This design comes from an exercise in tuning for small area on the open sky130 flow, not from production work.
RTL that was checked went through simulation tests only; none was proved equivalent to the original.
The series may have gaps, and a smaller design here may also do less where the tests do not look.
Function not checked in run 10: the RTL went through the layout flow alone.
The clock port is modelled as an ideal driver; clocking choices that lean on that would not hold on a real chip.

## design/flow/config.mk

```make
export PLATFORM = sky130hd
export DESIGN_NAME = ride_fsm
export DESIGN_NICKNAME = ride_fsm
export VERILOG_FILES = /design/flow/design.v
export SDC_FILE = /design/flow/constraint.sdc
export NUM_CORES = 4
export LEC_CHECK = 0
export CAP_MARGIN = 20
export CORE_AREA = 2.3 2.72 57.5 59.84
export DIE_AREA = 0 0 59.8 62.56
export SLEW_MARGIN = 20
```

## design/flow/constraint.sdc

```tcl
create_clock -name core_clock -period 5.0 [get_ports {clk}]
set_input_delay 1.0000 -clock core_clock [delete_from_list [all_inputs] [get_ports {clk}]]
set_output_delay 1.0000 -clock core_clock [all_outputs]
set_load 0.01 [all_outputs]
```

## design/flow/design.v

```verilog
`timescale 1ns/1ps
module ride_fsm #(
  parameter int DEBOUNCE_CYCLES = 3,
  parameter int PERSIST_CYCLES  = 5,
  parameter int SHUTDOWN_TIMEOUT= 20
)(
  input  logic clk,
  input  logic rst_n,
  input  logic vibration_raw,
  input  logic queue_raw,
  input  logic brake_raw,
  input  logic restraint_raw,
  input  logic mask_vibration,
  input  logic mask_queue,
  input  logic mask_brake,
  input  logic mask_restraint,
  output logic [1:0] state,
  output logic alarm,
  output logic [2:0] fault_code
);
  logic [3:0] raw, db, r1, r2, nxt_db;
  assign raw = {queue_raw, vibration_raw, brake_raw, restraint_raw};
  always_comb
    for (int i = 0; i < 4; i++)
      nxt_db[i] = (raw[i] & r1[i] & r2[i]) | (db[i] & (raw[i] | r1[i] | r2[i]));
  always_ff @(posedge clk or negedge rst_n) begin
    if (!rst_n) begin
      db <= 4'b0;
      r1 <= 4'b0;
    end else begin
      db <= nxt_db;
      r1 <= raw;
    end
  end
  always_ff @(posedge clk) r2 <= r1;
  logic res, brk, vib, que, any_flag;
  assign res = db[0] & ~mask_restraint;
  assign brk = db[1] & ~mask_brake;
  assign vib = db[2] & ~mask_vibration;
  assign que = db[3] & ~mask_queue;
  assign any_flag = res | brk | vib | que;
  always_comb begin
    if (res)      fault_code = 3'd1;
    else if (brk) fault_code = 3'd2;
    else if (vib) fault_code = 3'd3;
    else if (que) fault_code = 3'd4;
    else          fault_code = 3'd0;
  end
  logic [1:0] cur_state, nxt_state;
  logic [4:0] pc;
  logic p_ge5, p_ge20;
  assign p_ge5  = pc[4];
  assign p_ge20 = pc[3] & ~pc[2] & ~pc[1] & ~pc[0];
  always_ff @(posedge clk) begin
    if (!any_flag)                 pc <= 5'd0;
    else if (cur_state == 2'd0)    pc <= 5'd1;
    else                           pc <= {pc[3:0], ~(pc[4] ^ pc[1])};
  end
  always_comb begin
    nxt_state = cur_state;
    case (cur_state)
      2'd0: if (any_flag) nxt_state = 2'd1;
      2'd1: begin
        if (res || brk)     nxt_state = 2'd2;
        else if (p_ge5)     nxt_state = 2'd2;
        else if (!any_flag) nxt_state = 2'd0;
      end
      2'd2: begin
        if (p_ge20 || res)  nxt_state = 2'd3;
        else if (!any_flag) nxt_state = 2'd1;
      end
      default: nxt_state = 2'd3;
    endcase
  end
  always_ff @(posedge clk or negedge rst_n)
    if (!rst_n) cur_state <= 2'd0;
    else        cur_state <= nxt_state;
  assign state = cur_state;
  assign alarm = (cur_state != 2'd0);
endmodule
```

## design/flow/run.sh

```bash
#!/bin/bash
# synth_recipe.tcl (not shown) runs the flow's synth.tcl, then flattens the netlist and writes it again
# the make line also repeats each setting of config.mk as NAME=value (left out here)
make -C /OpenROAD-flow-scripts/flow DESIGN_CONFIG=/design/flow/config.mk WORK_HOME=/design/flow/orfs CLKGATE_MAP_FILE= SYNTH_SCRIPT=/design/flow/synth_recipe.tcl finish
```

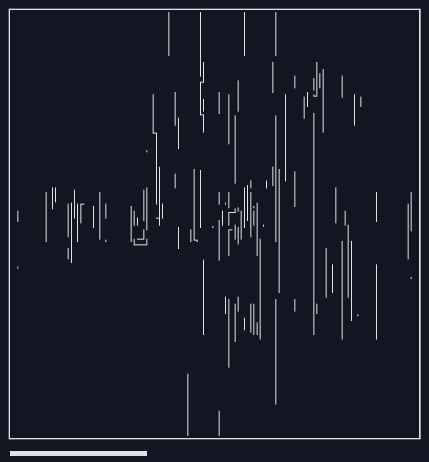
(run_1/met2.png)
Scale bar: 20 um.
main direction: vertical
wire length on this layer: 564 um
longest straight run: 32.3 um
nets with wire on the layer: 78

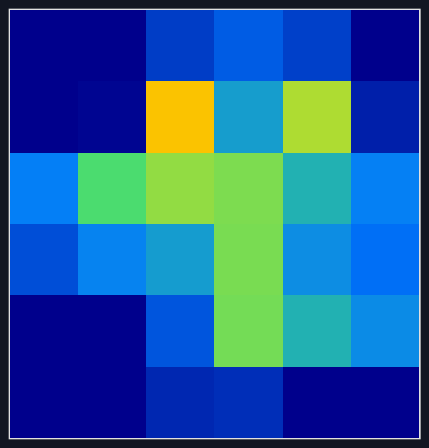
(run_1/density.png)
The die is cut into 6 by 6 equal tiles; dark blue is low, red is high, 0 to 100% covered.
tiles over 75% full: 2.8%
densest ninth of the die: middle
emptiest ninth of the die: bottom left

==> reports/results.md, run 1 <==
| Result | Reported |
| --- | --- |
| WL final | 1320 um |
| First-pass iteration count of the detailed router | 4 |
| Clock net sink count | 19 |
| Global-route wire length before repair | 2060 um |
| Outcome | no timing/DRC/antenna violations |
| Final number of setup-violating endpoints | 0 |
| Tightest Hold Check Type | reg -> reg |
| Die Outline Area | 3740 um^2 |
| Maximum number of pins on one net before global-route repair | 12 |
| Clock slew at reported path FFs | 0.11 ns |
| Compound-gate portion of the synthesized area | 13.6% |
| Final Skew | 0.0129 ns |
| Setup slack on the worst flop-to-flop path | 3.63 ns |
| Synth area leaders | sky130_fd_sc_hd__dfrtp_1, sky130_fd_sc_hd__dfxtp_1, sky130_fd_sc_hd__o21ai_0 |
| Max-slew headroom at the worst pin | 68.5% |
| Placement row count | 21 |
| Vias in the first global route | 455 |
| Initial cell density of the core | 22.2% |
| Deepest level of the CTS H-tree | 1 |
| Worst Slack Setup Final | 1.46 ns |
| Total clock buffers created by CTS | 3 |
| Clock root cell | sky130_fd_sc_hd__clkbuf_4 |
| Total inserted antenna cells | 0 |
| Layout net count | 91 |
| Synth Area in Adders | 0% |
| Dominant combinational cell family by area after synthesis | simple AND/OR/NAND/NOR gates |
| Setup crit start kind | primary input |
| Fraction of final layout cells sized beyond drive strength 1 | 11.3% |
| Final hold violation count | 0 |
| Filler cell count in the final layout | 329 |
| Synthesized-area fraction occupied by and/or/nand/nor cells | 20.9% |
| Path type of the worst setup path | in -> out |
| Area Growth Syn to Fin | 31.5% |
| Iter 0 DRT Violations | 11 |
| Total overflow reported by the global router | 0 |
| Synthesized cell area | 699 um^2 |
| Worst reg2reg path endpoint | pc[4]$_SDFF_PP0_ |
| Number of different library cells in the post-synthesis netlist | 19 |
| Synthesized net count | 71 |
| Critical R2R Launch | db[0]$_DFF_PN0_ |
| Average instance area after synthesis | 11.5 um^2 |
| Total Negative Setup Slacks | 0 ns |
| Proportion of netlist area held by the largest area contributor | 35.8% |
| CP Data Required Time | 4.00 ns |
| Max Fanout on Critical Path | 5 |
| DR DRC count | 0 |
| Number of stages on the worst hold path | 0 |
| Gate count after technology mapping | 61 |
| Part of the Yosys area used for sequential elements | 61.5% |
| Achievable clock frequency | 283 MHz |
| Final ANT Viol Nets | 0 |
| Aggregate global-route resource usage | 7.68% |
| Reg2Reg Depth | 4 |
| Initial antenna violation count | 0 |
| Xor-xnor portion of the synthesized cell area | 1.25% |
| Register bit total from synthesis | 19 |
| Worst-Margin Slew | 0.471 ns |
| Crit path capture type | primary output |
| Placeable core region | 3150 um^2 |
| Vias | 507 |
| TritonCTS clock tree | yes |
| GPL Wtd Cong | 0.674 |
| Detail-routed net length per standard cell | 11.5 um |
| Mux contribution to synthesized area | 0% |
| Crit path DAT | 2.54 ns |
| Buffer count from post-CTS setup fixing | 0 |
| Later-pin clock latency in the skew report | 0.30 ns |
| Number of hold buffers added after CTS | 0 |
| Library cell occupying the most area in the post-synthesis netlist | sky130_fd_sc_hd__dfrtp_1 |
| Clock tree buffer depth | 2 |
| Number of warnings printed during yosys synthesis | 1 |
| RSZ-0062 raised after global routing | false |
| Max-cap check violation count | 0 |
| Source of the worst hold timing path | r1[2]$_DFF_PN0_ |
| Dpl ws | 1.47 ns |
| Detailed-route vias per instance | 4.45 |
| Final Slew Violations | 0 |
| Post-route fraction of the period consumed by the critical path | 70.8% |
| HPWL after DPL | 1030 um |
| CTS-repair resized insts | 0 |
| Shortest clock period the worst path allows after layout | 3.54 ns |
| Worst hold path endpoint | r2[2]$_DFF_P_ |
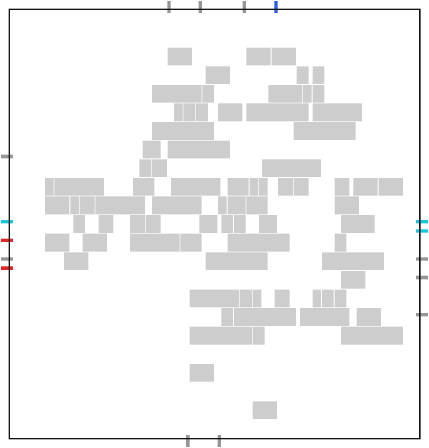
(run_1/pins.png)
Pins as bars across the die edge, other pins in grey.
[cyan] `fault_code` | pins: 3 | direction: output | edge: 2 right, 1 left
[blue] `vibration_raw` | pins: 1 | direction: input | edge: top
[red] `state` | pins: 2 | direction: output | edge: left
all pins by edge: 5 left, 5 right, 4 top, 2 bottom
number of buffers inserted by port buffering: 15
overall die width: 59.8 um

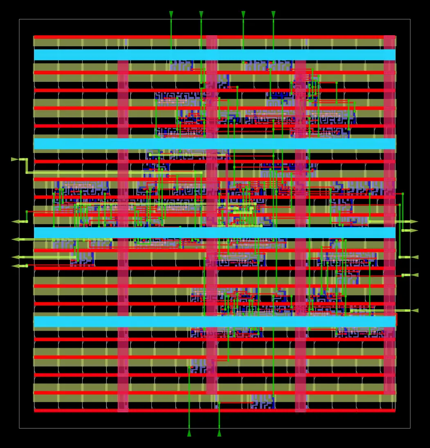
(run_1/final_all.png)
I/O pin total: 16
utilization after layout: 29.2%
post-route design area: 920 um^2

## run 1: synth_stat cells, drive strengths merged
| cell type | instances |
|---|---|
| and2b | 1 |
| nor4b | 2 |
| o31ai | 1 |
| nor4 | 1 |
| nand2b | 3 |
| dfrtp | 10 |
| and2 | 4 |
| dfxtp | 9 |
| nor2 | 5 |
| a21oi | 6 |
| nor3 | 1 |
| o21ai | 8 |
| o31a | 1 |
| inv | 5 |
| o41ai | 1 |
| nor2b | 2 |
| xor2 | 1 |
## run 1: stage by stage
step | instance area, um^2 | hold WS, ns | cells
after floorplan | 699 | 0.347 | 61
after global placement | 892 | 0.350 | 110
after detailed placement | 892 | 0.354 | 110
after CTS | 920 | 0.383 | 114
after global routing | 920 | 0.399 | 114
final | 920 | 0.378 | 114
## run 1: cell type report
class / count / area (um^2) / share of cell area (%)
Clock inverter: 1 / 5.00 / 0.544
Sequential cell: 19 / 430 / 46.8
Inverter: 5 / 18.8 / 2.04
Clock buffer: 3 / 22.5 / 2.45
Timing Repair Buffer: 15 / 150 / 16.3
Tap cell: 34 / 42.5 / 4.63
Multi-Input combinational cell: 37 / 250 / 27.2
## run 1: worst max path at each step
stage | from | endpoint | slack [ns] | cells after the start
floorplan | mask_brake | fault_code[2] | 2.40 | 2
global placement | mask_brake | fault_code[2] | 1.51 | 4
detailed placement | mask_brake | fault_code[2] | 1.47 | 4
CTS | mask_brake | fault_code[2] | 1.47 | 4
global route | mask_brake | fault_code[2] | 1.39 | 4
finish | mask_brake | fault_code[2] | 1.46 | 4
## run 1: state kept, by name, indices dropped and copies added, names as in the netlist
| name | flops |
|---|---|
| pc | 5 |
| r2 | 4 |
| r1 | 4 |
| cur_state | 2 |
| db | 4 |
## run 1: cell families (layout without fill, tap and decap cells)
kind of cell / after synthesis / count (layout)
xor gates and xnor gates: 1 / 1
and+or+nand+nor: 19 / 19
buffers and inverters: 5 / 24
AOI/OAI and AO/OA: 17 / 17
DFF: 19 / 19
## run 1: worst max-delay path, stage by stage
cell	delay, ns
sky130_fd_sc_hd__clkdlybuf4s50_1	0.45
sky130_fd_sc_hd__and2b_4	0.20
sky130_fd_sc_hd__nor4_1	0.29
sky130_fd_sc_hd__clkdlybuf4s50_1	0.60
## run 1: layer usage
layer / track usage, % / vias to the layer above / part of all wire (%) / wire length (um)
met2: 9.10 / 20 / 43 / 564
met3: 4.97 / 2 / 9.1 / 120
met5: 0 / - / 0 / 0
met1: 11.0 / 235 / 47 / 620
li1: - / 250 / - / -
met4: 2.50 / 0 / 0.76 / 10
## run 1: layout by cell type, fill, tap and decap left out, drive strengths merged
master         count
o21ai              8
xor2               1
nor4               1
clkdlybuf4s50     15
dfrtp             10
nor2               5
clkinv             1
o31a               1
dfxtp              9
and2               4
a21oi              6
nand2b             3
nor4b              2
nor3               1
and2b              1
inv                5
o31ai              1
clkbuf             3
nor2b              2
o41ai              1
==> run 2: changes to the inputs <==
--- a/design/flow/config.mk
+++ b/design/flow/config.mk
@@ -7,5 +7,6 @@
 export LEC_CHECK = 0
+export ABC_AREA = 1
 export CAP_MARGIN = 20
-export CORE_AREA = 2.3 2.72 57.5 59.84
-export DIE_AREA = 0 0 59.8 62.56
+export CORE_MARGIN = 2
+export CORE_UTILIZATION = 70
 export SLEW_MARGIN = 20
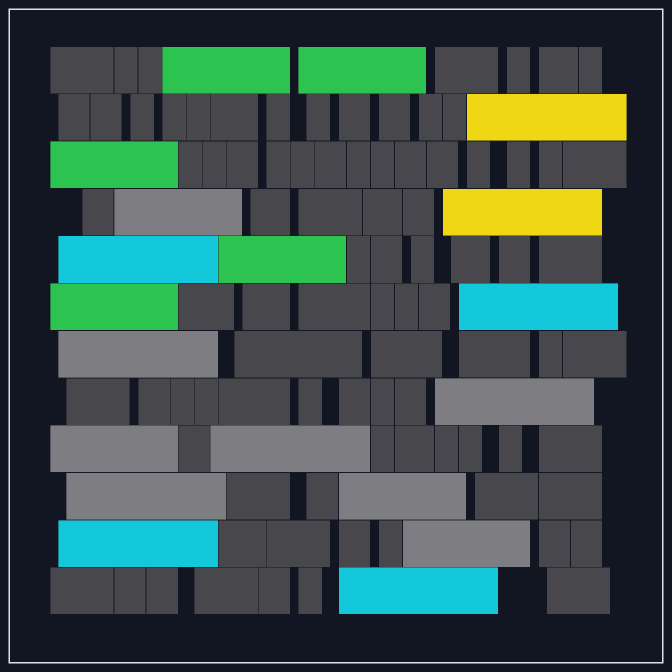
(run_2/registers.png)
Other sequential cells in the stronger grey, the rest of the logic in the fainter grey.
[green] `pc` | sequential cells: 5
[yellow] `cur_state` | sequential cells: 2
[cyan] `r1` | sequential cells: 4
not coloured: 8

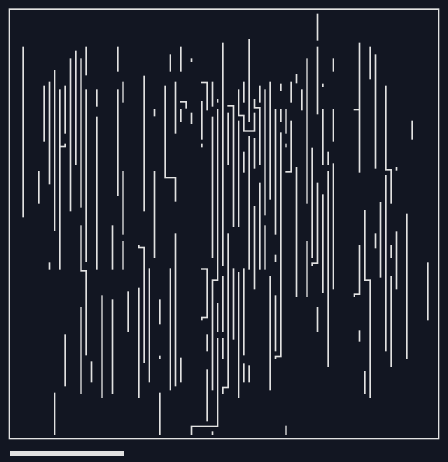
(run_2/met2.png)
Scale bar: 10 um.
longest straight run: 19.6 um
wire length on this layer: 828 um
nets with wire on the layer: 99
main direction: vertical
share of all routed wire: 50%
vias: 640
grt met2 use: 49.1%
WL final: 1640 um

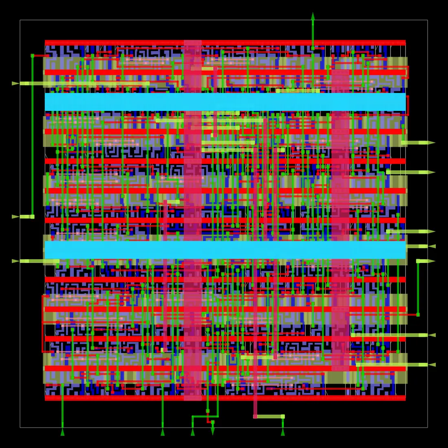
(run_2/final_all.png)
utilization after layout: 90.4%
placement row count: 12
overall die width: 37.5 um
post-route design area: 977 um^2

==> run 2 against run 1 <==
  * Cell count up 6.1%
  * Maximum frequency increased by 2.4%
  * Setup slack gained 0.084 ns
  * Non-clock buffer count did not move
  * Utilization is 61 points higher
  * Cell area grew 6.3%
  * Global-route usage increased by 21 points
  * Clock skew shrank 0.011 ns
  * Highest routed layer unchanged
==> reports/results.md, run 2 <==
| Result | Reported | Delta |
| --- | --- | --- |
| Synth cell count leaders | sky130_fd_sc_hd__inv_1, sky130_fd_sc_hd__dfrtp_1, sky130_fd_sc_hd__nand3_1 | was sky130_fd_sc_hd__dfrtp_1, sky130_fd_sc_hd__dfxtp_1, sky130_fd_sc_hd__o21ai_0 |
| Setup crit start kind | primary input | unchanged |
| Number of flip-flops in the largest register | 5 | unchanged |
| Buffer count from post-CTS setup fixing | 0 | unchanged |
| Post-route fraction of the period consumed by the critical path | 69.1% | was 70.8% |
| Initial antenna violation count | 0 | unchanged |
| Final Slew Violations | 0 | unchanged |
| Max-cap check violation count | 0 | unchanged |
| Synthesized net count | 98 | was 71 |
| Commonest non-fill, non-tap cell in the layout | sky130_fd_sc_hd__inv_1 | was sky130_fd_sc_hd__clkdlybuf4s50_1 |
| Number of warnings printed during yosys synthesis | 1 | unchanged |
| Critical path endpoint | fault_code[1] | was fault_code[2] |
| HPWL after DPL | 1240 um | was 1030 um |
| I/O pin total | 16 | unchanged |
| Placeable core region | 1080 um^2 | was 3150 um^2 |
| Detail-routed net length per standard cell | 13.6 um | was 11.5 um |
| Outcome | no timing/DRC/antenna violations | unchanged |
| Part of the Yosys area used for sequential elements | 55.0% | was 61.5% |
| Dominant delay contributor by cell family on the critical path | buffers and inverters | unchanged |
| Crit path DAT | 2.45 ns | was 2.54 ns |
| Average instance area after synthesis | 8.90 um^2 | was 11.5 um^2 |
| Filler cell count in the final layout | 57 | was 329 |
| Reg2Reg Depth | 5 | was 4 |
| GPL Wtd Cong | 0.777 | was 0.674 |
| Commonest cells after routing, fill and taps aside | sky130_fd_sc_hd__inv_1, sky130_fd_sc_hd__clkdlybuf4s50_1, sky130_fd_sc_hd__nand3_1, sky130_fd_sc_hd__dfrtp_1, sky130_fd_sc_hd__dfxtp_1 | was sky130_fd_sc_hd__clkdlybuf4s50_1, sky130_fd_sc_hd__dfrtp_1, sky130_fd_sc_hd__dfxtp_1 |
| Achievable clock frequency | 289 MHz | was 283 MHz |
| Total overflow reported by the global router | 0 | unchanged |
| Worst Slack Setup Final | 1.55 ns | was 1.46 ns |
| Fraction of final layout cells sized beyond drive strength 1 | 12.1% | was 11.3% |
| TritonCTS clock tree | yes | unchanged |
| CP Data Required Time | 4.00 ns | about the same |
| Synthesized cell area | 783 um^2 | was 699 um^2 |
| Worst setup path start | mask_vibration | was mask_brake |
| Final number of setup-violating endpoints | 0 | unchanged |
| Area Growth Syn to Fin | 24.8% | was 31.5% |
| Final ANT Viol Nets | 0 | unchanged |
| CTS-repair resized insts | 0 | unchanged |
| Slowest stage delay, CP | 0.56 ns | was 0.60 ns |
| Standard cell with the maximum stage delay on the critical path | sky130_fd_sc_hd__clkdlybuf4s50_1 | unchanged |
| Shortest clock period the worst path allows after layout | 3.45 ns | was 3.54 ns |
| Clock tree buffer depth | 2 | unchanged |
| Maximum number of pins on one net before global-route repair | 11 | was 12 |
| Dpl ws | 1.55 ns | was 1.47 ns |
| DR DRC count | 0 | unchanged |
| Setup slack on the worst flop-to-flop path | 3.89 ns | was 3.63 ns |
| Count of placed standard cells including taps | 117 | was 110 |
| Final Skew | 0.00195 ns | was 0.0129 ns |
| Fraction of registers with async set or reset after synthesis | 52.6% | unchanged |
| Stages on worst setup path | 5 | was 4 |
| Clock root cell | sky130_fd_sc_hd__clkbuf_4 | unchanged |
| Layout net count | 118 | was 91 |
| Storage cell area | 430 um^2 | unchanged |
| Max Fanout on Critical Path | 4 | was 5 |
| Register with the highest flop count | pc | unchanged |
| Most used cell along the critical path | sky130_fd_sc_hd__clkdlybuf4s50_1 | unchanged |
| Multi-input logic area | 285 um^2 | was 250 um^2 |
| Sequence of cells on the critical path | clkdlybuf4s50_1 > nor2_4 > inv_1 > a21oi_1 > clkdlybuf4s50_1 | was clkdlybuf4s50_1 > and2b_4 > nor4_1 > clkdlybuf4s50_1 |
| Gate count after technology mapping | 88 | was 61 |
| Die Outline Area | 1400 um^2 | was 3740 um^2 |
| Vias in the first global route | 612 | was 455 |
| Number of hold buffers added after CTS | 0 | unchanged |
| Final-layout worst hold slack | 0.414 ns | was 0.378 ns |
| Non-filler instance count after layout | 121 | was 114 |
| Clock slew at reported path FFs | 0.10 ns | was 0.11 ns |
| Later-pin clock latency in the skew report | 0.29 ns | was 0.30 ns |
| Post-synth EDFFs | 0 | unchanged |
| Main synth FF type | sky130_fd_sc_hd__dfrtp_1 | unchanged |
| Total inserted antenna cells | 0 | unchanged |
| Path type of the worst setup path | in -> out | unchanged |
| Initial cell density of the core | 72.5% | was 22.2% |
| Clock net sink count | 19 | unchanged |
| Number of buffers inserted by port buffering | 15 | unchanged |
| Dominant cell by count in the synthesized netlist | sky130_fd_sc_hd__inv_1 | was sky130_fd_sc_hd__dfrtp_1 |
| Proportion of netlist area held by the largest area contributor | 31.9% | was 35.8% |
| Tightest Hold Check Type | reg -> reg | unchanged |
| Total Negative Setup Slacks | 0 ns | unchanged |
| Synth area leaders | sky130_fd_sc_hd__dfrtp_1, sky130_fd_sc_hd__dfxtp_1, sky130_fd_sc_hd__inv_1 | was sky130_fd_sc_hd__dfrtp_1, sky130_fd_sc_hd__dfxtp_1, sky130_fd_sc_hd__o21ai_0 |
| First-pass iteration count of the detailed router | 4 | unchanged |
| Aggregate global-route resource usage | 28.3% | was 7.68% |
| Number of different library cells in the post-synthesis netlist | 17 | was 19 |
| Final hold violation count | 0 | unchanged |
| Detailed-route vias per instance | 5.29 | was 4.45 |
| Library cell occupying the most area in the post-synthesis netlist | sky130_fd_sc_hd__dfrtp_1 | unchanged |
| Buf/Inv on CP | 3 | was 2 |
| Global-route wire length before repair | 2560 um | was 2060 um |
| Deepest level of the CTS H-tree | 1 | unchanged |
| Total clock buffers created by CTS | 3 | unchanged |
| Iter 0 DRT Violations | 11 | unchanged |
| Worst reg2reg path endpoint | pc[0]$_SDFF_PN0_ | was pc[4]$_SDFF_PP0_ |
| Max-slew headroom at the worst pin | 69.7% | was 68.5% |
| Register bit total from synthesis | 19 | unchanged |
| Crit path capture type | primary output | unchanged |
| Critical R2R Launch | cur_state[0]$_DFFE_PN0P_ | was db[0]$_DFF_PN0_ |
| RSZ-0062 raised after global routing | false | unchanged |
| Worst-Margin Slew | 0.453 ns | was 0.471 ns |
-- run 2: changes by cell type in the layout (fill, tap and decap cells not counted), moves of 2 or more --
cell                       change
sky130_fd_sc_hd__nor2_1        +4
sky130_fd_sc_hd__inv_1        +12
sky130_fd_sc_hd__nor3_1        +4
sky130_fd_sc_hd__o21ai_0       -8
sky130_fd_sc_hd__nand4_1       +2
sky130_fd_sc_hd__nand2_1       +8
sky130_fd_sc_hd__nand3_1      +10
sky130_fd_sc_hd__a21oi_1       +2
sky130_fd_sc_hd__nand2_2       +2
sky130_fd_sc_hd__nand2_4       +3
sky130_fd_sc_hd__and2_1        -4
sky130_fd_sc_hd__nor2b_4       -2
sky130_fd_sc_hd__nand2b_1      -3
-- run 2: final cells by class --
type                       instances  share of cell area [%]
multi-input combinational         51                    29.2
inverter                          18                    6.91
sequential                        19                    44.0
timing repair buffer              15                    15.4
tap                               14                    1.79
clock buffer                       4                    2.69
-- run 2: logic make-up after synthesis --
| group | Yosys count | synth area share (%) |
|---|---|---|
| buf+inv | 18 | 8.63 |
| flops | 19 | 55.0 |
| simple gates | 42 | 30.7 |
| compound gates | 9 | 5.75 |
-- run 2: worst min-delay path by stage --
stage                     slack, ns       startpoint            end  cells after the start
after floorplan                0.37  r1[0]$_DFF_PN0_  r2[0]$_DFF_P_                      0
after global placement         0.37  r1[1]$_DFF_PN0_  r2[1]$_DFF_P_                      0
after detailed placement       0.39  r1[3]$_DFF_PN0_  r2[3]$_DFF_P_                      0
after CTS                      0.41  r1[3]$_DFF_PN0_  r2[3]$_DFF_P_                      0
after global routing           0.43  r1[3]$_DFF_PN0_  r2[3]$_DFF_P_                      0
final                          0.41  r1[1]$_DFF_PN0_  r2[1]$_DFF_P_                      0
-- run 2: metrics by stage --
step,cell area (um^2),utilization [%]
2_1_floorplan,783,-
3_3_place_gp,951,88.0
3_5_place_dp,951,88.0
4_1_cts,977,90.4
5_1_grt,977,90.4
6_report,977,90.4
-- run 2: layer usage --
layer	routed length, um	global-route usage (%)
met1	652	28.8
met3	88	7.74
met2	827	49.1
met4	75	20.5
met5	0	0
==> run 3: changes to the inputs <==
==> design/flow/flow/run.sh (new file) <==
#!/bin/bash
# Own layout flow: the standard synthesis, then every combinational cell
# set to the smallest drive of its family, then the standard layout with
# buf_1 as the port buffer cell. Each tool's output goes to a log of its own.
set -euo pipefail
W=$(pwd)
R=$W/orfs/results/$FLOW_PLATFORM/ride_fsm/base
bash standard.sh synth > synth.log 2>&1
openroad -no_init -exit flow/downsize.tcl > downsize.log 2>&1
touch "$R/1_synth.sdc"
bash standard.sh "BUFFER_PORTS_ARGS=-buffer_cell sky130_fd_sc_hd__buf_1" finish > layout.log 2>&1
==> design/flow/flow/downsize.tcl (new file) <==
# Set each combinational cell of the synthesized netlist to the smallest-area
# cell of its family (same name up to the drive suffix).
set R [pwd]/orfs/results/$::env(FLOW_PLATFORM)/ride_fsm/base
read_db $R/1_synth.odb
set db [ord::get_db]
set dont {probe lpflow}
set n 0
foreach inst [[ord::get_db_block] getInsts] {
  set m [$inst getMaster]
  set name [$m getName]
  if {![regexp {^(sky130_fd_sc_hd__)([a-z0-9]+)_([0-9]+)$} $name -> pre base drv]} continue
  if {[string match "df*" $base] || [string match "sdf*" $base] || [string match "edf*" $base] || [string match "dl*" $base]} continue
  set best $m
  set barea [expr {[$m getWidth] * [$m getHeight]}]
  foreach d {0 1 2 3 4 6 8 12 16} {
    set alt [$db findMaster "${pre}${base}_$d"]
    if {$alt eq "NULL"} continue
    set a [expr {[$alt getWidth] * [$alt getHeight]}]
    if {$a < $barea} { set best $alt; set barea $a }
  }
  if {$best ne $m} {
    puts "[$inst getName]: $name -> [$best getName]"
    $inst swapMaster $best
    incr n
  }
}
puts "downsized $n cells"
write_db $R/1_synth.odb
==> design/flow/standard.sh (new file) <==
#!/bin/bash
# synth_recipe.tcl (not shown) runs the flow's synth.tcl, then flattens the netlist and writes it again
# the make line also repeats each setting of config.mk as NAME=value (left out here)
make -C /OpenROAD-flow-scripts/flow DESIGN_CONFIG=/design/flow/config.mk WORK_HOME=/design/flow/orfs CLKGATE_MAP_FILE= SYNTH_SCRIPT=/design/flow/synth_recipe.tcl "${@:-finish}"
--- a/design/flow/config.mk
+++ b/design/flow/config.mk
@@ -7,6 +7,5 @@
 export LEC_CHECK = 0
-export ABC_AREA = 1
 export CAP_MARGIN = 20
-export CORE_MARGIN = 2
-export CORE_UTILIZATION = 70
+export CORE_AREA = 2.3 2.72 57.5 59.84
+export DIE_AREA = 0 0 59.8 62.56
 export SLEW_MARGIN = 20
removed: design/flow/run.sh
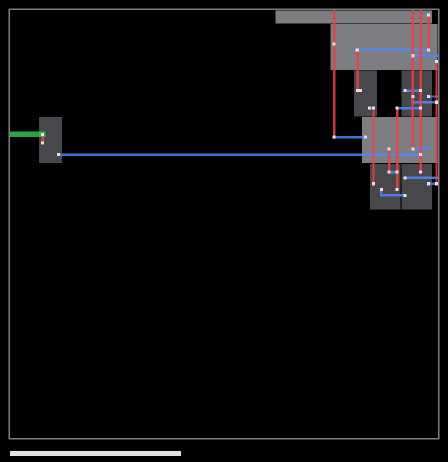
(run_3/zoom.png)
Scale bar: 10 um. Window x 2 to 27, y 3 to 28 um. Cells in grey, sequential cells in the stronger grey; small squares are vias.
[blue] met1
[red] met2
[green] met3
cells with their middle in the window: 6
sequential cells in the window: 1
netlist names of flops here include: `r2` (1)
most frequent: o21ai_0 (2)

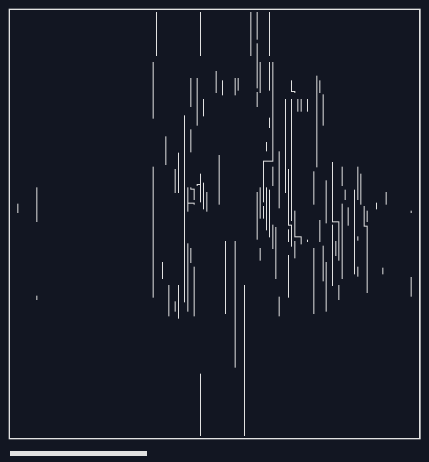
(run_3/met2.png)
Scale bar: 20 um.
nets with wire on the layer: 79
longest straight run: 27.2 um
share of all routed wire: 45%
wire length on this layer: 550 um

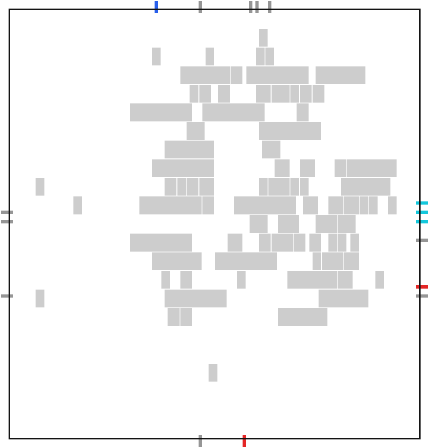
(run_3/pins.png)
Pins as bars across the die edge, other pins in grey.
[cyan] `fault_code` | pins: 3 | direction: output | edge: right
[red] `state` | pins: 2 | direction: output | edge: 1 right, 1 bottom
[blue] `vibration_raw` | pins: 1 | direction: input | edge: top
all pins by edge: 6 right, 5 top, 3 left, 2 bottom
overall die width: 59.8 um
height of the die: 62.6 um

==> run 3 against run 2 <==
  * Still clean on timing, DRC and antenna
  * Sequential share of layout area rose by 10 points
  * Worst hold slack got worse by 0.039 ns
  * Non-clock buffer count did not move
  * Synthesized cell count fell by 31%
  * Critical path depth fell by 1
  * Cell area fell by 19%
==> reports/results.md, run 3 <==
| Result | Reported | Delta |
| --- | --- | --- |
| Total clock buffers created by CTS | 3 | unchanged |
| Deepest level of the CTS H-tree | 1 | unchanged |
| Clock root cell | sky130_fd_sc_hd__clkbuf_4 | unchanged |
| Vias | 492 | was 640 |
| Post-route fraction of the period consumed by the critical path | 55.3% | was 69.1% |
| Cell area after placement | 763 um^2 | was 951 um^2 |
| Worst setup path start | mask_brake | was mask_vibration |
| CP Data Required Time | 4.00 ns | about the same |
| Die Outline Area | 3740 um^2 | was 1400 um^2 |
| WL final | 1210 um | was 1640 um |
| Placeable core region | 3150 um^2 | was 1080 um^2 |
| Aggregate global-route resource usage | 7.71% | was 28.3% |
| Final ANT Viol Nets | 0 | unchanged |
| Later-pin clock latency in the skew report | 0.30 ns | was 0.29 ns |
| Register with the highest flop count | pc | unchanged |
| Detail-routed net length per standard cell | 10.6 um | was 13.6 um |
| Clock tree buffer depth | 2 | unchanged |
| Shortest clock period the worst path allows after layout | 2.77 ns | was 3.45 ns |
| Average instance area after synthesis | 10.9 um^2 | was 8.90 um^2 |
| Synthesized cell area | 664 um^2 | was 783 um^2 |
| Maximum number of pins on one net before global-route repair | 12 | was 11 |
| Placement row count | 21 | was 12 |
| Achievable clock frequency | 362 MHz | was 289 MHz |
| Global-route wire length before repair | 2130 um | was 2560 um |
| RSZ-0062 raised after global routing | false | unchanged |
| Clock slew at reported path FFs | 0.11 ns | was 0.10 ns |
| Iter 0 DRT Violations | 19 | was 11 |
| Total inserted antenna cells | 0 | unchanged |
| Clock net sink count | 19 | unchanged |
| Initial cell density of the core | 21.1% | was 72.5% |
| Total overflow reported by the global router | 0 | unchanged |
| Post-route design area | 791 um^2 | was 977 um^2 |
| Slowest stage delay, CP | 0.29 ns | was 0.56 ns |
| Crit path DAT | 1.77 ns | was 2.45 ns |
| Commonest cells after routing, fill and taps aside | sky130_fd_sc_hd__buf_1, sky130_fd_sc_hd__dfrtp_1, sky130_fd_sc_hd__dfxtp_1 | was sky130_fd_sc_hd__inv_1, sky130_fd_sc_hd__clkdlybuf4s50_1, sky130_fd_sc_hd__nand3_1, sky130_fd_sc_hd__dfrtp_1, sky130_fd_sc_hd__dfxtp_1 |
| Max Fanout on Critical Path | 5 | was 4 |
| Layout net count | 91 | was 118 |
| Total Negative Setup Slacks | 0 ns | unchanged |
| Final number of setup-violating endpoints | 0 | unchanged |
| Final hold violation count | 0 | unchanged |
| Number of warnings printed during yosys synthesis | 1 | unchanged |
| CTS-repair resized insts | 0 | unchanged |
| DR DRC count | 0 | unchanged |
| Commonest non-fill, non-tap cell in the layout | sky130_fd_sc_hd__buf_1 | was sky130_fd_sc_hd__inv_1 |
| Outcome | no timing/DRC/antenna violations | unchanged |
| Vias in the first global route | 481 | was 612 |
| Sequence of cells on the critical path | buf_1 > and2b_1 > nor4_1 > buf_1 | was clkdlybuf4s50_1 > nor2_4 > inv_1 > a21oi_1 > clkdlybuf4s50_1 |
| Filler cell count in the final layout | 353 | was 57 |
| Crit path capture type | primary output | unchanged |
| Dominant delay contributor by cell family on the critical path | simple AND/OR/NAND/NOR gates | was buffers and inverters |
| Buffer count from post-CTS setup fixing | 0 | unchanged |
| Number of buffers inserted by port buffering | 15 | unchanged |
| Worst-Margin Slew | 0.741 ns | was 0.453 ns |
| GPL Wtd Cong | 0.726 | was 0.777 |
| Number of flip-flops in the largest register | 5 | unchanged |
| Most used cell along the critical path | sky130_fd_sc_hd__buf_1 | was sky130_fd_sc_hd__clkdlybuf4s50_1 |
| Source of the worst hold timing path | r1[1]$_DFF_PN0_ | unchanged |
| Fraction of final layout cells sized beyond drive strength 1 | 5.00% | was 12.1% |
| Area Growth Syn to Fin | 19.0% | was 24.8% |
| Gate count after technology mapping | 61 | was 88 |
| TritonCTS clock tree | yes | unchanged |
## run 3: worst paths after layout
| check | to | slack, ns | cells past startpoint |
|---|---|---|---|
| min | r2[1]$_DFF_P_ | 0.38 | 0 |
| min reg2reg | r2[1]$_DFF_P_ | 0.38 | 0 |
| max reg2reg | pc[1]$_SDFF_PP0_ | 3.25 | 4 |
| max in group asynchronous | db[0]$_DFF_PN0_ | 4.01 | 1 |
| max | fault_code[2] | 2.23 | 4 |
| min in group asynchronous | db[1]$_DFF_PN0_ | 0.64 | 1 |
## run 3: final cells by class
cell class,count,area (um^2),share of cell area [%]
multi-input cells,37,215,27.2
clock buffers,3,22.5,2.85
repair buffers,15,56.3,7.12
well taps,34,42.5,5.38
inverters,5,18.8,2.37
flip-flops and latches,19,430,54.4
clock inverters,1,5.00,0.633
## run 3: stage by stage
| stage | std cells | setup slack (ns) | util [%] | hold slack [ns] |
|---|---|---|---|---|
| after global placement | 110 | 2.26 | 24.2 | 0.351 |
| final | 114 | 2.23 | 25.1 | 0.375 |
| after floorplan | 61 | 2.39 | - | 0.347 |
| after CTS | 114 | 2.22 | 25.1 | 0.382 |
| after detailed placement | 110 | 2.22 | 24.2 | 0.355 |
| after global routing | 114 | 2.16 | 25.1 | 0.398 |
## run 3: layer usage
layer,vias up,share of wire (%),track usage [%]
li1,247,-,-
met1,224,46,9.59
met2,17,45,10.7
met3,4,6.7,3.73
met4,0,1.8,4.17
met5,-,0,0
==> run 4: changes to the inputs <==
--- a/design/flow/config.mk
+++ b/design/flow/config.mk
@@ -9,2 +9,4 @@
 export CORE_AREA = 2.3 2.72 57.5 59.84
+export CTS_CLUSTER_DIAMETER = 100
+export CTS_CLUSTER_SIZE = 30
 export DIE_AREA = 0 0 59.8 62.56
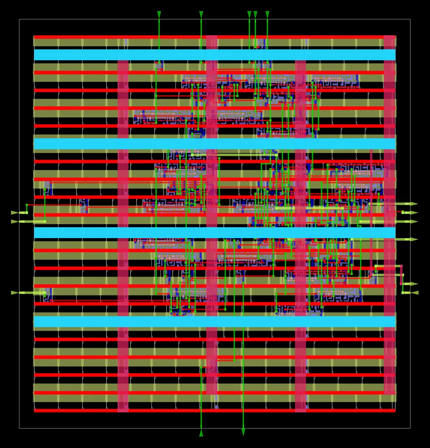
(run_4/final_all.png)
post-route design area: 791 um^2
placement row count: 21
non-filler instance count after layout: 114

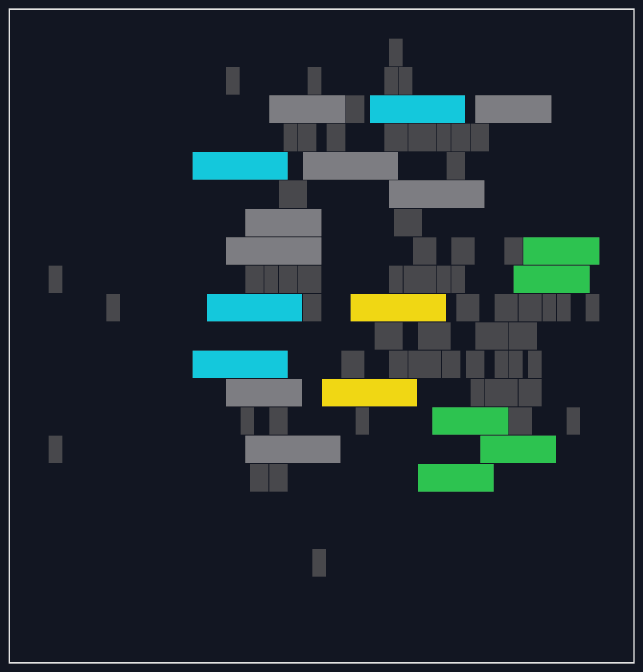
(run_4/registers.png)
Other sequential cells in the stronger grey, the rest of the logic in the fainter grey.
[yellow] `cur_state` | sequential cells: 2
[green] `pc` | sequential cells: 5
[cyan] `r1` | sequential cells: 4

==> run 4 against run 3 <==
  * Still clean on timing, DRC and antenna
  * Maximum frequency unchanged
  * Clock-buffer cell count unchanged
  * Critical path type unchanged
  * Highest routed layer unchanged
==> reports/results.md, run 4 <==
| Result | Reported | Delta |
| --- | --- | --- |
| Outcome | no timing/DRC/antenna violations | unchanged |
| Total Negative Setup Slacks | 0 ns | unchanged |
| Global-route wire length before repair | 2130 um | unchanged |
| Crit path DAT | 1.77 ns | about the same |
| TritonCTS clock tree | yes | unchanged |
| Most used cell along the critical path | sky130_fd_sc_hd__buf_1 | unchanged |
| Number of flip-flops in the largest register | 5 | unchanged |
| WL final | 1210 um | unchanged |
| Vias in the first global route | 481 | unchanged |
| Worst-Margin Slew | 0.741 ns | unchanged |
| Final Skew | 0.00437 ns | unchanged |
| Crit path capture type | primary output | unchanged |
| Final number of setup-violating endpoints | 0 | unchanged |
| I/O pin total | 16 | unchanged |
| Total clock buffers created by CTS | 3 | unchanged |
| Multi-input logic area | 215 um^2 | unchanged |
| Clock slew at reported path FFs | 0.11 ns | about the same |
| Commonest non-fill, non-tap cell in the layout | sky130_fd_sc_hd__buf_1 | unchanged |
| Average instance area after synthesis | 10.9 um^2 | unchanged |
| Number of warnings printed during yosys synthesis | 1 | unchanged |
| Stages on worst setup path | 4 | unchanged |
| Global routing usage on met3 | 3.73% | unchanged |
| Number of buffers inserted by port buffering | 15 | unchanged |
| Iter 0 DRT Violations | 19 | unchanged |
| Final ANT Viol Nets | 0 | unchanged |
| Detailed-route vias per instance | 4.32 | unchanged |
| Grt met2 use | 10.7% | unchanged |
| Aggregate global-route resource usage | 7.71% | unchanged |
| Dominant delay contributor by cell family on the critical path | simple AND/OR/NAND/NOR gates | unchanged |
| Clock net sink count | 19 | unchanged |
| Setup slack on the worst flop-to-flop path | 3.25 ns | about the same |
| Buf/Inv on CP | 2 | unchanged |
| Area Growth Syn to Fin | 19.0% | unchanged |
| Storage cell area | 430 um^2 | unchanged |
| Max-slew headroom at the worst pin | 49.9% | unchanged |
| Vias | 492 | unchanged |
| Gate count after technology mapping | 61 | unchanged |
| Initial antenna violation count | 0 | unchanged |
| RSZ-0062 raised after global routing | false | unchanged |
| Later-pin clock latency in the skew report | 0.30 ns | about the same |
| Reg2Reg Depth | 4 | unchanged |
| Deepest level of the CTS H-tree | 1 | unchanged |
| Met1 global-route usage | 9.59% | unchanged |
| Final-layout worst hold slack | 0.375 ns | unchanged |
| Utilization after layout | 25.1% | unchanged |
| Final Slew Violations | 0 | unchanged |
| First-pass iteration count of the detailed router | 4 | unchanged |
| CP Data Required Time | 4.00 ns | about the same |
| Register with the highest flop count | pc | unchanged |
| DR DRC count | 0 | unchanged |
| Buffer count from post-CTS setup fixing | 0 | unchanged |
| Setup crit start kind | primary input | unchanged |
| Shortest clock period the worst path allows after layout | 2.77 ns | unchanged |
| CTS-repair resized insts | 0 | unchanged |
| Path type of the worst setup path | in -> out | unchanged |
| Number of hold buffers added after CTS | 0 | unchanged |
| Max Fanout on Critical Path | 5 | unchanged |
| Number of stages on the worst hold path | 0 | unchanged |
| Max-cap check violation count | 0 | unchanged |
| Height of the die | 62.6 um | unchanged |
| Clock tree buffer depth | 2 | unchanged |
| Peak-usage layer in the global routing report | met2 | unchanged |
| Post-route fraction of the period consumed by the critical path | 55.3% | unchanged |
| Synthesized cell area | 664 um^2 | unchanged |
| Slowest stage delay, CP | 0.29 ns | about the same |
| Die Outline Area | 3740 um^2 | unchanged |
| Detail-routed net length per standard cell | 10.6 um | unchanged |
[run 4: cell counts in the layout (fill, tap and decap cells not counted)]
No cell type changed its count.
[run 4: final timing paths]
path	start	end
max reg2reg	db[0]$_DFF_PN0_	pc[1]$_SDFF_PP0_
min in group asynchronous	rst_n	db[1]$_DFF_PN0_
min	r1[1]$_DFF_PN0_	r2[1]$_DFF_P_
min reg2reg	r1[1]$_DFF_PN0_	r2[1]$_DFF_P_
max in group asynchronous	rst_n	db[0]$_DFF_PN0_
max	mask_brake	fault_code[2]
[run 4: final cells by class]
cell class	count	share of cell area, %
Sequential cell	19	54.4
Multi-Input combinational cell	37	27.2
Timing Repair Buffer	15	7.12
Tap cell	34	5.38
Clock buffer	3	2.85
Inverter	5	2.37
Clock inverter	1	0.633
[run 4: per-layer routing]
metal  wire length, um  vias to the layer above
met3                81                        4
met2               550                       17
met5                 0                        -
met1               560                      224
met4                22                        0
li1                  -                      247
[run 4: per-stage QoR]
step	instance area, um^2	instances	setup slack, ns
2_1_floorplan	664	61	2.39
3_3_place_gp	763	110	2.26
3_5_place_dp	763	110	2.22
4_1_cts	791	114	2.22
5_1_grt	791	114	2.16
6_report	791	114	2.23
==> run 5: changes to the inputs <==
==> design/flow/flow/run.sh (replaced) <==
#!/bin/bash
# Own layout flow: the standard synthesis; every combinational cell set to
# the smallest drive of its family; the standard floorplan and placement
# with buf_1 as the port buffer cell; a clock tree of one clock buffer in place
# of TritonCTS; then the standard routing and finish.
# Each tool's output goes to a log of its own in this folder.
set -euo pipefail
W=$(pwd)
R=$W/orfs/results/$FLOW_PLATFORM/ride_fsm/base
PB="BUFFER_PORTS_ARGS=-buffer_cell sky130_fd_sc_hd__buf_1"
bash standard.sh synth > synth.log 2>&1
openroad -no_init -exit flow/downsize.tcl > downsize.log 2>&1
touch "$R/1_synth.sdc"
bash standard.sh "$PB" place > place.log 2>&1
RDIR=$R CLKBUF=sky130_fd_sc_hd__clkbuf_8 openroad -no_init -exit flow/mycts.tcl > cts.log 2>&1
bash standard.sh "$PB" finish > finish.log 2>&1
==> design/flow/flow/mycts.tcl (new file) <==
# Clock tree of one buffer: all register clock pins on one clock buffer,
# placed at the centre of the registers, in place of TritonCTS.
set R $::env(RDIR)
read_db $R/3_place.odb
read_liberty $::env(FLOW_HOME)/platforms/$::env(FLOW_PLATFORM)/lib/sky130_fd_sc_hd__tt_025C_1v80.lib
read_sdc $R/3_place.sdc
source $::env(FLOW_HOME)/platforms/$::env(FLOW_PLATFORM)/setRC.tcl
set block [ord::get_db_block]
set clk [$block findNet clk]
set xs 0; set ys 0; set n 0
foreach it [$clk getITerms] {
  set bb [[$it getInst] getBBox]
  set xs [expr {$xs + ([$bb xMin]+[$bb xMax])/2}]
  set ys [expr {$ys + ([$bb yMin]+[$bb yMax])/2}]
  incr n
}
set dbu [$block getDbUnitsPerMicron]
set x [expr {double($xs)/$n/$dbu}]; set y [expr {double($ys)/$n/$dbu}]
puts "clock sinks $n, centre $x $y"
insert_buffer -buffer_cell $::env(CLKBUF) -net clk -location [list $x $y] -buffer_name clkbuf_0_clk -net_name clknet_0_clk
set bi NULL; foreach i [$block getInsts] { if {[string match clkbuf_0_clk* [$i getName]]} { set bi $i } }; foreach it [$bi getITerms] { set nn [$it getNet]; if {$nn ne "NULL"} { puts "[[$it getMTerm] getName] -> [$nn getName] ([llength [$nn getITerms]] iterms)"; $nn setSigType CLOCK } }

detailed_placement
check_placement -verbose
set_propagated_clock [all_clocks]
estimate_parasitics -placement
report_clock_skew
report_worst_slack -max
report_worst_slack -min
write_db $R/4_1_cts.odb
write_sdc -no_timestamp $R/4_cts.sdc
--- a/design/flow/config.mk
+++ b/design/flow/config.mk
@@ -9,4 +9,2 @@
 export CORE_AREA = 2.3 2.72 57.5 59.84
-export CTS_CLUSTER_DIAMETER = 100
-export CTS_CLUSTER_SIZE = 30
 export DIE_AREA = 0 0 59.8 62.56
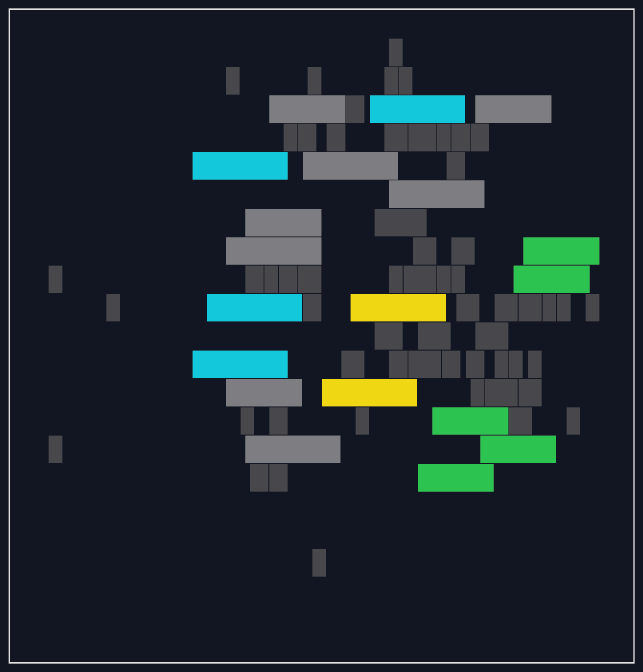
(run_5/registers.png)
Other sequential cells in the stronger grey, the rest of the logic in the fainter grey.
[yellow] `cur_state` | sequential cells: 2
[green] `pc` | sequential cells: 5
[cyan] `r1` | sequential cells: 4
not coloured: 8

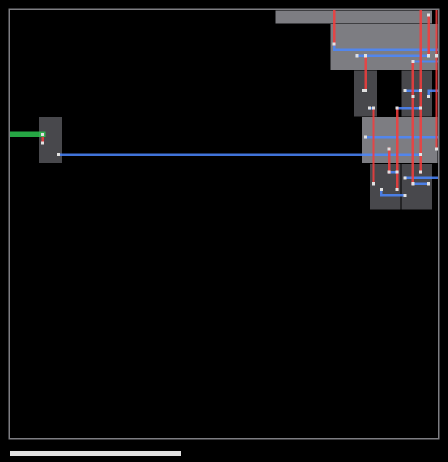
(run_5/zoom.png)
Scale bar: 10 um. Window x 2 to 27, y 3 to 28 um. Cells in grey, sequential cells in the stronger grey; small squares are vias.
[red] met2
[blue] met1
[green] met3
cells with their middle in the window: 6
netlist names of flops here include: `r2` (1)
sequential cells in the window: 1
most frequent: o21ai_0 (2)

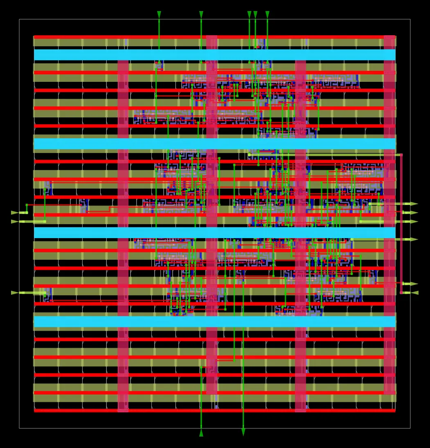
(run_5/final_all.png)
non-filler instance count after layout: 111
utilization after layout: 24.6%
WL final: 1170 um
Die Outline Area: 3740 um^2
post-route design area: 777 um^2

==> run 5 against run 4 <==
  * Clock-buffer cell count fell by 2
  * Worst hold slack improved by 0.0021 ns
  * Maximum frequency barely moved
  * Sequential share of layout area rose by 0.96 points
  * Largest cell class unchanged
  * Highest routed layer unchanged
==> reports/results.md, run 5 <==
| Result | Reported | Delta |
| --- | --- | --- |
| Setup slack on the worst flop-to-flop path | 3.25 ns | about the same |
| Most used cell along the critical path | sky130_fd_sc_hd__buf_1 | unchanged |
| Detailed-route vias per instance | 4.23 | was 4.32 |
| Met1 global-route usage | 10.2% | was 9.59% |
| Final Slew Violations | 0 | unchanged |
| DR DRC count | 0 | unchanged |
| Filler cell count in the final layout | 349 | was 353 |
| Tightest Hold Check Type | reg -> reg | unchanged |
| Fraction of final layout cells sized beyond drive strength 1 | 1.30% | was 5.00% |
| Count of placed standard cells including taps | 110 | unchanged |
| Average instance area after synthesis | 10.9 um^2 | unchanged |
| Critical R2R Launch | db[0]$_DFF_PN0_ | unchanged |
| Detail-routed net length per standard cell | 10.5 um | was 10.6 um |
| Final ANT Viol Nets | 0 | unchanged |
| CP Data Required Time | 4.00 ns | about the same |
| Global routing usage on met3 | 0.414% | was 3.73% |
| Iter 0 DRT Violations | 9 | was 19 |
| Source of the worst hold timing path | r1[2]$_DFF_PN0_ | was r1[1]$_DFF_PN0_ |
| First-pass iteration count of the detailed router | 4 | unchanged |
| Final number of setup-violating endpoints | 0 | unchanged |
| Total Negative Setup Slacks | 0 ns | unchanged |
| Post-route fraction of the period consumed by the critical path | 55.3% | about the same |
| Worst hold path endpoint | r2[2]$_DFF_P_ | was r2[1]$_DFF_P_ |
| Max-cap check violation count | 0 | unchanged |
| Max-slew headroom at the worst pin | 50.0% | was 49.9% |
| Synthesized cell area | 664 um^2 | unchanged |
| Crit path capture type | primary output | unchanged |
| Vias in the first global route | 450 | was 481 |
| Sequence of cells on the critical path | buf_1 > and2b_1 > nor4_1 > buf_1 | unchanged |
| Area Growth Syn to Fin | 16.9% | was 19.0% |
| Placeable core region | 3150 um^2 | unchanged |
| Commonest cells after routing, fill and taps aside | sky130_fd_sc_hd__buf_1, sky130_fd_sc_hd__dfrtp_1, sky130_fd_sc_hd__dfxtp_1 | unchanged |
| Initial cell density of the core | 21.1% | unchanged |
| GPL Wtd Cong | 0.726 | unchanged |
| Final-layout worst hold slack | 0.377 ns | was 0.375 ns |
| Outcome | no timing/DRC/antenna violations | unchanged |
| Crit path DAT | 1.76 ns | was 1.77 ns |
| Standard cell with the maximum stage delay on the critical path | sky130_fd_sc_hd__nor4_1 | unchanged |
| Aggregate global-route resource usage | 6.55% | was 7.71% |
| RSZ-0062 raised after global routing | false | unchanged |
| Peak-usage layer in the global routing report | met1 | was met2 |
| Grt met2 use | 10.1% | was 10.7% |
| Layout net count | 89 | was 91 |
| Total inserted antenna cells | 0 | unchanged |
| Clock slew at reported path FFs | 0.11 ns | about the same |
| Maximum number of pins on one net before global-route repair | 20 | was 12 |
| Number of buffers inserted by port buffering | 15 | unchanged |
| Final hold violation count | 0 | unchanged |
| Total overflow reported by the global router | 0 | unchanged |
| Register with the highest flop count | pc | unchanged |
| Reg2Reg Depth | 4 | unchanged |
| Worst reg2reg path endpoint | pc[1]$_SDFF_PP0_ | unchanged |
| Height of the die | 62.6 um | unchanged |
| Gate count after technology mapping | 61 | unchanged |
| Achievable clock frequency | 362 MHz | about the same |
| Final Skew | 0.00250 ns | was 0.00437 ns |
| Global-route wire length before repair | 2040 um | was 2130 um |
| Initial antenna violation count | 0 | unchanged |
| Shortest clock period the worst path allows after layout | 2.77 ns | about the same |
| Vias | 469 | was 492 |
| Worst-Margin Slew | 0.740 ns | was 0.741 ns |
| Overall die width | 59.8 um | unchanged |
| HPWL after DPL | 969 um | unchanged |
| Later-pin clock latency in the skew report | 0.16 ns | was 0.30 ns |
| Number of stages on the worst hold path | 0 | unchanged |
| Number of flip-flops in the largest register | 5 | unchanged |
| Number of warnings printed during yosys synthesis | 1 | unchanged |
| Slowest stage delay, CP | 0.29 ns | about the same |
| Max Fanout on Critical Path | 5 | unchanged |
| Placement row count | 21 | unchanged |
| Path type of the worst setup path | in -> out | unchanged |
| Commonest non-fill, non-tap cell in the layout | sky130_fd_sc_hd__buf_1 | unchanged |
| I/O pin total | 16 | unchanged |
| Setup crit start kind | primary input | unchanged |
| Synthesized net count | 71 | unchanged |
==> run 5: routing by layer <==
layer  up-vias  part of all wire [%]
met5         -                     0
met4         0                   1.8
met3         2                   4.6
met2         9                    44
met1       217                    49
li1        241                     -
==> run 5: worst max-delay path by stage <==
stage / startpoint / to / depth (start not counted)
after detailed placement: mask_brake / fault_code[2] / 4
after global routing: mask_brake / fault_code[2] / 4
final: mask_brake / fault_code[2] / 4
after global placement: mask_brake / fault_code[2] / 4
after floorplan: mask_brake / fault_code[2] / 2
==> run 5: worst max-delay path: cells and delay by family <==
| family | cells | cell delay, ns |
|---|---|---|
| simple gates | 2 | 0.50 |
| buf+inv | 2 | 0.25 |
==> run 5: per-stage QoR <==
step	worst slack (ns)	area [um^2]
finish	2.24	777
global route	2.16	777
global placement	2.26	763
floorplan	2.39	664
detailed placement	2.22	763
==> run 5: layout make-up <==
class | count | area [um^2] | share of cell area [%]
sequential | 19 | 430 | 55.4
multi-input combinational | 37 | 215 | 27.7
timing repair buffer | 15 | 56.3 | 7.25
tap | 34 | 42.5 | 5.48
inverter | 5 | 18.8 | 2.42
clock buffer | 1 | 13.8 | 1.77
==> run 6: changes to the inputs <==
==> design/flow/flow/run.sh (replaced) <==
#!/bin/bash
# Own layout flow: the standard synthesis; its combinational logic
# re-mapped by ABC for area (registers kept, equivalence proved by Yosys);
# every combinational cell set to the smallest drive of its family; the standard flow's
# standard floorplan and placement with buf_1 as the port buffer cell; a clock
# tree of one clock buffer in place of TritonCTS; then the standard
# routing and finish. Each tool's output goes to a log of its own here.
set -euo pipefail
W=$(pwd)
R=$W/orfs/results/$FLOW_PLATFORM/ride_fsm/base
PB="BUFFER_PORTS_ARGS=-buffer_cell sky130_fd_sc_hd__buf_1"
bash standard.sh synth > synth.log 2>&1
bash flow/remap.sh $R > remap.log 2>&1
bash standard.sh synth > synth2.log 2>&1
openroad -no_init -exit flow/downsize.tcl > downsize.log 2>&1
touch "$R/1_synth.sdc"
bash standard.sh "$PB" place > place.log 2>&1
RDIR=$R CLKBUF=sky130_fd_sc_hd__clkbuf_8 openroad -no_init -exit flow/mycts.tcl > cts.log 2>&1
bash standard.sh "$PB" finish > finish.log 2>&1
==> design/flow/flow/abc_a.script (new file) <==
strash
 &get -n
 &dc2
 &dch
 &nf -a -E 5
 &put
==> design/flow/flow/abc_b.script (new file) <==
strash
 &get -n
 &fraig -x
 &put
 scorr
 dc2
 dretime
 strash
 &get -n
 &dch -f
 &nf {D}
 &put
==> design/flow/flow/abc_c.script (new file) <==
strash
 ifraig
 scorr
 dc2
 strash
 dch -f
 map -a
==> design/flow/flow/remap.sh (new file) <==
#!/bin/bash
# Re-map the combinational logic of the standard synthesis netlist with ABC,
# keeping every register cell (type and instance name) as it is. Tries a few
# ABC scripts, keeps the smallest netlist that Yosys proves equivalent to the
# standard one, and writes it back as the synthesis netlist.
set -euo pipefail
R=$1
W=$(pwd)
LIB=$FLOW_HOME/platforms/$FLOW_PLATFORM/lib/sky130_fd_sc_hd__tt_025C_1v80.lib
DU=$(sed -n '/^export DONT_USE_CELLS/,/^$/p' $FLOW_HOME/platforms/$FLOW_PLATFORM/config.mk | grep -oE 'sky130_fd_sc_hd__[a-z0-9_]+' | sed 's/^/-dont_use /' | tr '\n' ' ')
cp $R/1_2_yosys.v $W/std_1_2_yosys.v
best=""; besta=""
for s in default a b c; do
  if [[ $s == default ]]; then scr=""; else scr="-script $W/flow/abc_$s.script"; fi
  yosys -p "
read_liberty -ignore_miss_func $LIB
read_verilog $W/std_1_2_yosys.v
hierarchy -top $FLOW_TOP
setattr -mod -set keep_hierarchy 1 sky130_fd_sc_hd__df*
flatten
opt_clean
abc -liberty $LIB $DU $scr
opt_clean -purge
rename -hide w:*.*
tee -o $W/remap_$s.stat stat -liberty $LIB
blackbox sky130_fd_sc_hd__df*
write_verilog -noattr -noexpr -nohex -nodec $W/remap_$s.v
" > $W/remap_$s.log 2>&1 || continue
  yosys -p "
read_liberty -ignore_miss_func $LIB
read_verilog $W/std_1_2_yosys.v; rename $FLOW_TOP gold
read_verilog $W/remap_$s.v; rename $FLOW_TOP gate
hierarchy -check
flatten gold gate
async2sync
rename -hide w:_*
opt_clean
equiv_make gold gate eq
hierarchy -top eq
equiv_simple -seq 2
equiv_induct
equiv_status -assert
" > $W/remap_eq_$s.log 2>&1 || { echo "$s: not proven equivalent"; continue; }
  a=$(grep -E "Chip area for module" $W/remap_$s.stat | awk '{print $NF}')
  echo "$s: area $a"
  if [[ -z $besta ]] || awk -v a=$a -v b=$besta 'BEGIN{exit !(a<b)}'; then best=$s; besta=$a; fi
done
sa=$(yosys -p "read_liberty -ignore_miss_func $LIB; read_verilog $W/std_1_2_yosys.v; hierarchy -top $FLOW_TOP; tee -o $W/std.stat stat -liberty $LIB" > /dev/null 2>&1; grep -E "Chip area for module" $W/std.stat | awk '{print $NF}')
echo "standard: area $sa; best: $best $besta"
if [[ -n $best ]] && awk -v a=$besta -v b=$sa 'BEGIN{exit !(a<b)}'; then
  cp $W/remap_$best.v $R/1_2_yosys.v
  rm -f $R/1_synth.odb $R/1_synth.sdc
  echo "using $best"
fi
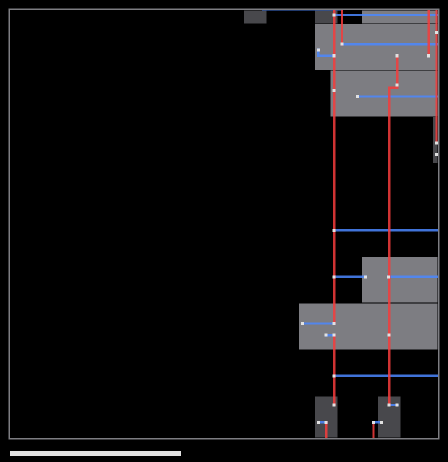
(run_6/zoom.png)
Scale bar: 10 um. Window x 2 to 27, y 3 to 28 um. Cells in grey, sequential cells in the stronger grey; small squares are vias.
[red] met2
[blue] met1
cells with their middle in the window: 6
netlist names of flops here include: `r1` (2)
most frequent: dfrtp_1 (3), buf_1 (2), dfxtp_1 (1)
sequential cells in the window: 4

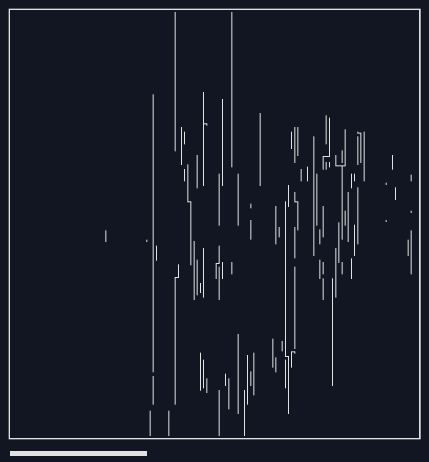
(run_6/met2.png)
Scale bar: 20 um.
nets with wire on the layer: 71
share of all routed wire: 48%
main direction: vertical
longest straight run: 40.5 um
WL final: 1160 um
grt met2 use: 11.3%
vias: 468

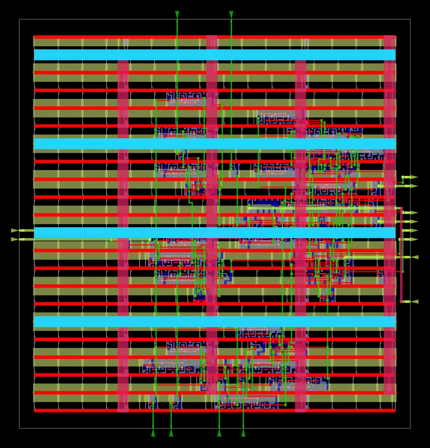
(run_6/final_all.png)
utilization after layout: 23.9%
non-filler instance count after layout: 107

==> run 6 against run 5 <==
  * Sequential share of layout area up 1.7 points
  * Critical path depth is the same
  * Setup slack better by 0.15 ns
  * Die area stayed put
  * Non-clock buffer count unchanged
  * Sequential cell count did not move
  * First-iteration DRC count increased to 4.6 times the previous value
  * Clock-buffer cell count unchanged
  * Global-route usage down 0.14 points
  * Cell area is 2.9% lower
  * Maximum frequency up 5.7%
  * Routed wire length fell by 0.60%
  * Critical endpoint is now fault_code[0]
==> reports/results.md, run 6 <==
| Result | Reported | Delta |
| --- | --- | --- |
| Commonest non-fill, non-tap cell in the layout | sky130_fd_sc_hd__buf_1 | unchanged |
| Crit path DAT | 1.62 ns | was 1.76 ns |
| Post-route design area | 754 um^2 | was 777 um^2 |
| GPL Wtd Cong | 0.795 | was 0.726 |
| Max-slew headroom at the worst pin | 62.7% | was 50.0% |
| Buf/Inv on CP | 2 | unchanged |
| Max Fanout on Critical Path | 4 | was 5 |
| Worst reg2reg path endpoint | cur_state[0]$_DFFE_PN0P_ | was pc[1]$_SDFF_PP0_ |
| Average instance area after synthesis | 11.3 um^2 | was 10.9 um^2 |
| Maximum number of pins on one net before global-route repair | 20 | unchanged |
| Placement row count | 21 | unchanged |
| Max-cap check violation count | 0 | unchanged |
| Worst-Margin Slew | 0.559 ns | was 0.740 ns |
| Iter 0 DRT Violations | 41 | was 9 |
| Total overflow reported by the global router | 0 | unchanged |
| Final hold violation count | 0 | unchanged |
| Commonest cells after routing, fill and taps aside | sky130_fd_sc_hd__buf_1, sky130_fd_sc_hd__dfrtp_1, sky130_fd_sc_hd__dfxtp_1 | unchanged |
| Placeable core region | 3150 um^2 | unchanged |
| Achievable clock frequency | 382 MHz | was 362 MHz |
| RSZ-0062 raised after global routing | false | unchanged |
| Total Negative Setup Slacks | 0 ns | unchanged |
| Source of the worst hold timing path | r1[2]$_DFF_PN0_ | unchanged |
| I/O pin total | 16 | unchanged |
| Final Slew Violations | 0 | unchanged |
| Initial cell density of the core | 20.4% | was 21.1% |
| Setup slack on the worst flop-to-flop path | 3.76 ns | was 3.25 ns |
| Crit path capture type | primary output | unchanged |
| Aggregate global-route resource usage | 6.40% | was 6.55% |
| Clock slew at reported path FFs | 0.10 ns | was 0.11 ns |
| Vias in the first global route | 473 | was 450 |
| Overall die width | 59.8 um | unchanged |
| Detailed-route vias per instance | 4.37 | was 4.23 |
| Reg2Reg Depth | 3 | was 4 |
| Die Outline Area | 3740 um^2 | unchanged |
| Layout net count | 85 | was 89 |
| Detail-routed net length per standard cell | 10.8 um | was 10.5 um |
| Register with the highest flop count | pc | unchanged |
| Count of placed standard cells including taps | 106 | was 110 |
| Number of warnings printed during yosys synthesis | 1 | unchanged |
| Total inserted antenna cells | 0 | unchanged |
| Critical R2R Launch | db[0]$_DFF_PN0_ | unchanged |
| CP Data Required Time | 4.00 ns | about the same |
| Area Growth Syn to Fin | 17.5% | was 16.9% |
| Number of buffers inserted by port buffering | 15 | unchanged |
| Most used cell along the critical path | sky130_fd_sc_hd__buf_1 | unchanged |
| Setup crit start kind | primary input | unchanged |
| Tightest Hold Check Type | reg -> reg | unchanged |
| Final-layout worst hold slack | 0.403 ns | was 0.377 ns |
| Number of flip-flops in the largest register | 5 | unchanged |
| Path type of the worst setup path | in -> out | unchanged |
| Gate count after technology mapping | 57 | was 61 |
| DR DRC count | 0 | unchanged |
| HPWL after DPL | 980 um | was 969 um |
| Synthesized cell area | 642 um^2 | was 664 um^2 |
| Final number of setup-violating endpoints | 0 | unchanged |
| Dominant delay contributor by cell family on the critical path | buffers and inverters | was simple AND/OR/NAND/NOR gates |
| Post-route fraction of the period consumed by the critical path | 52.3% | was 55.3% |
| Shortest clock period the worst path allows after layout | 2.62 ns | was 2.77 ns |
| Slowest stage delay, CP | 0.19 ns | was 0.29 ns |
| Later-pin clock latency in the skew report | 0.16 ns | about the same |
| Global-route wire length before repair | 2040 um | about the same |
| Cell area after placement | 741 um^2 | was 763 um^2 |
| Synthesized net count | 67 | was 71 |
| Height of the die | 62.6 um | unchanged |
| Final ANT Viol Nets | 0 | unchanged |
| Final Skew | 0.00213 ns | was 0.00250 ns |
| First-pass iteration count of the detailed router | 2 | was 4 |
| Number of stages on the worst hold path | 0 | unchanged |
| Sequence of cells on the critical path | buf_1 > nand2b_1 > o21ai_0 > buf_1 | was buf_1 > and2b_1 > nor4_1 > buf_1 |
| Standard cell with the maximum stage delay on the critical path | sky130_fd_sc_hd__nand2b_1 | was sky130_fd_sc_hd__nor4_1 |
| Initial antenna violation count | 0 | unchanged |
| Outcome | no timing/DRC/antenna violations | unchanged |
| Worst hold path endpoint | r2[2]$_DFF_P_ | unchanged |
| Fraction of final layout cells sized beyond drive strength 1 | 1.37% | was 1.30% |
-- run 6: cell types whose count changed in the layout (fill, tap and decap cells not counted), sizes merged, moves of 3 or more --
cell	previous run	this run
o21ai	8	2
a31oi	0	4
and2	4	0
nor3	1	5
inv	5	0
a21oi	6	3
and3	0	4
-- run 6: final cells by class --
class | count | area, um^2
clock buffers | 1 | 13.8
repair buffers | 15 | 56.3
multi-input cells | 37 | 208
inverters | 1 | 3.75
well taps | 34 | 42.5
fillers | 347 | 2400
flip-flops and latches | 19 | 430
-- run 6: stage by stage --
stage	utilization, %	setup slack (ns)
floorplan	-	2.53
global route	23.9	2.33
finish	23.9	2.38
detailed placement	23.5	2.38
global placement	23.5	2.39
-- run 6: worst max path at each step --
stage | from | slack, ns | to | depth (start not counted)
final | mask_vibration | 2.38 | fault_code[0] | 4
after global routing | mask_vibration | 2.33 | fault_code[2] | 5
after detailed placement | mask_vibration | 2.38 | fault_code[0] | 4
after global placement | mask_vibration | 2.39 | fault_code[0] | 4
after floorplan | mask_vibration | 2.53 | fault_code[0] | 2
-- run 6: worst reg2reg max path: cells and delay by family (launching register included) --
kind               cells  cell delay, ns
DFF                    1            0.40
and+or+nand+nor        1            0.16
AOI/OAI and AO/OA      2            0.62
-- run 6: metal layers --
metal	wire length (um)	track usage, %
met5	0	0
met4	14	0.556
met3	78	1.24
met2	551	11.3
met1	515	8.22
==> run 7: changes to the inputs <==
--- a/design/flow/design.v
+++ b/design/flow/design.v
@@ -20,3 +20,3 @@
 );
-  logic [3:0] raw, db, r1, r2, nxt_db;
+  logic [3:0] raw, db, ndb, r1, r2, nxt_ndb;
   assign raw = {queue_raw, vibration_raw, brake_raw, restraint_raw};
@@ -24,9 +24,9 @@
     for (int i = 0; i < 4; i++)
-      nxt_db[i] = (raw[i] & r1[i] & r2[i]) | (db[i] & (raw[i] | r1[i] | r2[i]));
+      nxt_ndb[i] = ~(raw[i] & r1[i] & r2[i]) & (ndb[i] | ~(raw[i] | r1[i] | r2[i]));
   always_ff @(posedge clk or negedge rst_n) begin
     if (!rst_n) begin
-      db <= 4'b0;
+      ndb <= 4'b1111;
       r1 <= 4'b0;
     end else begin
-      db <= nxt_db;
+      ndb <= nxt_ndb;
       r1 <= raw;
@@ -35,2 +35,3 @@
   always_ff @(posedge clk) r2 <= r1;
+  assign db = ~ndb;
   logic res, brk, vib, que, any_flag;
@@ -49,3 +50,5 @@
   logic [1:0] cur_state, nxt_state;
-  logic [4:0] pc;
+  logic [4:0] pc, pq, nxt_pc;
+  localparam logic [4:0] PINV = 5'b01010;
+  assign pc = pq ^ PINV;
   logic p_ge5, p_ge20;
@@ -53,7 +56,8 @@
   assign p_ge20 = pc[3] & ~pc[2] & ~pc[1] & ~pc[0];
-  always_ff @(posedge clk) begin
-    if (!any_flag)                 pc <= 5'd0;
-    else if (cur_state == 2'd0)    pc <= 5'd1;
-    else                           pc <= {pc[3:0], ~(pc[4] ^ pc[1])};
+  always_comb begin
+    if (!any_flag)                 nxt_pc = 5'd0;
+    else if (cur_state == 2'd0)    nxt_pc = 5'd1;
+    else                           nxt_pc = {pc[3:0], ~(pc[4] ^ pc[1])};
   end
+  always_ff @(posedge clk) pq <= nxt_pc ^ PINV;
   always_comb begin
==> design/flow/flow/remap.sh (replaced) <==
#!/bin/bash
# Re-map the combinational logic of the standard synthesis netlist with ABC,
# keeping every register cell (type and instance name) as it is. Each round
# re-maps the current netlist with each ABC script below and keeps the
# smallest result that Yosys proves equivalent to the standard netlist; it
# stops when a round finds nothing smaller. The result replaces the
# synthesis netlist.
set -uo pipefail
R=$1
W=$(pwd)
D=$W/remap
mkdir -p $D
LIB=$FLOW_HOME/platforms/$FLOW_PLATFORM/lib/sky130_fd_sc_hd__tt_025C_1v80.lib
DU=$(sed -n '/^export DONT_USE_CELLS/,/^$/p' $FLOW_HOME/platforms/$FLOW_PLATFORM/config.mk | grep -oE 'sky130_fd_sc_hd__[a-z0-9_]+' | sed 's/^/-dont_use /' | tr '\n' ' ')
SCRIPTS=(
"default"
"strash; &get -n; &fraig -x; &put; scorr; dc2; dretime; strash; &get -n; &dch -f; &nf {D}; &put"
"strash; ifraig; scorr; dc2; strash; dch -f; map -a"
"strash; &get -n; &dc2; &dch; &nf -a -E 5; &put"
"strash; dch -f; map -a; strash; dch -f; map -a; strash; dch -f; map -a"
"strash; &get -n; &dch -f; &nf -a -F 10 -A 10 -E 10; &put"
"strash; &get -n; &dc2; &dc2; &dch -f; &nf -a -R 10000; &put"
"strash; dc2; resub -K 8; dch -f; map -a"
"strash; &get -n; &dch -f; &nf -a; &put; strash; &get -n; &dch -f; &nf -a; &put"
"strash; dch; amap"
"strash; &get -n; &b; &dch -f; &nf -a -p; &put"
"strash; &get -n; &dch -f; &if -K 4 -a; &put; strash; dch -f; map -a"
"strash; &get -n; &if -K 6 -a; &mfs; &st; &dch -f; &nf -a; &put"
)
area() {
  yosys -p "read_liberty -ignore_miss_func $LIB; read_verilog $1; hierarchy -top $FLOW_TOP; tee -o $1.stat stat -liberty $LIB" > $1.stat.log 2>&1
  grep -E "Chip area for module" $1.stat | awk '{print $NF}'
}
equiv() {
  yosys -p "
read_liberty -ignore_miss_func $LIB
read_verilog $D/std.v; rename $FLOW_TOP gold
read_verilog $1; rename $FLOW_TOP gate
hierarchy -check
flatten gold gate
async2sync
rename -hide w:_*
opt_clean
equiv_make gold gate eq
hierarchy -top eq
equiv_simple -seq 2
equiv_induct
equiv_status -assert
" > $1.eq.log 2>&1
}
cp $R/1_2_yosys.v $D/std.v
cp $D/std.v $D/cur.v
cura=$(area $D/cur.v)
echo "standard: area $cura"
for r in 1 2 3 4 5 6; do
  besta=$cura; best=""
  for i in "${!SCRIPTS[@]}"; do
    s=${SCRIPTS[$i]}
    c=$D/r${r}_s$i.v
    if [[ $s == default ]]; then scr=""; else echo "$s" | tr ';' '\n' > $D/s$i.abc; scr="-script $D/s$i.abc"; fi
    yosys -p "
read_liberty -ignore_miss_func $LIB
read_verilog $D/cur.v
hierarchy -top $FLOW_TOP
setattr -mod -set keep_hierarchy 1 sky130_fd_sc_hd__df*
flatten
opt_clean
abc -liberty $LIB $DU $scr
opt_clean -purge
rename -hide w:*.*
blackbox sky130_fd_sc_hd__df*
write_verilog -noattr -noexpr -nohex -nodec $c
" > $c.log 2>&1 || continue
    a=$(area $c)
    [[ -n $a ]] || continue
    if awk -v a=$a -v b=$besta 'BEGIN{exit !(a<b)}'; then
      if equiv $c; then besta=$a; best=$c; else echo "round $r script $i: not proven equivalent"; fi
    fi
  done
  [[ -n $best ]] || break
  cp $best $D/cur.v; cura=$besta
  echo "round $r: $(basename $best) area $cura"
done
if ! cmp -s $D/cur.v $D/std.v; then
  equiv $D/cur.v || { echo "final netlist not proven equivalent; keeping the standard one"; exit 0; }
  cp $D/cur.v $R/1_2_yosys.v
  rm -f $R/1_synth.odb $R/1_synth.sdc
  echo "using the re-mapped netlist, area $cura"
fi
removed: design/flow/flow/abc_a.script
removed: design/flow/flow/abc_b.script
removed: design/flow/flow/abc_c.script
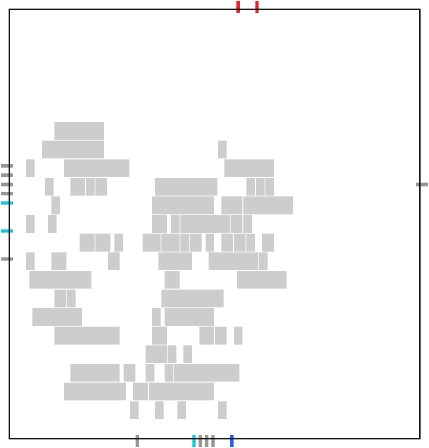
(run_7/pins.png)
Pins as bars across the die edge, other pins in grey.
[blue] `vibration_raw` | pins: 1 | direction: input | edge: bottom
[cyan] `fault_code` | pins: 3 | direction: output | edge: 2 left, 1 bottom
[red] `state` | pins: 2 | direction: output | edge: top
all pins by edge: 7 left, 6 bottom, 2 top, 1 right

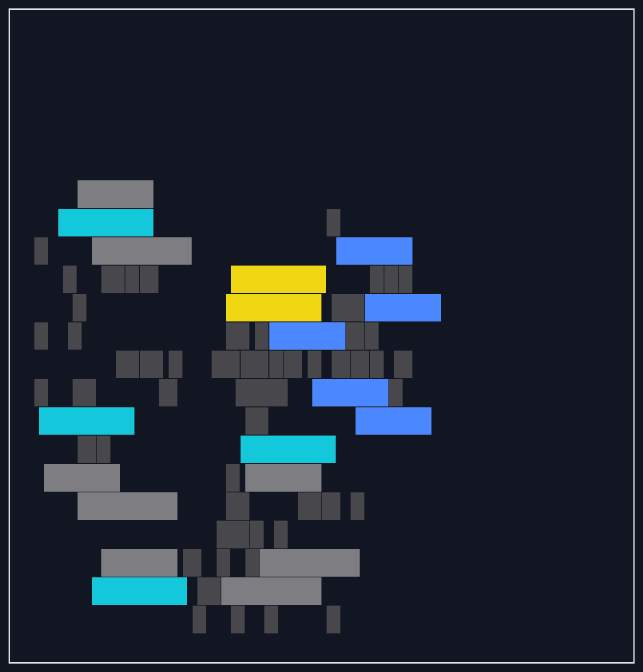
(run_7/registers.png)
Other sequential cells in the stronger grey, the rest of the logic in the fainter grey.
[blue] `pq` | sequential cells: 5 | where: middle
[yellow] `cur_state` | sequential cells: 2
[cyan] `r1` | sequential cells: 4
not coloured: 8
utilization after layout: 23.5%
Storage cell area: 435 um^2
sequential portion of the cell area: 58.9%

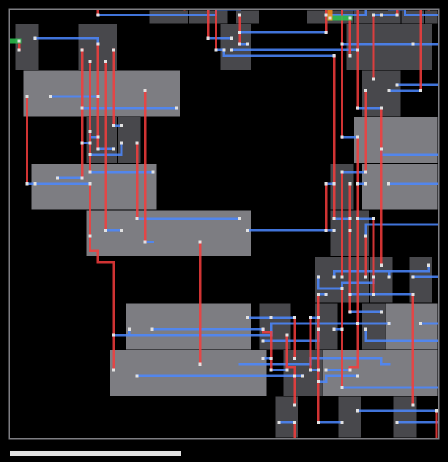
(run_7/zoom.png)
Scale bar: 10 um. Window x 2 to 27, y 3 to 28 um. Cells in grey, sequential cells in the stronger grey; small squares are vias.
[red] met2
[blue] met1
[green] met3
[orange] met4
cells with their middle in the window: 27
sequential cells in the window: 8
netlist names of flops here include: `r1` (3), `r2` (3), `ndb` (2)
most frequent: buf_1 (6), nor2_1 (4)

==> run 7 against run 6 <==
  * First-iteration DRC count down 88%
  * Synthesized area down 2.3%
  * Utilization down 0.48 points
  * Via count up 0.85%
  * Global-route usage down 0.70 points
  * Cell area down 2.0%
  * Worst hold slack worse by 0.012 ns
  * Maximum frequency down 2.0%
==> reports/results.md, run 7 <==
| Result | Reported | Delta |
| --- | --- | --- |
| Layout net count | 84 | was 85 |
| Most used cell along the critical path | sky130_fd_sc_hd__buf_1 | unchanged |
| Final hold violation count | 0 | unchanged |
| Final number of setup-violating endpoints | 0 | unchanged |
| Global-route wire length before repair | 1780 um | was 2040 um |
| Post-route design area | 739 um^2 | was 754 um^2 |
| Vias in the first global route | 412 | was 473 |
| Max-cap check violation count | 0 | unchanged |
| Final ANT Viol Nets | 0 | unchanged |
| Buf/Inv on CP | 2 | unchanged |
| Vias | 472 | was 468 |
| Crit path DAT | 1.67 ns | was 1.62 ns |
| Achievable clock frequency | 375 MHz | was 382 MHz |
| Total Negative Setup Slacks | 0 ns | unchanged |
| Worst-Margin Slew | 0.698 ns | was 0.559 ns |
| Filler cell count in the final layout | 351 | was 347 |
| Register with the highest flop count | pq | was pc |
| Clock slew at reported path FFs | 0.11 ns | was 0.10 ns |
| Area Growth Syn to Fin | 18.0% | was 17.5% |
| CP Data Required Time | 4.00 ns | about the same |
| RSZ-0062 raised after global routing | false | unchanged |
| First-pass iteration count of the detailed router | 4 | was 2 |
| Initial cell density of the core | 19.9% | was 20.4% |
| Iter 0 DRT Violations | 5 | was 41 |
| Standard cell with the maximum stage delay on the critical path | sky130_fd_sc_hd__o22ai_1 | was sky130_fd_sc_hd__nand2b_1 |
| Detail-routed net length per standard cell | 10.6 um | was 10.8 um |
| Number of buffers inserted by port buffering | 15 | unchanged |
| Shortest clock period the worst path allows after layout | 2.67 ns | was 2.62 ns |
| Worst Slack Setup Final | 2.33 ns | was 2.38 ns |
| Commonest non-fill, non-tap cell in the layout | sky130_fd_sc_hd__buf_1 | unchanged |
| Tightest Hold Check Type | reg -> reg | unchanged |
| Multi-input logic area | 184 um^2 | was 208 um^2 |
| Sequence of cells on the critical path | buf_1 > o22ai_1 > nor2b_1 > buf_1 | was buf_1 > nand2b_1 > o21ai_0 > buf_1 |
| GPL Wtd Cong | 0.648 | was 0.795 |
| Outcome | no timing/DRC/antenna violations | unchanged |
| Average instance area after synthesis | 11.2 um^2 | was 11.3 um^2 |
| Slowest stage delay, CP | 0.25 ns | was 0.19 ns |
| Final-layout worst hold slack | 0.391 ns | was 0.403 ns |
| Path type of the worst setup path | in -> out | unchanged |
| Dominant delay contributor by cell family on the critical path | buffers and inverters | unchanged |
| Later-pin clock latency in the skew report | 0.16 ns | about the same |
| Synthesized cell area | 627 um^2 | was 642 um^2 |
| Final Skew | 0.00160 ns | was 0.00213 ns |
| Die Outline Area | 3740 um^2 | unchanged |
| Synthesized net count | 66 | was 67 |
| Initial antenna violation count | 0 | unchanged |
| Total inserted antenna cells | 0 | unchanged |
| Number of flip-flops in the largest register | 5 | unchanged |
| Cell area after placement | 726 um^2 | was 741 um^2 |
| DR DRC count | 0 | unchanged |
| Setup crit start kind | primary input | unchanged |
| Maximum number of pins on one net before global-route repair | 20 | unchanged |
| Commonest cells after routing, fill and taps aside | sky130_fd_sc_hd__buf_1, sky130_fd_sc_hd__nor2_1, sky130_fd_sc_hd__dfxtp_1 | was sky130_fd_sc_hd__buf_1, sky130_fd_sc_hd__dfrtp_1, sky130_fd_sc_hd__dfxtp_1 |
[run 7: per-layer routing]
metal	track usage [%]	up-vias	part of all wire (%)
met5	0	-	0
met4	0.556	0	0.89
met3	0.621	2	4.9
met2	9.24	10	49
met1	8.37	225	45
li1	-	235	-
[run 7: worst register-to-register path: stages (launching register included)]
cell	delay (ns)
sky130_fd_sc_hd__dfstp_2	0.56
sky130_fd_sc_hd__o22ai_1	0.12
sky130_fd_sc_hd__nor3_1	0.56
sky130_fd_sc_hd__nor3b_1	0.11
sky130_fd_sc_hd__o22ai_1	0.16
[run 7: final cells by class]
cell class | instances | area share (%)
clock buffer | 1 | 1.86
inverter | 2 | 1.02
multi-input combinational | 35 | 24.9
sequential | 19 | 58.9
tap | 34 | 5.75
timing repair buffer | 15 | 7.61
[run 7: final timing paths]
check	startpoint	endpoint	slack, ns	depth (start not counted)
worst max-delay path	mask_vibration	fault_code[1]	2.33	4
worst min-delay path	pq[2]$_SDFF_PP0_	pq[3]$_DFF_P_	0.39	1
worst max register to register	ndb[2]$_DFF_PN1_	cur_state[0]$_DFFE_PN0P_	3.42	4
worst min register to register	pq[2]$_SDFF_PP0_	pq[3]$_DFF_P_	0.39	1
max in group asynchronous	rst_n	ndb[0]$_DFF_PN1_	3.85	1
min in group asynchronous	rst_n	r1[3]$_DFF_PN0_	0.78	1
[run 7: through the flow]
step / instances
6_report: 106
5_1_grt: 106
3_5_place_dp: 105
3_3_place_gp: 105
2_1_floorplan: 56
==> run 8: changes to the inputs <==
--- a/design/flow/design.v
+++ b/design/flow/design.v
@@ -20,18 +20,22 @@
 );
-  logic [3:0] raw, db, ndb, r1, r2, nxt_ndb;
+  localparam logic [3:0] DBINV = 4'b1111;
+  localparam logic [3:0] R1INV = 4'b0000;
+  logic [3:0] raw, db, r1, r2, dbq, r1q, r2q, nxt_db;
   assign raw = {queue_raw, vibration_raw, brake_raw, restraint_raw};
+  assign db = dbq ^ DBINV;
+  assign r1 = r1q ^ R1INV;
+  assign r2 = r2q ^ R1INV;
   always_comb
     for (int i = 0; i < 4; i++)
-      nxt_ndb[i] = ~(raw[i] & r1[i] & r2[i]) & (ndb[i] | ~(raw[i] | r1[i] | r2[i]));
+      nxt_db[i] = (raw[i] & r1[i] & r2[i]) | (db[i] & (raw[i] | r1[i] | r2[i]));
   always_ff @(posedge clk or negedge rst_n) begin
     if (!rst_n) begin
-      ndb <= 4'b1111;
-      r1 <= 4'b0;
+      dbq <= 4'b1111;
+      r1q <= 4'b0000;
     end else begin
-      ndb <= nxt_ndb;
-      r1 <= raw;
+      dbq <= nxt_db ^ DBINV;
+      r1q <= raw ^ R1INV;
     end
   end
-  always_ff @(posedge clk) r2 <= r1;
-  assign db = ~ndb;
+  always_ff @(posedge clk) r2q <= r1q;
   logic res, brk, vib, que, any_flag;
@@ -50,13 +54,10 @@
   logic [1:0] cur_state, nxt_state;
+  localparam logic [4:0] PINV = 5'b10101;
   logic [4:0] pc, pq, nxt_pc;
-  localparam logic [4:0] PINV = 5'b01010;
   assign pc = pq ^ PINV;
   logic p_ge5, p_ge20;
-  assign p_ge5  = pc[4];
-  assign p_ge20 = pc[3] & ~pc[2] & ~pc[1] & ~pc[0];
-  always_comb begin
-    if (!any_flag)                 nxt_pc = 5'd0;
-    else if (cur_state == 2'd0)    nxt_pc = 5'd1;
-    else                           nxt_pc = {pc[3:0], ~(pc[4] ^ pc[1])};
-  end
+  assign p_ge5  = pc[1];
+  assign p_ge20 = pc[3] & pc[2] & pc[0];
+  localparam logic [4:0] PCLR = 5'b01100;
+  assign nxt_pc = any_flag ? {pc[3:0], ~(pc[4] ^ pc[2])} : PCLR;
   always_ff @(posedge clk) pq <= nxt_pc ^ PINV;
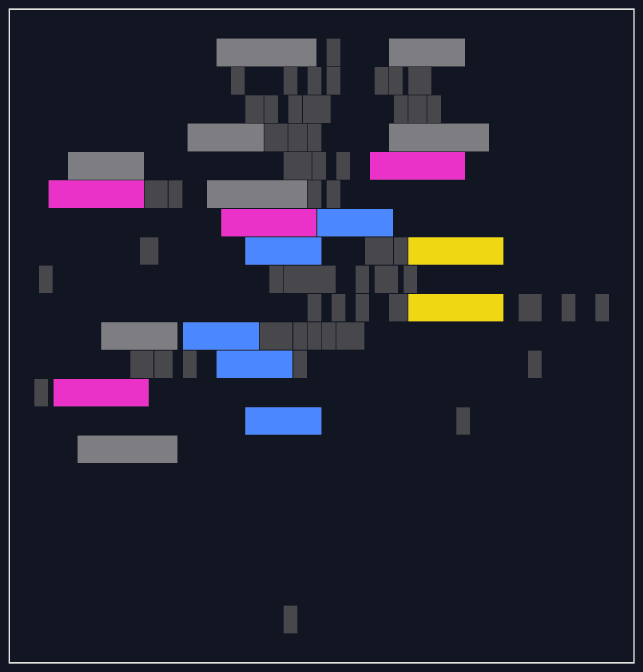
(run_8/registers.png)
Other sequential cells in the stronger grey, the rest of the logic in the fainter grey.
[magenta] `r1q` | sequential cells: 4
[yellow] `cur_state` | sequential cells: 2
[blue] `pq` | sequential cells: 5 | where: middle
not coloured: 8

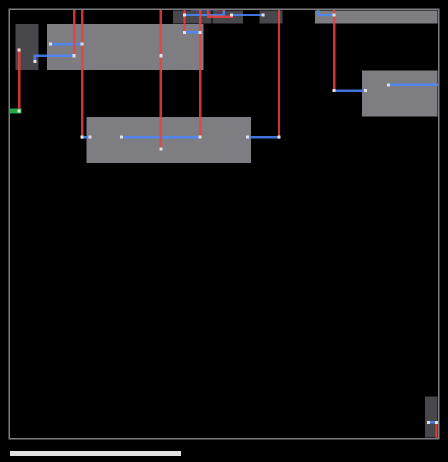
(run_8/zoom.png)
Scale bar: 10 um. Window x 2 to 27, y 3 to 28 um. Cells in grey, sequential cells in the stronger grey; small squares are vias.
[blue] met1
[red] met2
[green] met3
most frequent: buf_1 (2)
cells with their middle in the window: 5
sequential cells in the window: 3

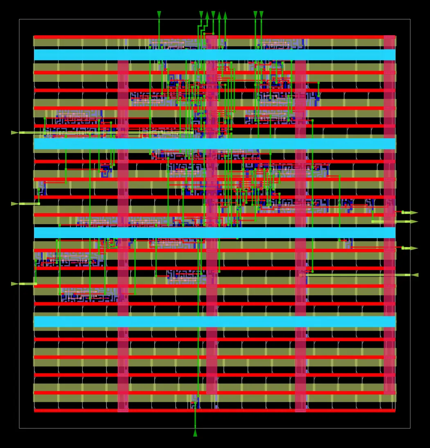
(run_8/final_all.png)
WL final: 1110 um
post-route design area: 733 um^2

==> run 8 against run 7 <==
  * Synthesized area down 1.0%
  * Global-route usage is 0.46 points higher
  * Critical path depth rose by 1
  * Non-clock buffer count did not move
  * Die area unchanged
  * Worst hold slack better by 0.017 ns
  * Utilization decreased by 0.20 points
  * Maximum frequency decreased by 3.0%
==> reports/results.md, run 8 <==
| Result | Reported | Delta |
| --- | --- | --- |
| Dpl ws | 2.23 ns | was 2.33 ns |
| HPWL after DPL | 898 um | was 905 um |
| CP Data Required Time | 4.00 ns | about the same |
| Source of the worst hold timing path | r1q[0]$_DFF_PN0_ | was pq[2]$_SDFF_PP0_ |
| Number of flip-flops in the largest register | 5 | unchanged |
| Number of buffers inserted by port buffering | 15 | unchanged |
| Detail-routed net length per standard cell | 10.3 um | was 10.6 um |
| Final Skew | 0.000726 ns | was 0.00160 ns |
| Number of warnings printed during yosys synthesis | 1 | unchanged |
| Setup crit start kind | primary input | unchanged |
| Height of the die | 62.6 um | unchanged |
| Dominant delay contributor by cell family on the critical path | buffers and inverters | unchanged |
| Standard cell with the maximum stage delay on the critical path | sky130_fd_sc_hd__nor2_1 | was sky130_fd_sc_hd__o22ai_1 |
| Max-cap check violation count | 0 | unchanged |
| Total inserted antenna cells | 0 | unchanged |
| Critical R2R Launch | dbq[0]$_DFF_PN1_ | was ndb[2]$_DFF_PN1_ |
| Worst Slack Setup Final | 2.25 ns | was 2.33 ns |
| Achievable clock frequency | 363 MHz | was 375 MHz |
| Global-route wire length before repair | 1890 um | was 1780 um |
| Most used cell along the critical path | sky130_fd_sc_hd__buf_1 | unchanged |
| Die Outline Area | 3740 um^2 | unchanged |
| Max-slew headroom at the worst pin | 62.2% | was 53.1% |
| Final hold violation count | 0 | unchanged |
| Clock slew at reported path FFs | 0.11 ns | about the same |
| Average instance area after synthesis | 10.9 um^2 | was 11.2 um^2 |
| Path type of the worst setup path | in -> out | unchanged |
| GPL Wtd Cong | 0.751 | was 0.648 |
| Layout net count | 85 | was 84 |
| I/O pin total | 16 | unchanged |
| Vias | 443 | was 472 |
| Synthesized net count | 67 | was 66 |
| Placeable core region | 3150 um^2 | unchanged |
| Worst setup path start | mask_restraint | was mask_vibration |
| Fraction of final layout cells sized beyond drive strength 1 | 8.22% | was 6.94% |
| Sequence of cells on the critical path | buf_1 > nor2_1 > clkinv_1 > o31ai_1 > buf_1 | was buf_1 > o22ai_1 > nor2b_1 > buf_1 |
| Total overflow reported by the global router | 0 | unchanged |
| Worst-Margin Slew | 0.568 ns | was 0.698 ns |
| Max Fanout on Critical Path | 4 | was 3 |
| Synthesized cell area | 621 um^2 | was 627 um^2 |
| Register with the highest flop count | pq | unchanged |
| RSZ-0062 raised after global routing | false | unchanged |
| Placement row count | 21 | unchanged |
| Shortest clock period the worst path allows after layout | 2.75 ns | was 2.67 ns |
| Later-pin clock latency in the skew report | 0.16 ns | about the same |
| Total Negative Setup Slacks | 0 ns | unchanged |
| Area Growth Syn to Fin | 18.1% | was 18.0% |
| Iter 0 DRT Violations | 22 | was 5 |
| First-pass iteration count of the detailed router | 4 | unchanged |
| Final ANT Viol Nets | 0 | unchanged |
| Final number of setup-violating endpoints | 0 | unchanged |
| Outcome | no timing/DRC/antenna violations | unchanged |
| Slowest stage delay, CP | 0.24 ns | was 0.25 ns |
| Initial antenna violation count | 0 | unchanged |
| Post-route fraction of the period consumed by the critical path | 55.1% | was 53.4% |
| Buf/Inv on CP | 3 | was 2 |
| Maximum number of pins on one net before global-route repair | 20 | unchanged |
| Commonest non-fill, non-tap cell in the layout | sky130_fd_sc_hd__buf_1 | unchanged |
| Overall die width | 59.8 um | unchanged |
| Initial cell density of the core | 19.7% | was 19.9% |
| Vias in the first global route | 427 | was 412 |
| Detailed-route vias per instance | 4.14 | was 4.45 |
| Aggregate global-route resource usage | 6.17% | was 5.70% |
| Crit path capture type | primary output | unchanged |
| Gate count after technology mapping | 57 | was 56 |
| DR DRC count | 0 | unchanged |
| Commonest cells after routing, fill and taps aside | sky130_fd_sc_hd__buf_1, sky130_fd_sc_hd__nor2_1, sky130_fd_sc_hd__dfxtp_1 | unchanged |
| Final Slew Violations | 0 | unchanged |
| Tightest Hold Check Type | reg -> reg | unchanged |
| Crit path DAT | 1.75 ns | was 1.67 ns |
-- run 8: layer usage --
| metal | part of all wire, % | up-vias | track usage (%) |
|---|---|---|---|
| li1 | - | 226 | - |
| met3 | 4.8 | 0 | 0.828 |
| met1 | 43 | 210 | 8.67 |
| met5 | 0 | - | 0 |
| met4 | 0 | 0 | 0.278 |
| met2 | 52 | 7 | 10.5 |
-- run 8: final cells by class --
class / count / area [um^2]
clock buffer: 1 / 13.8
multi-input combinational: 36 / 178
inverter: 2 / 7.51
sequential: 19 / 435
tap: 34 / 42.5
fill: 339 / 2420
timing repair buffer: 15 / 56.3
-- run 8: worst reg2reg max path, delay by kind of cell, from the launching register on --
| kind | cells | cell delay [ns] |
|---|---|---|
| AO/OA/AOI/OAI | 1 | 0.25 |
| AND/OR/NAND/NOR | 4 | 0.45 |
| flip-flops | 1 | 0.39 |
| buffers and inverters | 2 | 0.36 |
-- run 8: worst paths after layout --
kind	end	depth (start not counted)	slack [ns]
setup reg to reg	cur_state[1]$_DFFE_PN0P_	7	3.50
min in group asynchronous	cur_state[1]$_DFFE_PN0P_	1	0.79
hold / removal	r2q[0]$_DFF_P_	0	0.41
max in group asynchronous	dbq[0]$_DFF_PN1_	1	3.84
hold reg to reg	r2q[0]$_DFF_P_	0	0.41
setup / recovery	fault_code[0]	5	2.25
-- run 8: per-stage QoR --
step	utilization, %	hold WS [ns]	area, um^2	cells
global route	23.3	0.423	733	107
global placement	22.8	0.376	719	106
finish	23.3	0.408	733	107
floorplan	-	0.367	621	57
detailed placement	22.8	0.383	719	106
==> run 9: changes to the inputs <==
--- a/design/flow/flow/run.sh
+++ b/design/flow/flow/run.sh
@@ -17,3 +17,3 @@
 bash standard.sh "$PB" place > place.log 2>&1
-RDIR=$R CLKBUF=sky130_fd_sc_hd__clkbuf_8 openroad -no_init -exit flow/mycts.tcl > cts.log 2>&1
+RDIR=$R CLKBUF=sky130_fd_sc_hd__buf_6 openroad -no_init -exit flow/mycts.tcl > cts.log 2>&1
 bash standard.sh "$PB" finish > finish.log 2>&1
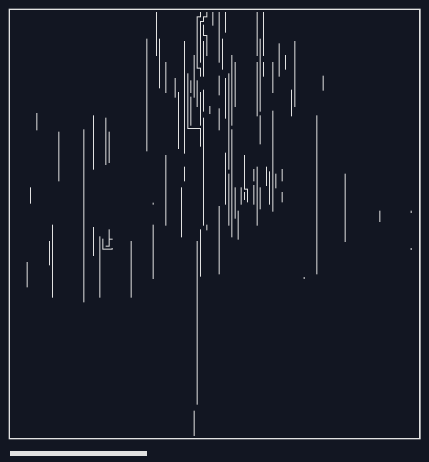
(run_9/met2.png)
Scale bar: 20 um.
main direction: vertical
wire length on this layer: 565 um
share of all routed wire: 51%
longest straight run: 25.2 um
nets with wire on the layer: 71

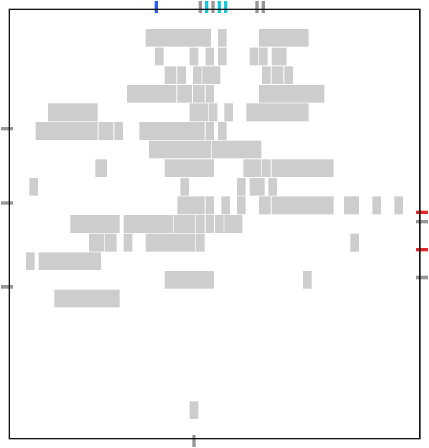
(run_9/pins.png)
Pins as bars across the die edge, other pins in grey.
[cyan] `fault_code` | pins: 3 | direction: output | edge: top
[blue] `vibration_raw` | pins: 1 | direction: input | edge: top
[red] `state` | pins: 2 | direction: output | edge: right
all pins by edge: 8 top, 4 right, 3 left, 1 bottom

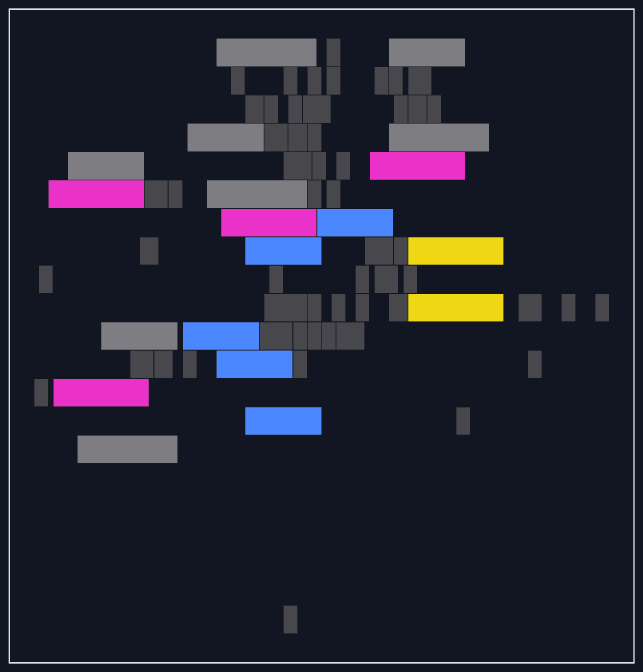
(run_9/registers.png)
Other sequential cells in the stronger grey, the rest of the logic in the fainter grey.
[yellow] `cur_state` | sequential cells: 2
[blue] `pq` | sequential cells: 5 | where: middle
[magenta] `r1q` | sequential cells: 4

==> run 9 against run 8 <==
  * Register-to-register slack barely moved
  * Highest routed layer is now met4
  * Synthesized area unchanged
  * Still clean
  * Cell area is 0.34% lower
  * Sequential cell count unchanged
==> reports/results.md, run 9 <==
| Result | Reported | Delta |
| --- | --- | --- |
| Reg2Reg Depth | 7 | unchanged |
| Later-pin clock latency in the skew report | 0.14 ns | was 0.16 ns |
| Max Fanout on Critical Path | 4 | unchanged |
| Worst setup path start | mask_restraint | unchanged |
| Gate count after technology mapping | 57 | unchanged |
| Achievable clock frequency | 363 MHz | about the same |
| Setup slack on the worst flop-to-flop path | 3.50 ns | about the same |
| Initial cell density of the core | 19.7% | unchanged |
| Die Outline Area | 3740 um^2 | unchanged |
| Filler cell count in the final layout | 340 | was 339 |
| Post-route fraction of the period consumed by the critical path | 55.1% | about the same |
| Placeable core region | 3150 um^2 | unchanged |
| Crit path DAT | 1.75 ns | about the same |
| Crit path capture type | primary output | unchanged |
| Critical R2R Launch | dbq[0]$_DFF_PN1_ | unchanged |
| Commonest non-fill, non-tap cell in the layout | sky130_fd_sc_hd__buf_1 | unchanged |
| Layout net count | 85 | unchanged |
| Synthesized cell area | 621 um^2 | unchanged |
| Iter 0 DRT Violations | 22 | unchanged |
| Initial antenna violation count | 0 | unchanged |
| First-pass iteration count of the detailed router | 4 | unchanged |
| Met1 global-route usage | 8.67% | unchanged |
| Vias in the first global route | 426 | was 427 |
| Register with the highest flop count | pq | unchanged |
| Final hold violation count | 0 | unchanged |
| CP Data Required Time | 4.00 ns | about the same |
| Aggregate global-route resource usage | 6.21% | was 6.17% |
| Clock slew at reported path FFs | 0.12 ns | was 0.11 ns |
| Average instance area after synthesis | 10.9 um^2 | unchanged |
| Total Negative Setup Slacks | 0 ns | unchanged |
| RSZ-0062 raised after global routing | false | unchanged |
| Grt met2 use | 10.5% | unchanged |
| Commonest cells after routing, fill and taps aside | sky130_fd_sc_hd__buf_1, sky130_fd_sc_hd__nor2_1, sky130_fd_sc_hd__dfxtp_1 | unchanged |
| Final Slew Violations | 0 | unchanged |
| GPL Wtd Cong | 0.751 | unchanged |
| Total overflow reported by the global router | 0 | unchanged |
| Global routing usage on met3 | 0.828% | unchanged |
| Storage cell area | 435 um^2 | unchanged |
| Final Skew | 0.000690 ns | was 0.000726 ns |
| Dpl ws | 2.23 ns | unchanged |
| Final ANT Viol Nets | 0 | unchanged |
| Detailed-route vias per instance | 4.17 | was 4.14 |
| Outcome | no timing/DRC/antenna violations | unchanged |
| Height of the die | 62.6 um | unchanged |
| Total inserted antenna cells | 0 | unchanged |
| DR DRC count | 0 | unchanged |
| Max-slew headroom at the worst pin | 62.2% | about the same |
| Multi-input logic area | 178 um^2 | unchanged |
| Number of flip-flops in the largest register | 5 | unchanged |
| Count of placed standard cells including taps | 106 | unchanged |
| Shortest clock period the worst path allows after layout | 2.75 ns | about the same |
| Max-cap check violation count | 0 | unchanged |
| Final number of setup-violating endpoints | 0 | unchanged |
| Tightest Hold Check Type | reg -> reg | unchanged |
| Setup crit start kind | primary input | unchanged |
| Synthesized net count | 67 | unchanged |
| Global-route wire length before repair | 1900 um | was 1890 um |
| Worst-Margin Slew | 0.567 ns | was 0.568 ns |
| Worst reg2reg path endpoint | cur_state[1]$_DFFE_PN0P_ | unchanged |
| I/O pin total | 16 | unchanged |
| HPWL after DPL | 898 um | unchanged |
| Overall die width | 59.8 um | unchanged |
| Number of buffers inserted by port buffering | 15 | unchanged |
| Vias | 446 | was 443 |
| Detail-routed net length per standard cell | 10.3 um | about the same |
| Worst Slack Setup Final | 2.25 ns | about the same |
| WL final | 1110 um | about the same |
| Path type of the worst setup path | in -> out | unchanged |
| Placement row count | 21 | unchanged |
| Number of warnings printed during yosys synthesis | 1 | unchanged |
| Maximum number of pins on one net before global-route repair | 20 | unchanged |
| Critical path endpoint | fault_code[0] | unchanged |
| Peak-usage layer in the global routing report | met2 | unchanged |
| Area Growth Syn to Fin | 17.7% | was 18.1% |
| Non-filler instance count after layout | 107 | unchanged |
| Fraction of final layout cells sized beyond drive strength 1 | 8.22% | unchanged |
## run 9: final cells by class
type	count	share of cell area (%)
multi-input combinational	36	24.3
tap	34	5.82
sequential	19	59.6
timing repair buffer	15	7.71
clock buffer	1	1.54
inverter	2	1.03
## run 9: worst min path at each step
| stage | from | endpoint | cells past startpoint |
|---|---|---|---|
| 2_1_floorplan | pq[3]$_SDFF_PP1_ | pq[4]$_DFF_P_ | 1 |
| 6_report | r1q[0]$_DFF_PN0_ | r2q[0]$_DFF_P_ | 0 |
| 3_5_place_dp | r1q[0]$_DFF_PN0_ | r2q[0]$_DFF_P_ | 0 |
| 5_1_grt | r2q[2]$_DFF_P_ | dbq[2]$_DFF_PN1_ | 1 |
| 3_3_place_gp | r1q[0]$_DFF_PN0_ | r2q[0]$_DFF_P_ | 0 |
## run 9: critical path, stage by stage
cell and delay [ns]:
sky130_fd_sc_hd__buf_1 0.08, sky130_fd_sc_hd__nor2_1 0.24, sky130_fd_sc_hd__clkinv_1 0.17, sky130_fd_sc_hd__o31ai_1 0.10, sky130_fd_sc_hd__buf_1 0.17
## run 9: per-stage QoR
stage	utilization, %	area, um^2	hold slack (ns)
2_1_floorplan	-	621	0.367
5_1_grt	23.2	731	0.424
6_report	23.2	731	0.410
3_5_place_dp	22.8	719	0.383
3_3_place_gp	22.8	719	0.376
## run 9: metal layers
| layer | routed length, um | up-vias | part of all wire [%] |
|---|---|---|---|
| met1 | 482 | 210 | 44 |
| met4 | 10 | 0 | 0.90 |
| met2 | 565 | 7 | 51 |
| li1 | - | 227 | - |
| met5 | 0 | - | 0 |
| met3 | 48 | 2 | 4.3 |
==> run 10: changes to the inputs <==
==> design/flow/design.v (replaced) <==
`timescale 1ns/1ps
module ride_fsm #(
  parameter int DEBOUNCE_CYCLES = 3,
  parameter int PERSIST_CYCLES  = 5,
  parameter int SHUTDOWN_TIMEOUT= 20
)(
  input  logic clk,
  input  logic rst_n,
  input  logic vibration_raw,
  input  logic queue_raw,
  input  logic brake_raw,
  input  logic restraint_raw,
  input  logic mask_vibration,
  input  logic mask_queue,
  input  logic mask_brake,
  input  logic mask_restraint,
  output logic [1:0] state,
  output logic alarm,
  output logic [2:0] fault_code
);
  typedef enum logic [1:0] {S_NORMAL=2'd0,S_WARNING=2'd1,S_FAULT=2'd2,S_SHUTDOWN=2'd3} state_t;
  state_t cur_state, nxt_state;
  logic vibration_db, queue_db, brake_db, restraint_db;
  integer cnt_vib, cnt_queue, cnt_brake, cnt_rest;
  always_ff @(posedge clk or negedge rst_n) begin
    if (!rst_n) begin
      vibration_db<=0; queue_db<=0; brake_db<=0; restraint_db<=0;
      cnt_vib<=0; cnt_queue<=0; cnt_brake<=0; cnt_rest<=0;
      cur_state<=S_NORMAL;
    end else begin
      if (vibration_raw==vibration_db) cnt_vib<=0;
      else if (cnt_vib+1>=DEBOUNCE_CYCLES) begin vibration_db<=vibration_raw; cnt_vib<=0; end
      else cnt_vib<=cnt_vib+1;
      if (queue_raw==queue_db) cnt_queue<=0;
      else if (cnt_queue+1>=DEBOUNCE_CYCLES) begin queue_db<=queue_raw; cnt_queue<=0; end
      else cnt_queue<=cnt_queue+1;
      if (brake_raw==brake_db) cnt_brake<=0;
      else if (cnt_brake+1>=DEBOUNCE_CYCLES) begin brake_db<=brake_raw; cnt_brake<=0; end
      else cnt_brake<=cnt_brake+1;
      if (restraint_raw==restraint_db) cnt_rest<=0;
      else if (cnt_rest+1>=DEBOUNCE_CYCLES) begin restraint_db<=restraint_raw; cnt_rest<=0; end
      else cnt_rest<=cnt_rest+1;
      cur_state<=nxt_state;
    end
  end
  logic vib,que,brk,res;
  always_comb begin
    vib = vibration_db & ~mask_vibration;
    que = queue_db & ~mask_queue;
    brk = brake_db & ~mask_brake;
    res = restraint_db & ~mask_restraint;
  end
  always_comb begin
    if (res)      fault_code=3'd1;
    else if (brk) fault_code=3'd2;
    else if (vib) fault_code=3'd3;
    else if (que) fault_code=3'd4;
    else          fault_code=3'd0;
  end
  logic any_flag;
  assign any_flag = res|brk|vib|que;
  integer persist_cnt;
  always_ff @(posedge clk or negedge rst_n) begin
    if (!rst_n) persist_cnt<=0;
    else if (cur_state==S_WARNING || cur_state==S_FAULT) begin
      if (any_flag) persist_cnt<=persist_cnt+1;
      else persist_cnt<=0;
    end else if (cur_state==S_NORMAL && any_flag) persist_cnt<=1;
    else persist_cnt<=0;
  end
  always_comb begin
    nxt_state=cur_state;
    unique case(cur_state)
      S_NORMAL:  if(any_flag) nxt_state=S_WARNING;
      S_WARNING: begin
        if(res||brk) nxt_state=S_FAULT;
        else if(persist_cnt>=PERSIST_CYCLES) nxt_state=S_FAULT;
        else if(!any_flag) nxt_state=S_NORMAL;
      end
      S_FAULT: begin
        if(persist_cnt>=SHUTDOWN_TIMEOUT || res) nxt_state=S_SHUTDOWN;
        else if(!any_flag) nxt_state=S_WARNING;
      end
      S_SHUTDOWN: nxt_state=S_SHUTDOWN;
    endcase
  end
  assign state=cur_state;
  assign alarm=(cur_state!=S_NORMAL);
endmodule
==> design/flow/run.sh (new file) <==
#!/bin/bash
# synth_recipe.tcl (not shown) runs the flow's synth.tcl, then flattens the netlist and writes it again
# the make line also repeats each setting of config.mk as NAME=value (left out here)
make -C /OpenROAD-flow-scripts/flow DESIGN_CONFIG=/design/flow/config.mk WORK_HOME=/design/flow/orfs CLKGATE_MAP_FILE= SYNTH_SCRIPT=/design/flow/synth_recipe.tcl finish
--- a/design/flow/config.mk
+++ b/design/flow/config.mk
@@ -8,4 +8,4 @@
 export CAP_MARGIN = 20
-export CORE_AREA = 2.3 2.72 57.5 59.84
-export DIE_AREA = 0 0 59.8 62.56
+export CORE_MARGIN = 2
+export CORE_UTILIZATION = 40
 export SLEW_MARGIN = 20
removed: design/flow/flow/run.sh
removed: design/flow/flow/downsize.tcl
removed: design/flow/flow/mycts.tcl
removed: design/flow/flow/remap.sh
removed: design/flow/standard.sh
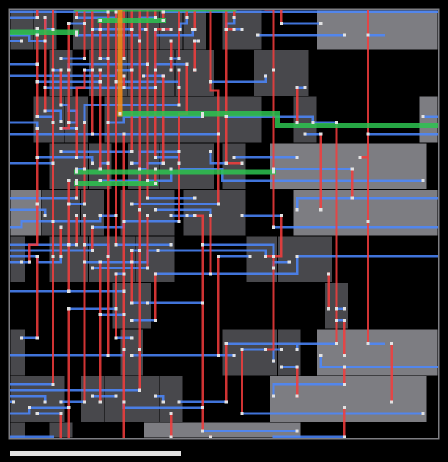
(run_10/zoom.png)
Scale bar: 10 um. Window x 29 to 54, y 29 to 54 um. Cells in grey, sequential cells in the stronger grey; small squares are vias.
[green] met3
[blue] met1
[orange] met4
[red] met2
netlist names of flops here include: `cnt_brake` (5)
cells with their middle in the window: 43
most frequent: nor2_1 (9), dfrtp_1 (5)
sequential cells in the window: 5

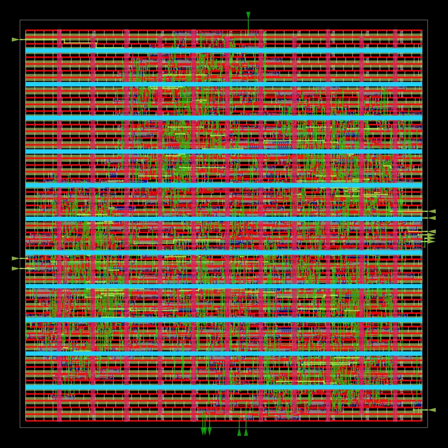
(run_10/final_all.png)
WL final: 22500 um
height of the die: 165 um
non-filler instance count after layout: 1493
placement row count: 58

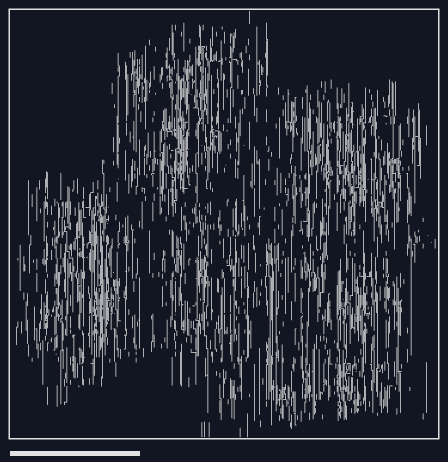
(run_10/met2.png)
Scale bar: 50 um.
wire length on this layer: 10400 um
nets with wire on the layer: 922
vias: 8223
grt met2 use: 28.4%

==> run 10 against run 9 <==
  * Still clean on timing, DRC and antenna
  * Register-to-register slack got worse by 1.9 ns
  * Global-route usage increased by 12 points
  * Utilization increased by 22 points
  * Cell area increased to 15 times the previous value
  * Setup slack got worse by 0.95 ns
  * Highest routed layer unchanged
==> reports/results.md, run 10 <==
| Result | Reported | Delta |
| --- | --- | --- |
| Commonest non-fill, non-tap cell in the layout | sky130_fd_sc_hd__nor2_1 | was sky130_fd_sc_hd__buf_1 |
| Setup crit start kind | primary input | unchanged |
| Aggregate global-route resource usage | 17.8% | was 6.21% |
| Detailed-route vias per instance | 5.51 | was 4.17 |
| Layout net count | 1177 | was 85 |
| Dominant cell by count in the synthesized netlist | sky130_fd_sc_hd__nor2_1 |  |
| Synth Area in Adders | 1.94% |  |
| Deepest level of the CTS H-tree | 4 |  |
| Average instance area after synthesis | 8.87 um^2 | was 10.9 um^2 |
| Synthesized net count | 1190 | was 67 |
| Synth cell count leaders | sky130_fd_sc_hd__nor2_1, sky130_fd_sc_hd__dfrtp_1, sky130_fd_sc_hd__nand2_1 |  |
| Part of the Yosys area used for sequential elements | 40.2% |  |
| I/O pin total | 16 | unchanged |
| Synthesized cell area | 10300 um^2 | was 621 um^2 |
| Synthesized-area fraction occupied by and/or/nand/nor cells | 32.2% |  |
| Detail-routed net length per standard cell | 15.1 um | was 10.3 um |
| Vias in the first global route | 8005 | was 426 |
| Cell area after placement | 10700 um^2 | was 719 um^2 |
| Synth area leaders | sky130_fd_sc_hd__dfrtp_1, sky130_fd_sc_hd__xor2_1, sky130_fd_sc_hd__xnor2_1 |  |
| Commonest cells after routing, fill and taps aside | sky130_fd_sc_hd__nor2_1, sky130_fd_sc_hd__dfrtp_1, sky130_fd_sc_hd__nand2_1 | was sky130_fd_sc_hd__buf_1, sky130_fd_sc_hd__nor2_1, sky130_fd_sc_hd__dfxtp_1 |
| Fraction of registers with async set or reset after synthesis | 100% |  |
| Dominant combinational cell family by area after synthesis | simple AND/OR/NAND/NOR gates |  |
| Xor-xnor portion of the synthesized cell area | 13.3% |  |
| Final Skew | 0.0156 ns | was 0.000690 ns |
| HPWL after DPL | 15500 um | was 898 um |
| Clock slew at reported path FFs | 0.06 ns | was 0.12 ns |
| Area Growth Syn to Fin | 9.54% | was 17.7% |
| Mux contribution to synthesized area | 1.76% |  |
| Library cell occupying the most area in the post-synthesis netlist | sky130_fd_sc_hd__dfrtp_1 |  |
| Final-layout worst hold slack | 0.538 ns | was 0.410 ns |
| RSZ-0062 raised after global routing | false | unchanged |
| DR DRC count | 0 | unchanged |
| Global-route wire length before repair | 39500 um | was 1900 um |
| Path type of the worst setup path | in -> out | unchanged |
| Max-cap check violation count | 0 | unchanged |
| Crit path capture type | primary output | unchanged |
| Gate count after technology mapping | 1164 | was 57 |
| Proportion of netlist area held by the largest area contributor | 40.2% |  |
| TritonCTS clock tree | yes |  |
| Placeable core region | 25300 um^2 | was 3150 um^2 |
| Max Fanout on Critical Path | 3 | was 4 |
| Post-synth EDFFs | 0 |  |
| Maximum number of pins on one net before global-route repair | 99 | was 20 |
| Overall die width | 165 um | was 59.8 um |
| Clock tree buffer depth | 2 |  |
| Compound-gate portion of the synthesized area | 6.81% |  |
| CTS-repair resized insts | 0 |  |
| Buffer count from post-CTS setup fixing | 0 |  |
| Main synth FF type | sky130_fd_sc_hd__dfrtp_1 |  |
| CP Data Required Time | 4.00 ns | about the same |
| Outcome | no timing/DRC/antenna violations | unchanged |
| Worst-Margin Slew | 0.945 ns | was 0.567 ns |
| GPL Wtd Cong | 0.822 | was 0.751 |
| Final Slew Violations | 0 | unchanged |
| Crit path DAT | 2.70 ns | was 1.75 ns |
| Final ANT Viol Nets | 0 | unchanged |
| Clock root cell | sky130_fd_sc_hd__clkbuf_16 |  |
| Shortest clock period the worst path allows after layout | 3.70 ns | was 2.75 ns |
| Initial cell density of the core | 40.9% | was 19.7% |
| Number of different library cells in the post-synthesis netlist | 73 |  |
| Final hold violation count | 0 | unchanged |
| Fraction of final layout cells sized beyond drive strength 1 | 6.96% | was 8.22% |
| Max-slew headroom at the worst pin | 36.5% | was 62.2% |
| Tightest Hold Check Type | reg -> reg | unchanged |
| Final number of setup-violating endpoints | 0 | unchanged |
| Number of warnings printed during yosys synthesis | 1 | unchanged |
| Register bit total from synthesis | 166 |  |
| Total clock buffers created by CTS | 17 |  |
| First-pass iteration count of the detailed router | 5 | was 4 |
| Setup slack on the worst flop-to-flop path | 1.59 ns | was 3.50 ns |
| Post-route fraction of the period consumed by the critical path | 74.1% | was 55.1% |
| Initial antenna violation count | 0 | unchanged |
| Number of hold buffers added after CTS | 0 |  |
| Total Negative Setup Slacks | 0 ns | unchanged |
| Total overflow reported by the global router | 0 | unchanged |
| Count of placed standard cells including taps | 1462 | was 106 |
| Post-route design area | 11300 um^2 | was 731 um^2 |
| Number of buffers inserted by port buffering | 15 | unchanged |
| Die Outline Area | 27100 um^2 | was 3740 um^2 |
| Later-pin clock latency in the skew report | 0.44 ns | was 0.14 ns |
| Achievable clock frequency | 270 MHz | was 363 MHz |
| Total inserted antenna cells | 0 | unchanged |
| Iter 0 DRT Violations | 422 | was 22 |
| Clock net sink count | 166 |  |
[run 10: critical path: stages]
cell and delay, ns:
sky130_fd_sc_hd__clkdlybuf4s50_1 0.40, sky130_fd_sc_hd__nor2b_1 0.47, sky130_fd_sc_hd__inv_1 0.12, sky130_fd_sc_hd__a21oi_1 0.17
sky130_fd_sc_hd__clkdlybuf4s50_1 0.55
[run 10: kinds of logic (layout without fill, tap and decap cells)]
group | Yosys count | in the layout
buffers and inverters | 85 | 84
AO/OA/AOI/OAI | 97 | 97
adder cells (fa/ha/maj) | 16 | 16
multiplexers | 17 | 17
AND/OR/NAND/NOR | 626 | 626
flip-flops | 166 | 166
XOR/XNOR | 157 | 157
[run 10: worst paths after layout]
check,start,depth (start not counted),to
min reg2reg,cnt_vib[0]$_DFF_PN0_,1,cnt_vib[0]$_DFF_PN0_
min,cnt_vib[0]$_DFF_PN0_,1,cnt_vib[0]$_DFF_PN0_
max,mask_brake,5,fault_code[1]
max in group asynchronous,rst_n,2,persist_cnt[21]$_DFF_PN0_
max reg2reg,cnt_rest[0]$_DFF_PN0_,10,cnt_rest[5]$_DFF_PN0_
min in group asynchronous,rst_n,1,cnt_rest[22]$_DFF_PN0_
[run 10: per-layer routing]
| layer | share of wire [%] | GRT usage, % | vias up |
|---|---|---|---|
| met3 | 3.9 | 3.49 | 36 |
| met1 | 48 | 24.5 | 3935 |
| met5 | 0 | 0 | - |
| met2 | 46 | 28.4 | 148 |
| met4 | 1.9 | 5.85 | 0 |
| li1 | - | - | 4104 |
[run 10: metrics by stage]
step,setup WS [ns],utilization [%]
after floorplan,2.21,-
after global placement,1.27,42.4
after detailed placement,1.27,42.4
after CTS,1.27,44.8
after global routing,1.09,44.8
final,1.30,44.8
[run 10: area by class of cell]
type | count | area, um^2
Clock inverter | 13 | 174
Timing Repair Buffer | 21 | 209
Multi-Input combinational cell | 913 | 5810
Inverter | 32 | 120
Clock buffer | 18 | 429
Tap cell | 330 | 413
Fill cell | 2450 | 13900
Sequential cell | 166 | 4150

[re-timing with driven ports]
No port has a modelled driver above. Below, the same layouts with a new extraction and two added sets of constraints.
Step 1 assumes that a clkbuf_16 drives the clock port and a buf_2 every other input.
Step 2 adds t to the input delays and takes it off the output delays; t is the mean of the earliest and latest rising clock arrival at the registers after step 1. Input paths then give back, and output paths get back, about the clock's delay inside the block.
Slacks: ideal ports / drivers / drivers and shift; pairs: ideal ports / drivers.
run | t, ns | setup WS [ns] | worst hold slack (ns) | pins driven straight from the clock port
run 1 | 0.309 | 1.461 / 1.435 / 1.435 | 0.378 / 0.378 / 0.378 | 1
run 2 | 0.304 | 1.545 / 1.523 / 1.523 | 0.414 / 0.414 / 0.414 | 1
run 3 | 0.315 | 2.235 / 2.211 / 2.211 | 0.375 / 0.375 / 0.375 | 1
run 4 | 0.315 | 2.235 / 2.211 / 2.211 | 0.375 / 0.375 / 0.375 | 1
run 5 | 0.185 | 2.235 / 2.211 / 2.211 | 0.377 / 0.377 / 0.377 | 1
run 6 | 0.181 | 2.384 / 2.364 / 2.364 | 0.403 / 0.403 / 0.403 | 1
run 7 | 0.183 | 2.330 / 2.307 / 2.307 | 0.391 / 0.391 / 0.391 | 1
run 8 | 0.182 | 2.247 / 2.228 / 2.228 | 0.408 / 0.408 / 0.408 | 1
run 9 | 0.162 | 2.245 / 2.226 / 2.226 | 0.410 / 0.410 / 0.410 | 1
run 10 | 0.481 | 1.297 / 1.276 / 1.276 | 0.538 / 0.538 / 0.538 | 1
After both steps setup and hold are still met in every run listed. For run 1, which loses most, drivers alone change the setup slack by -0.026 ns; drivers and shift together by -0.026 ns.
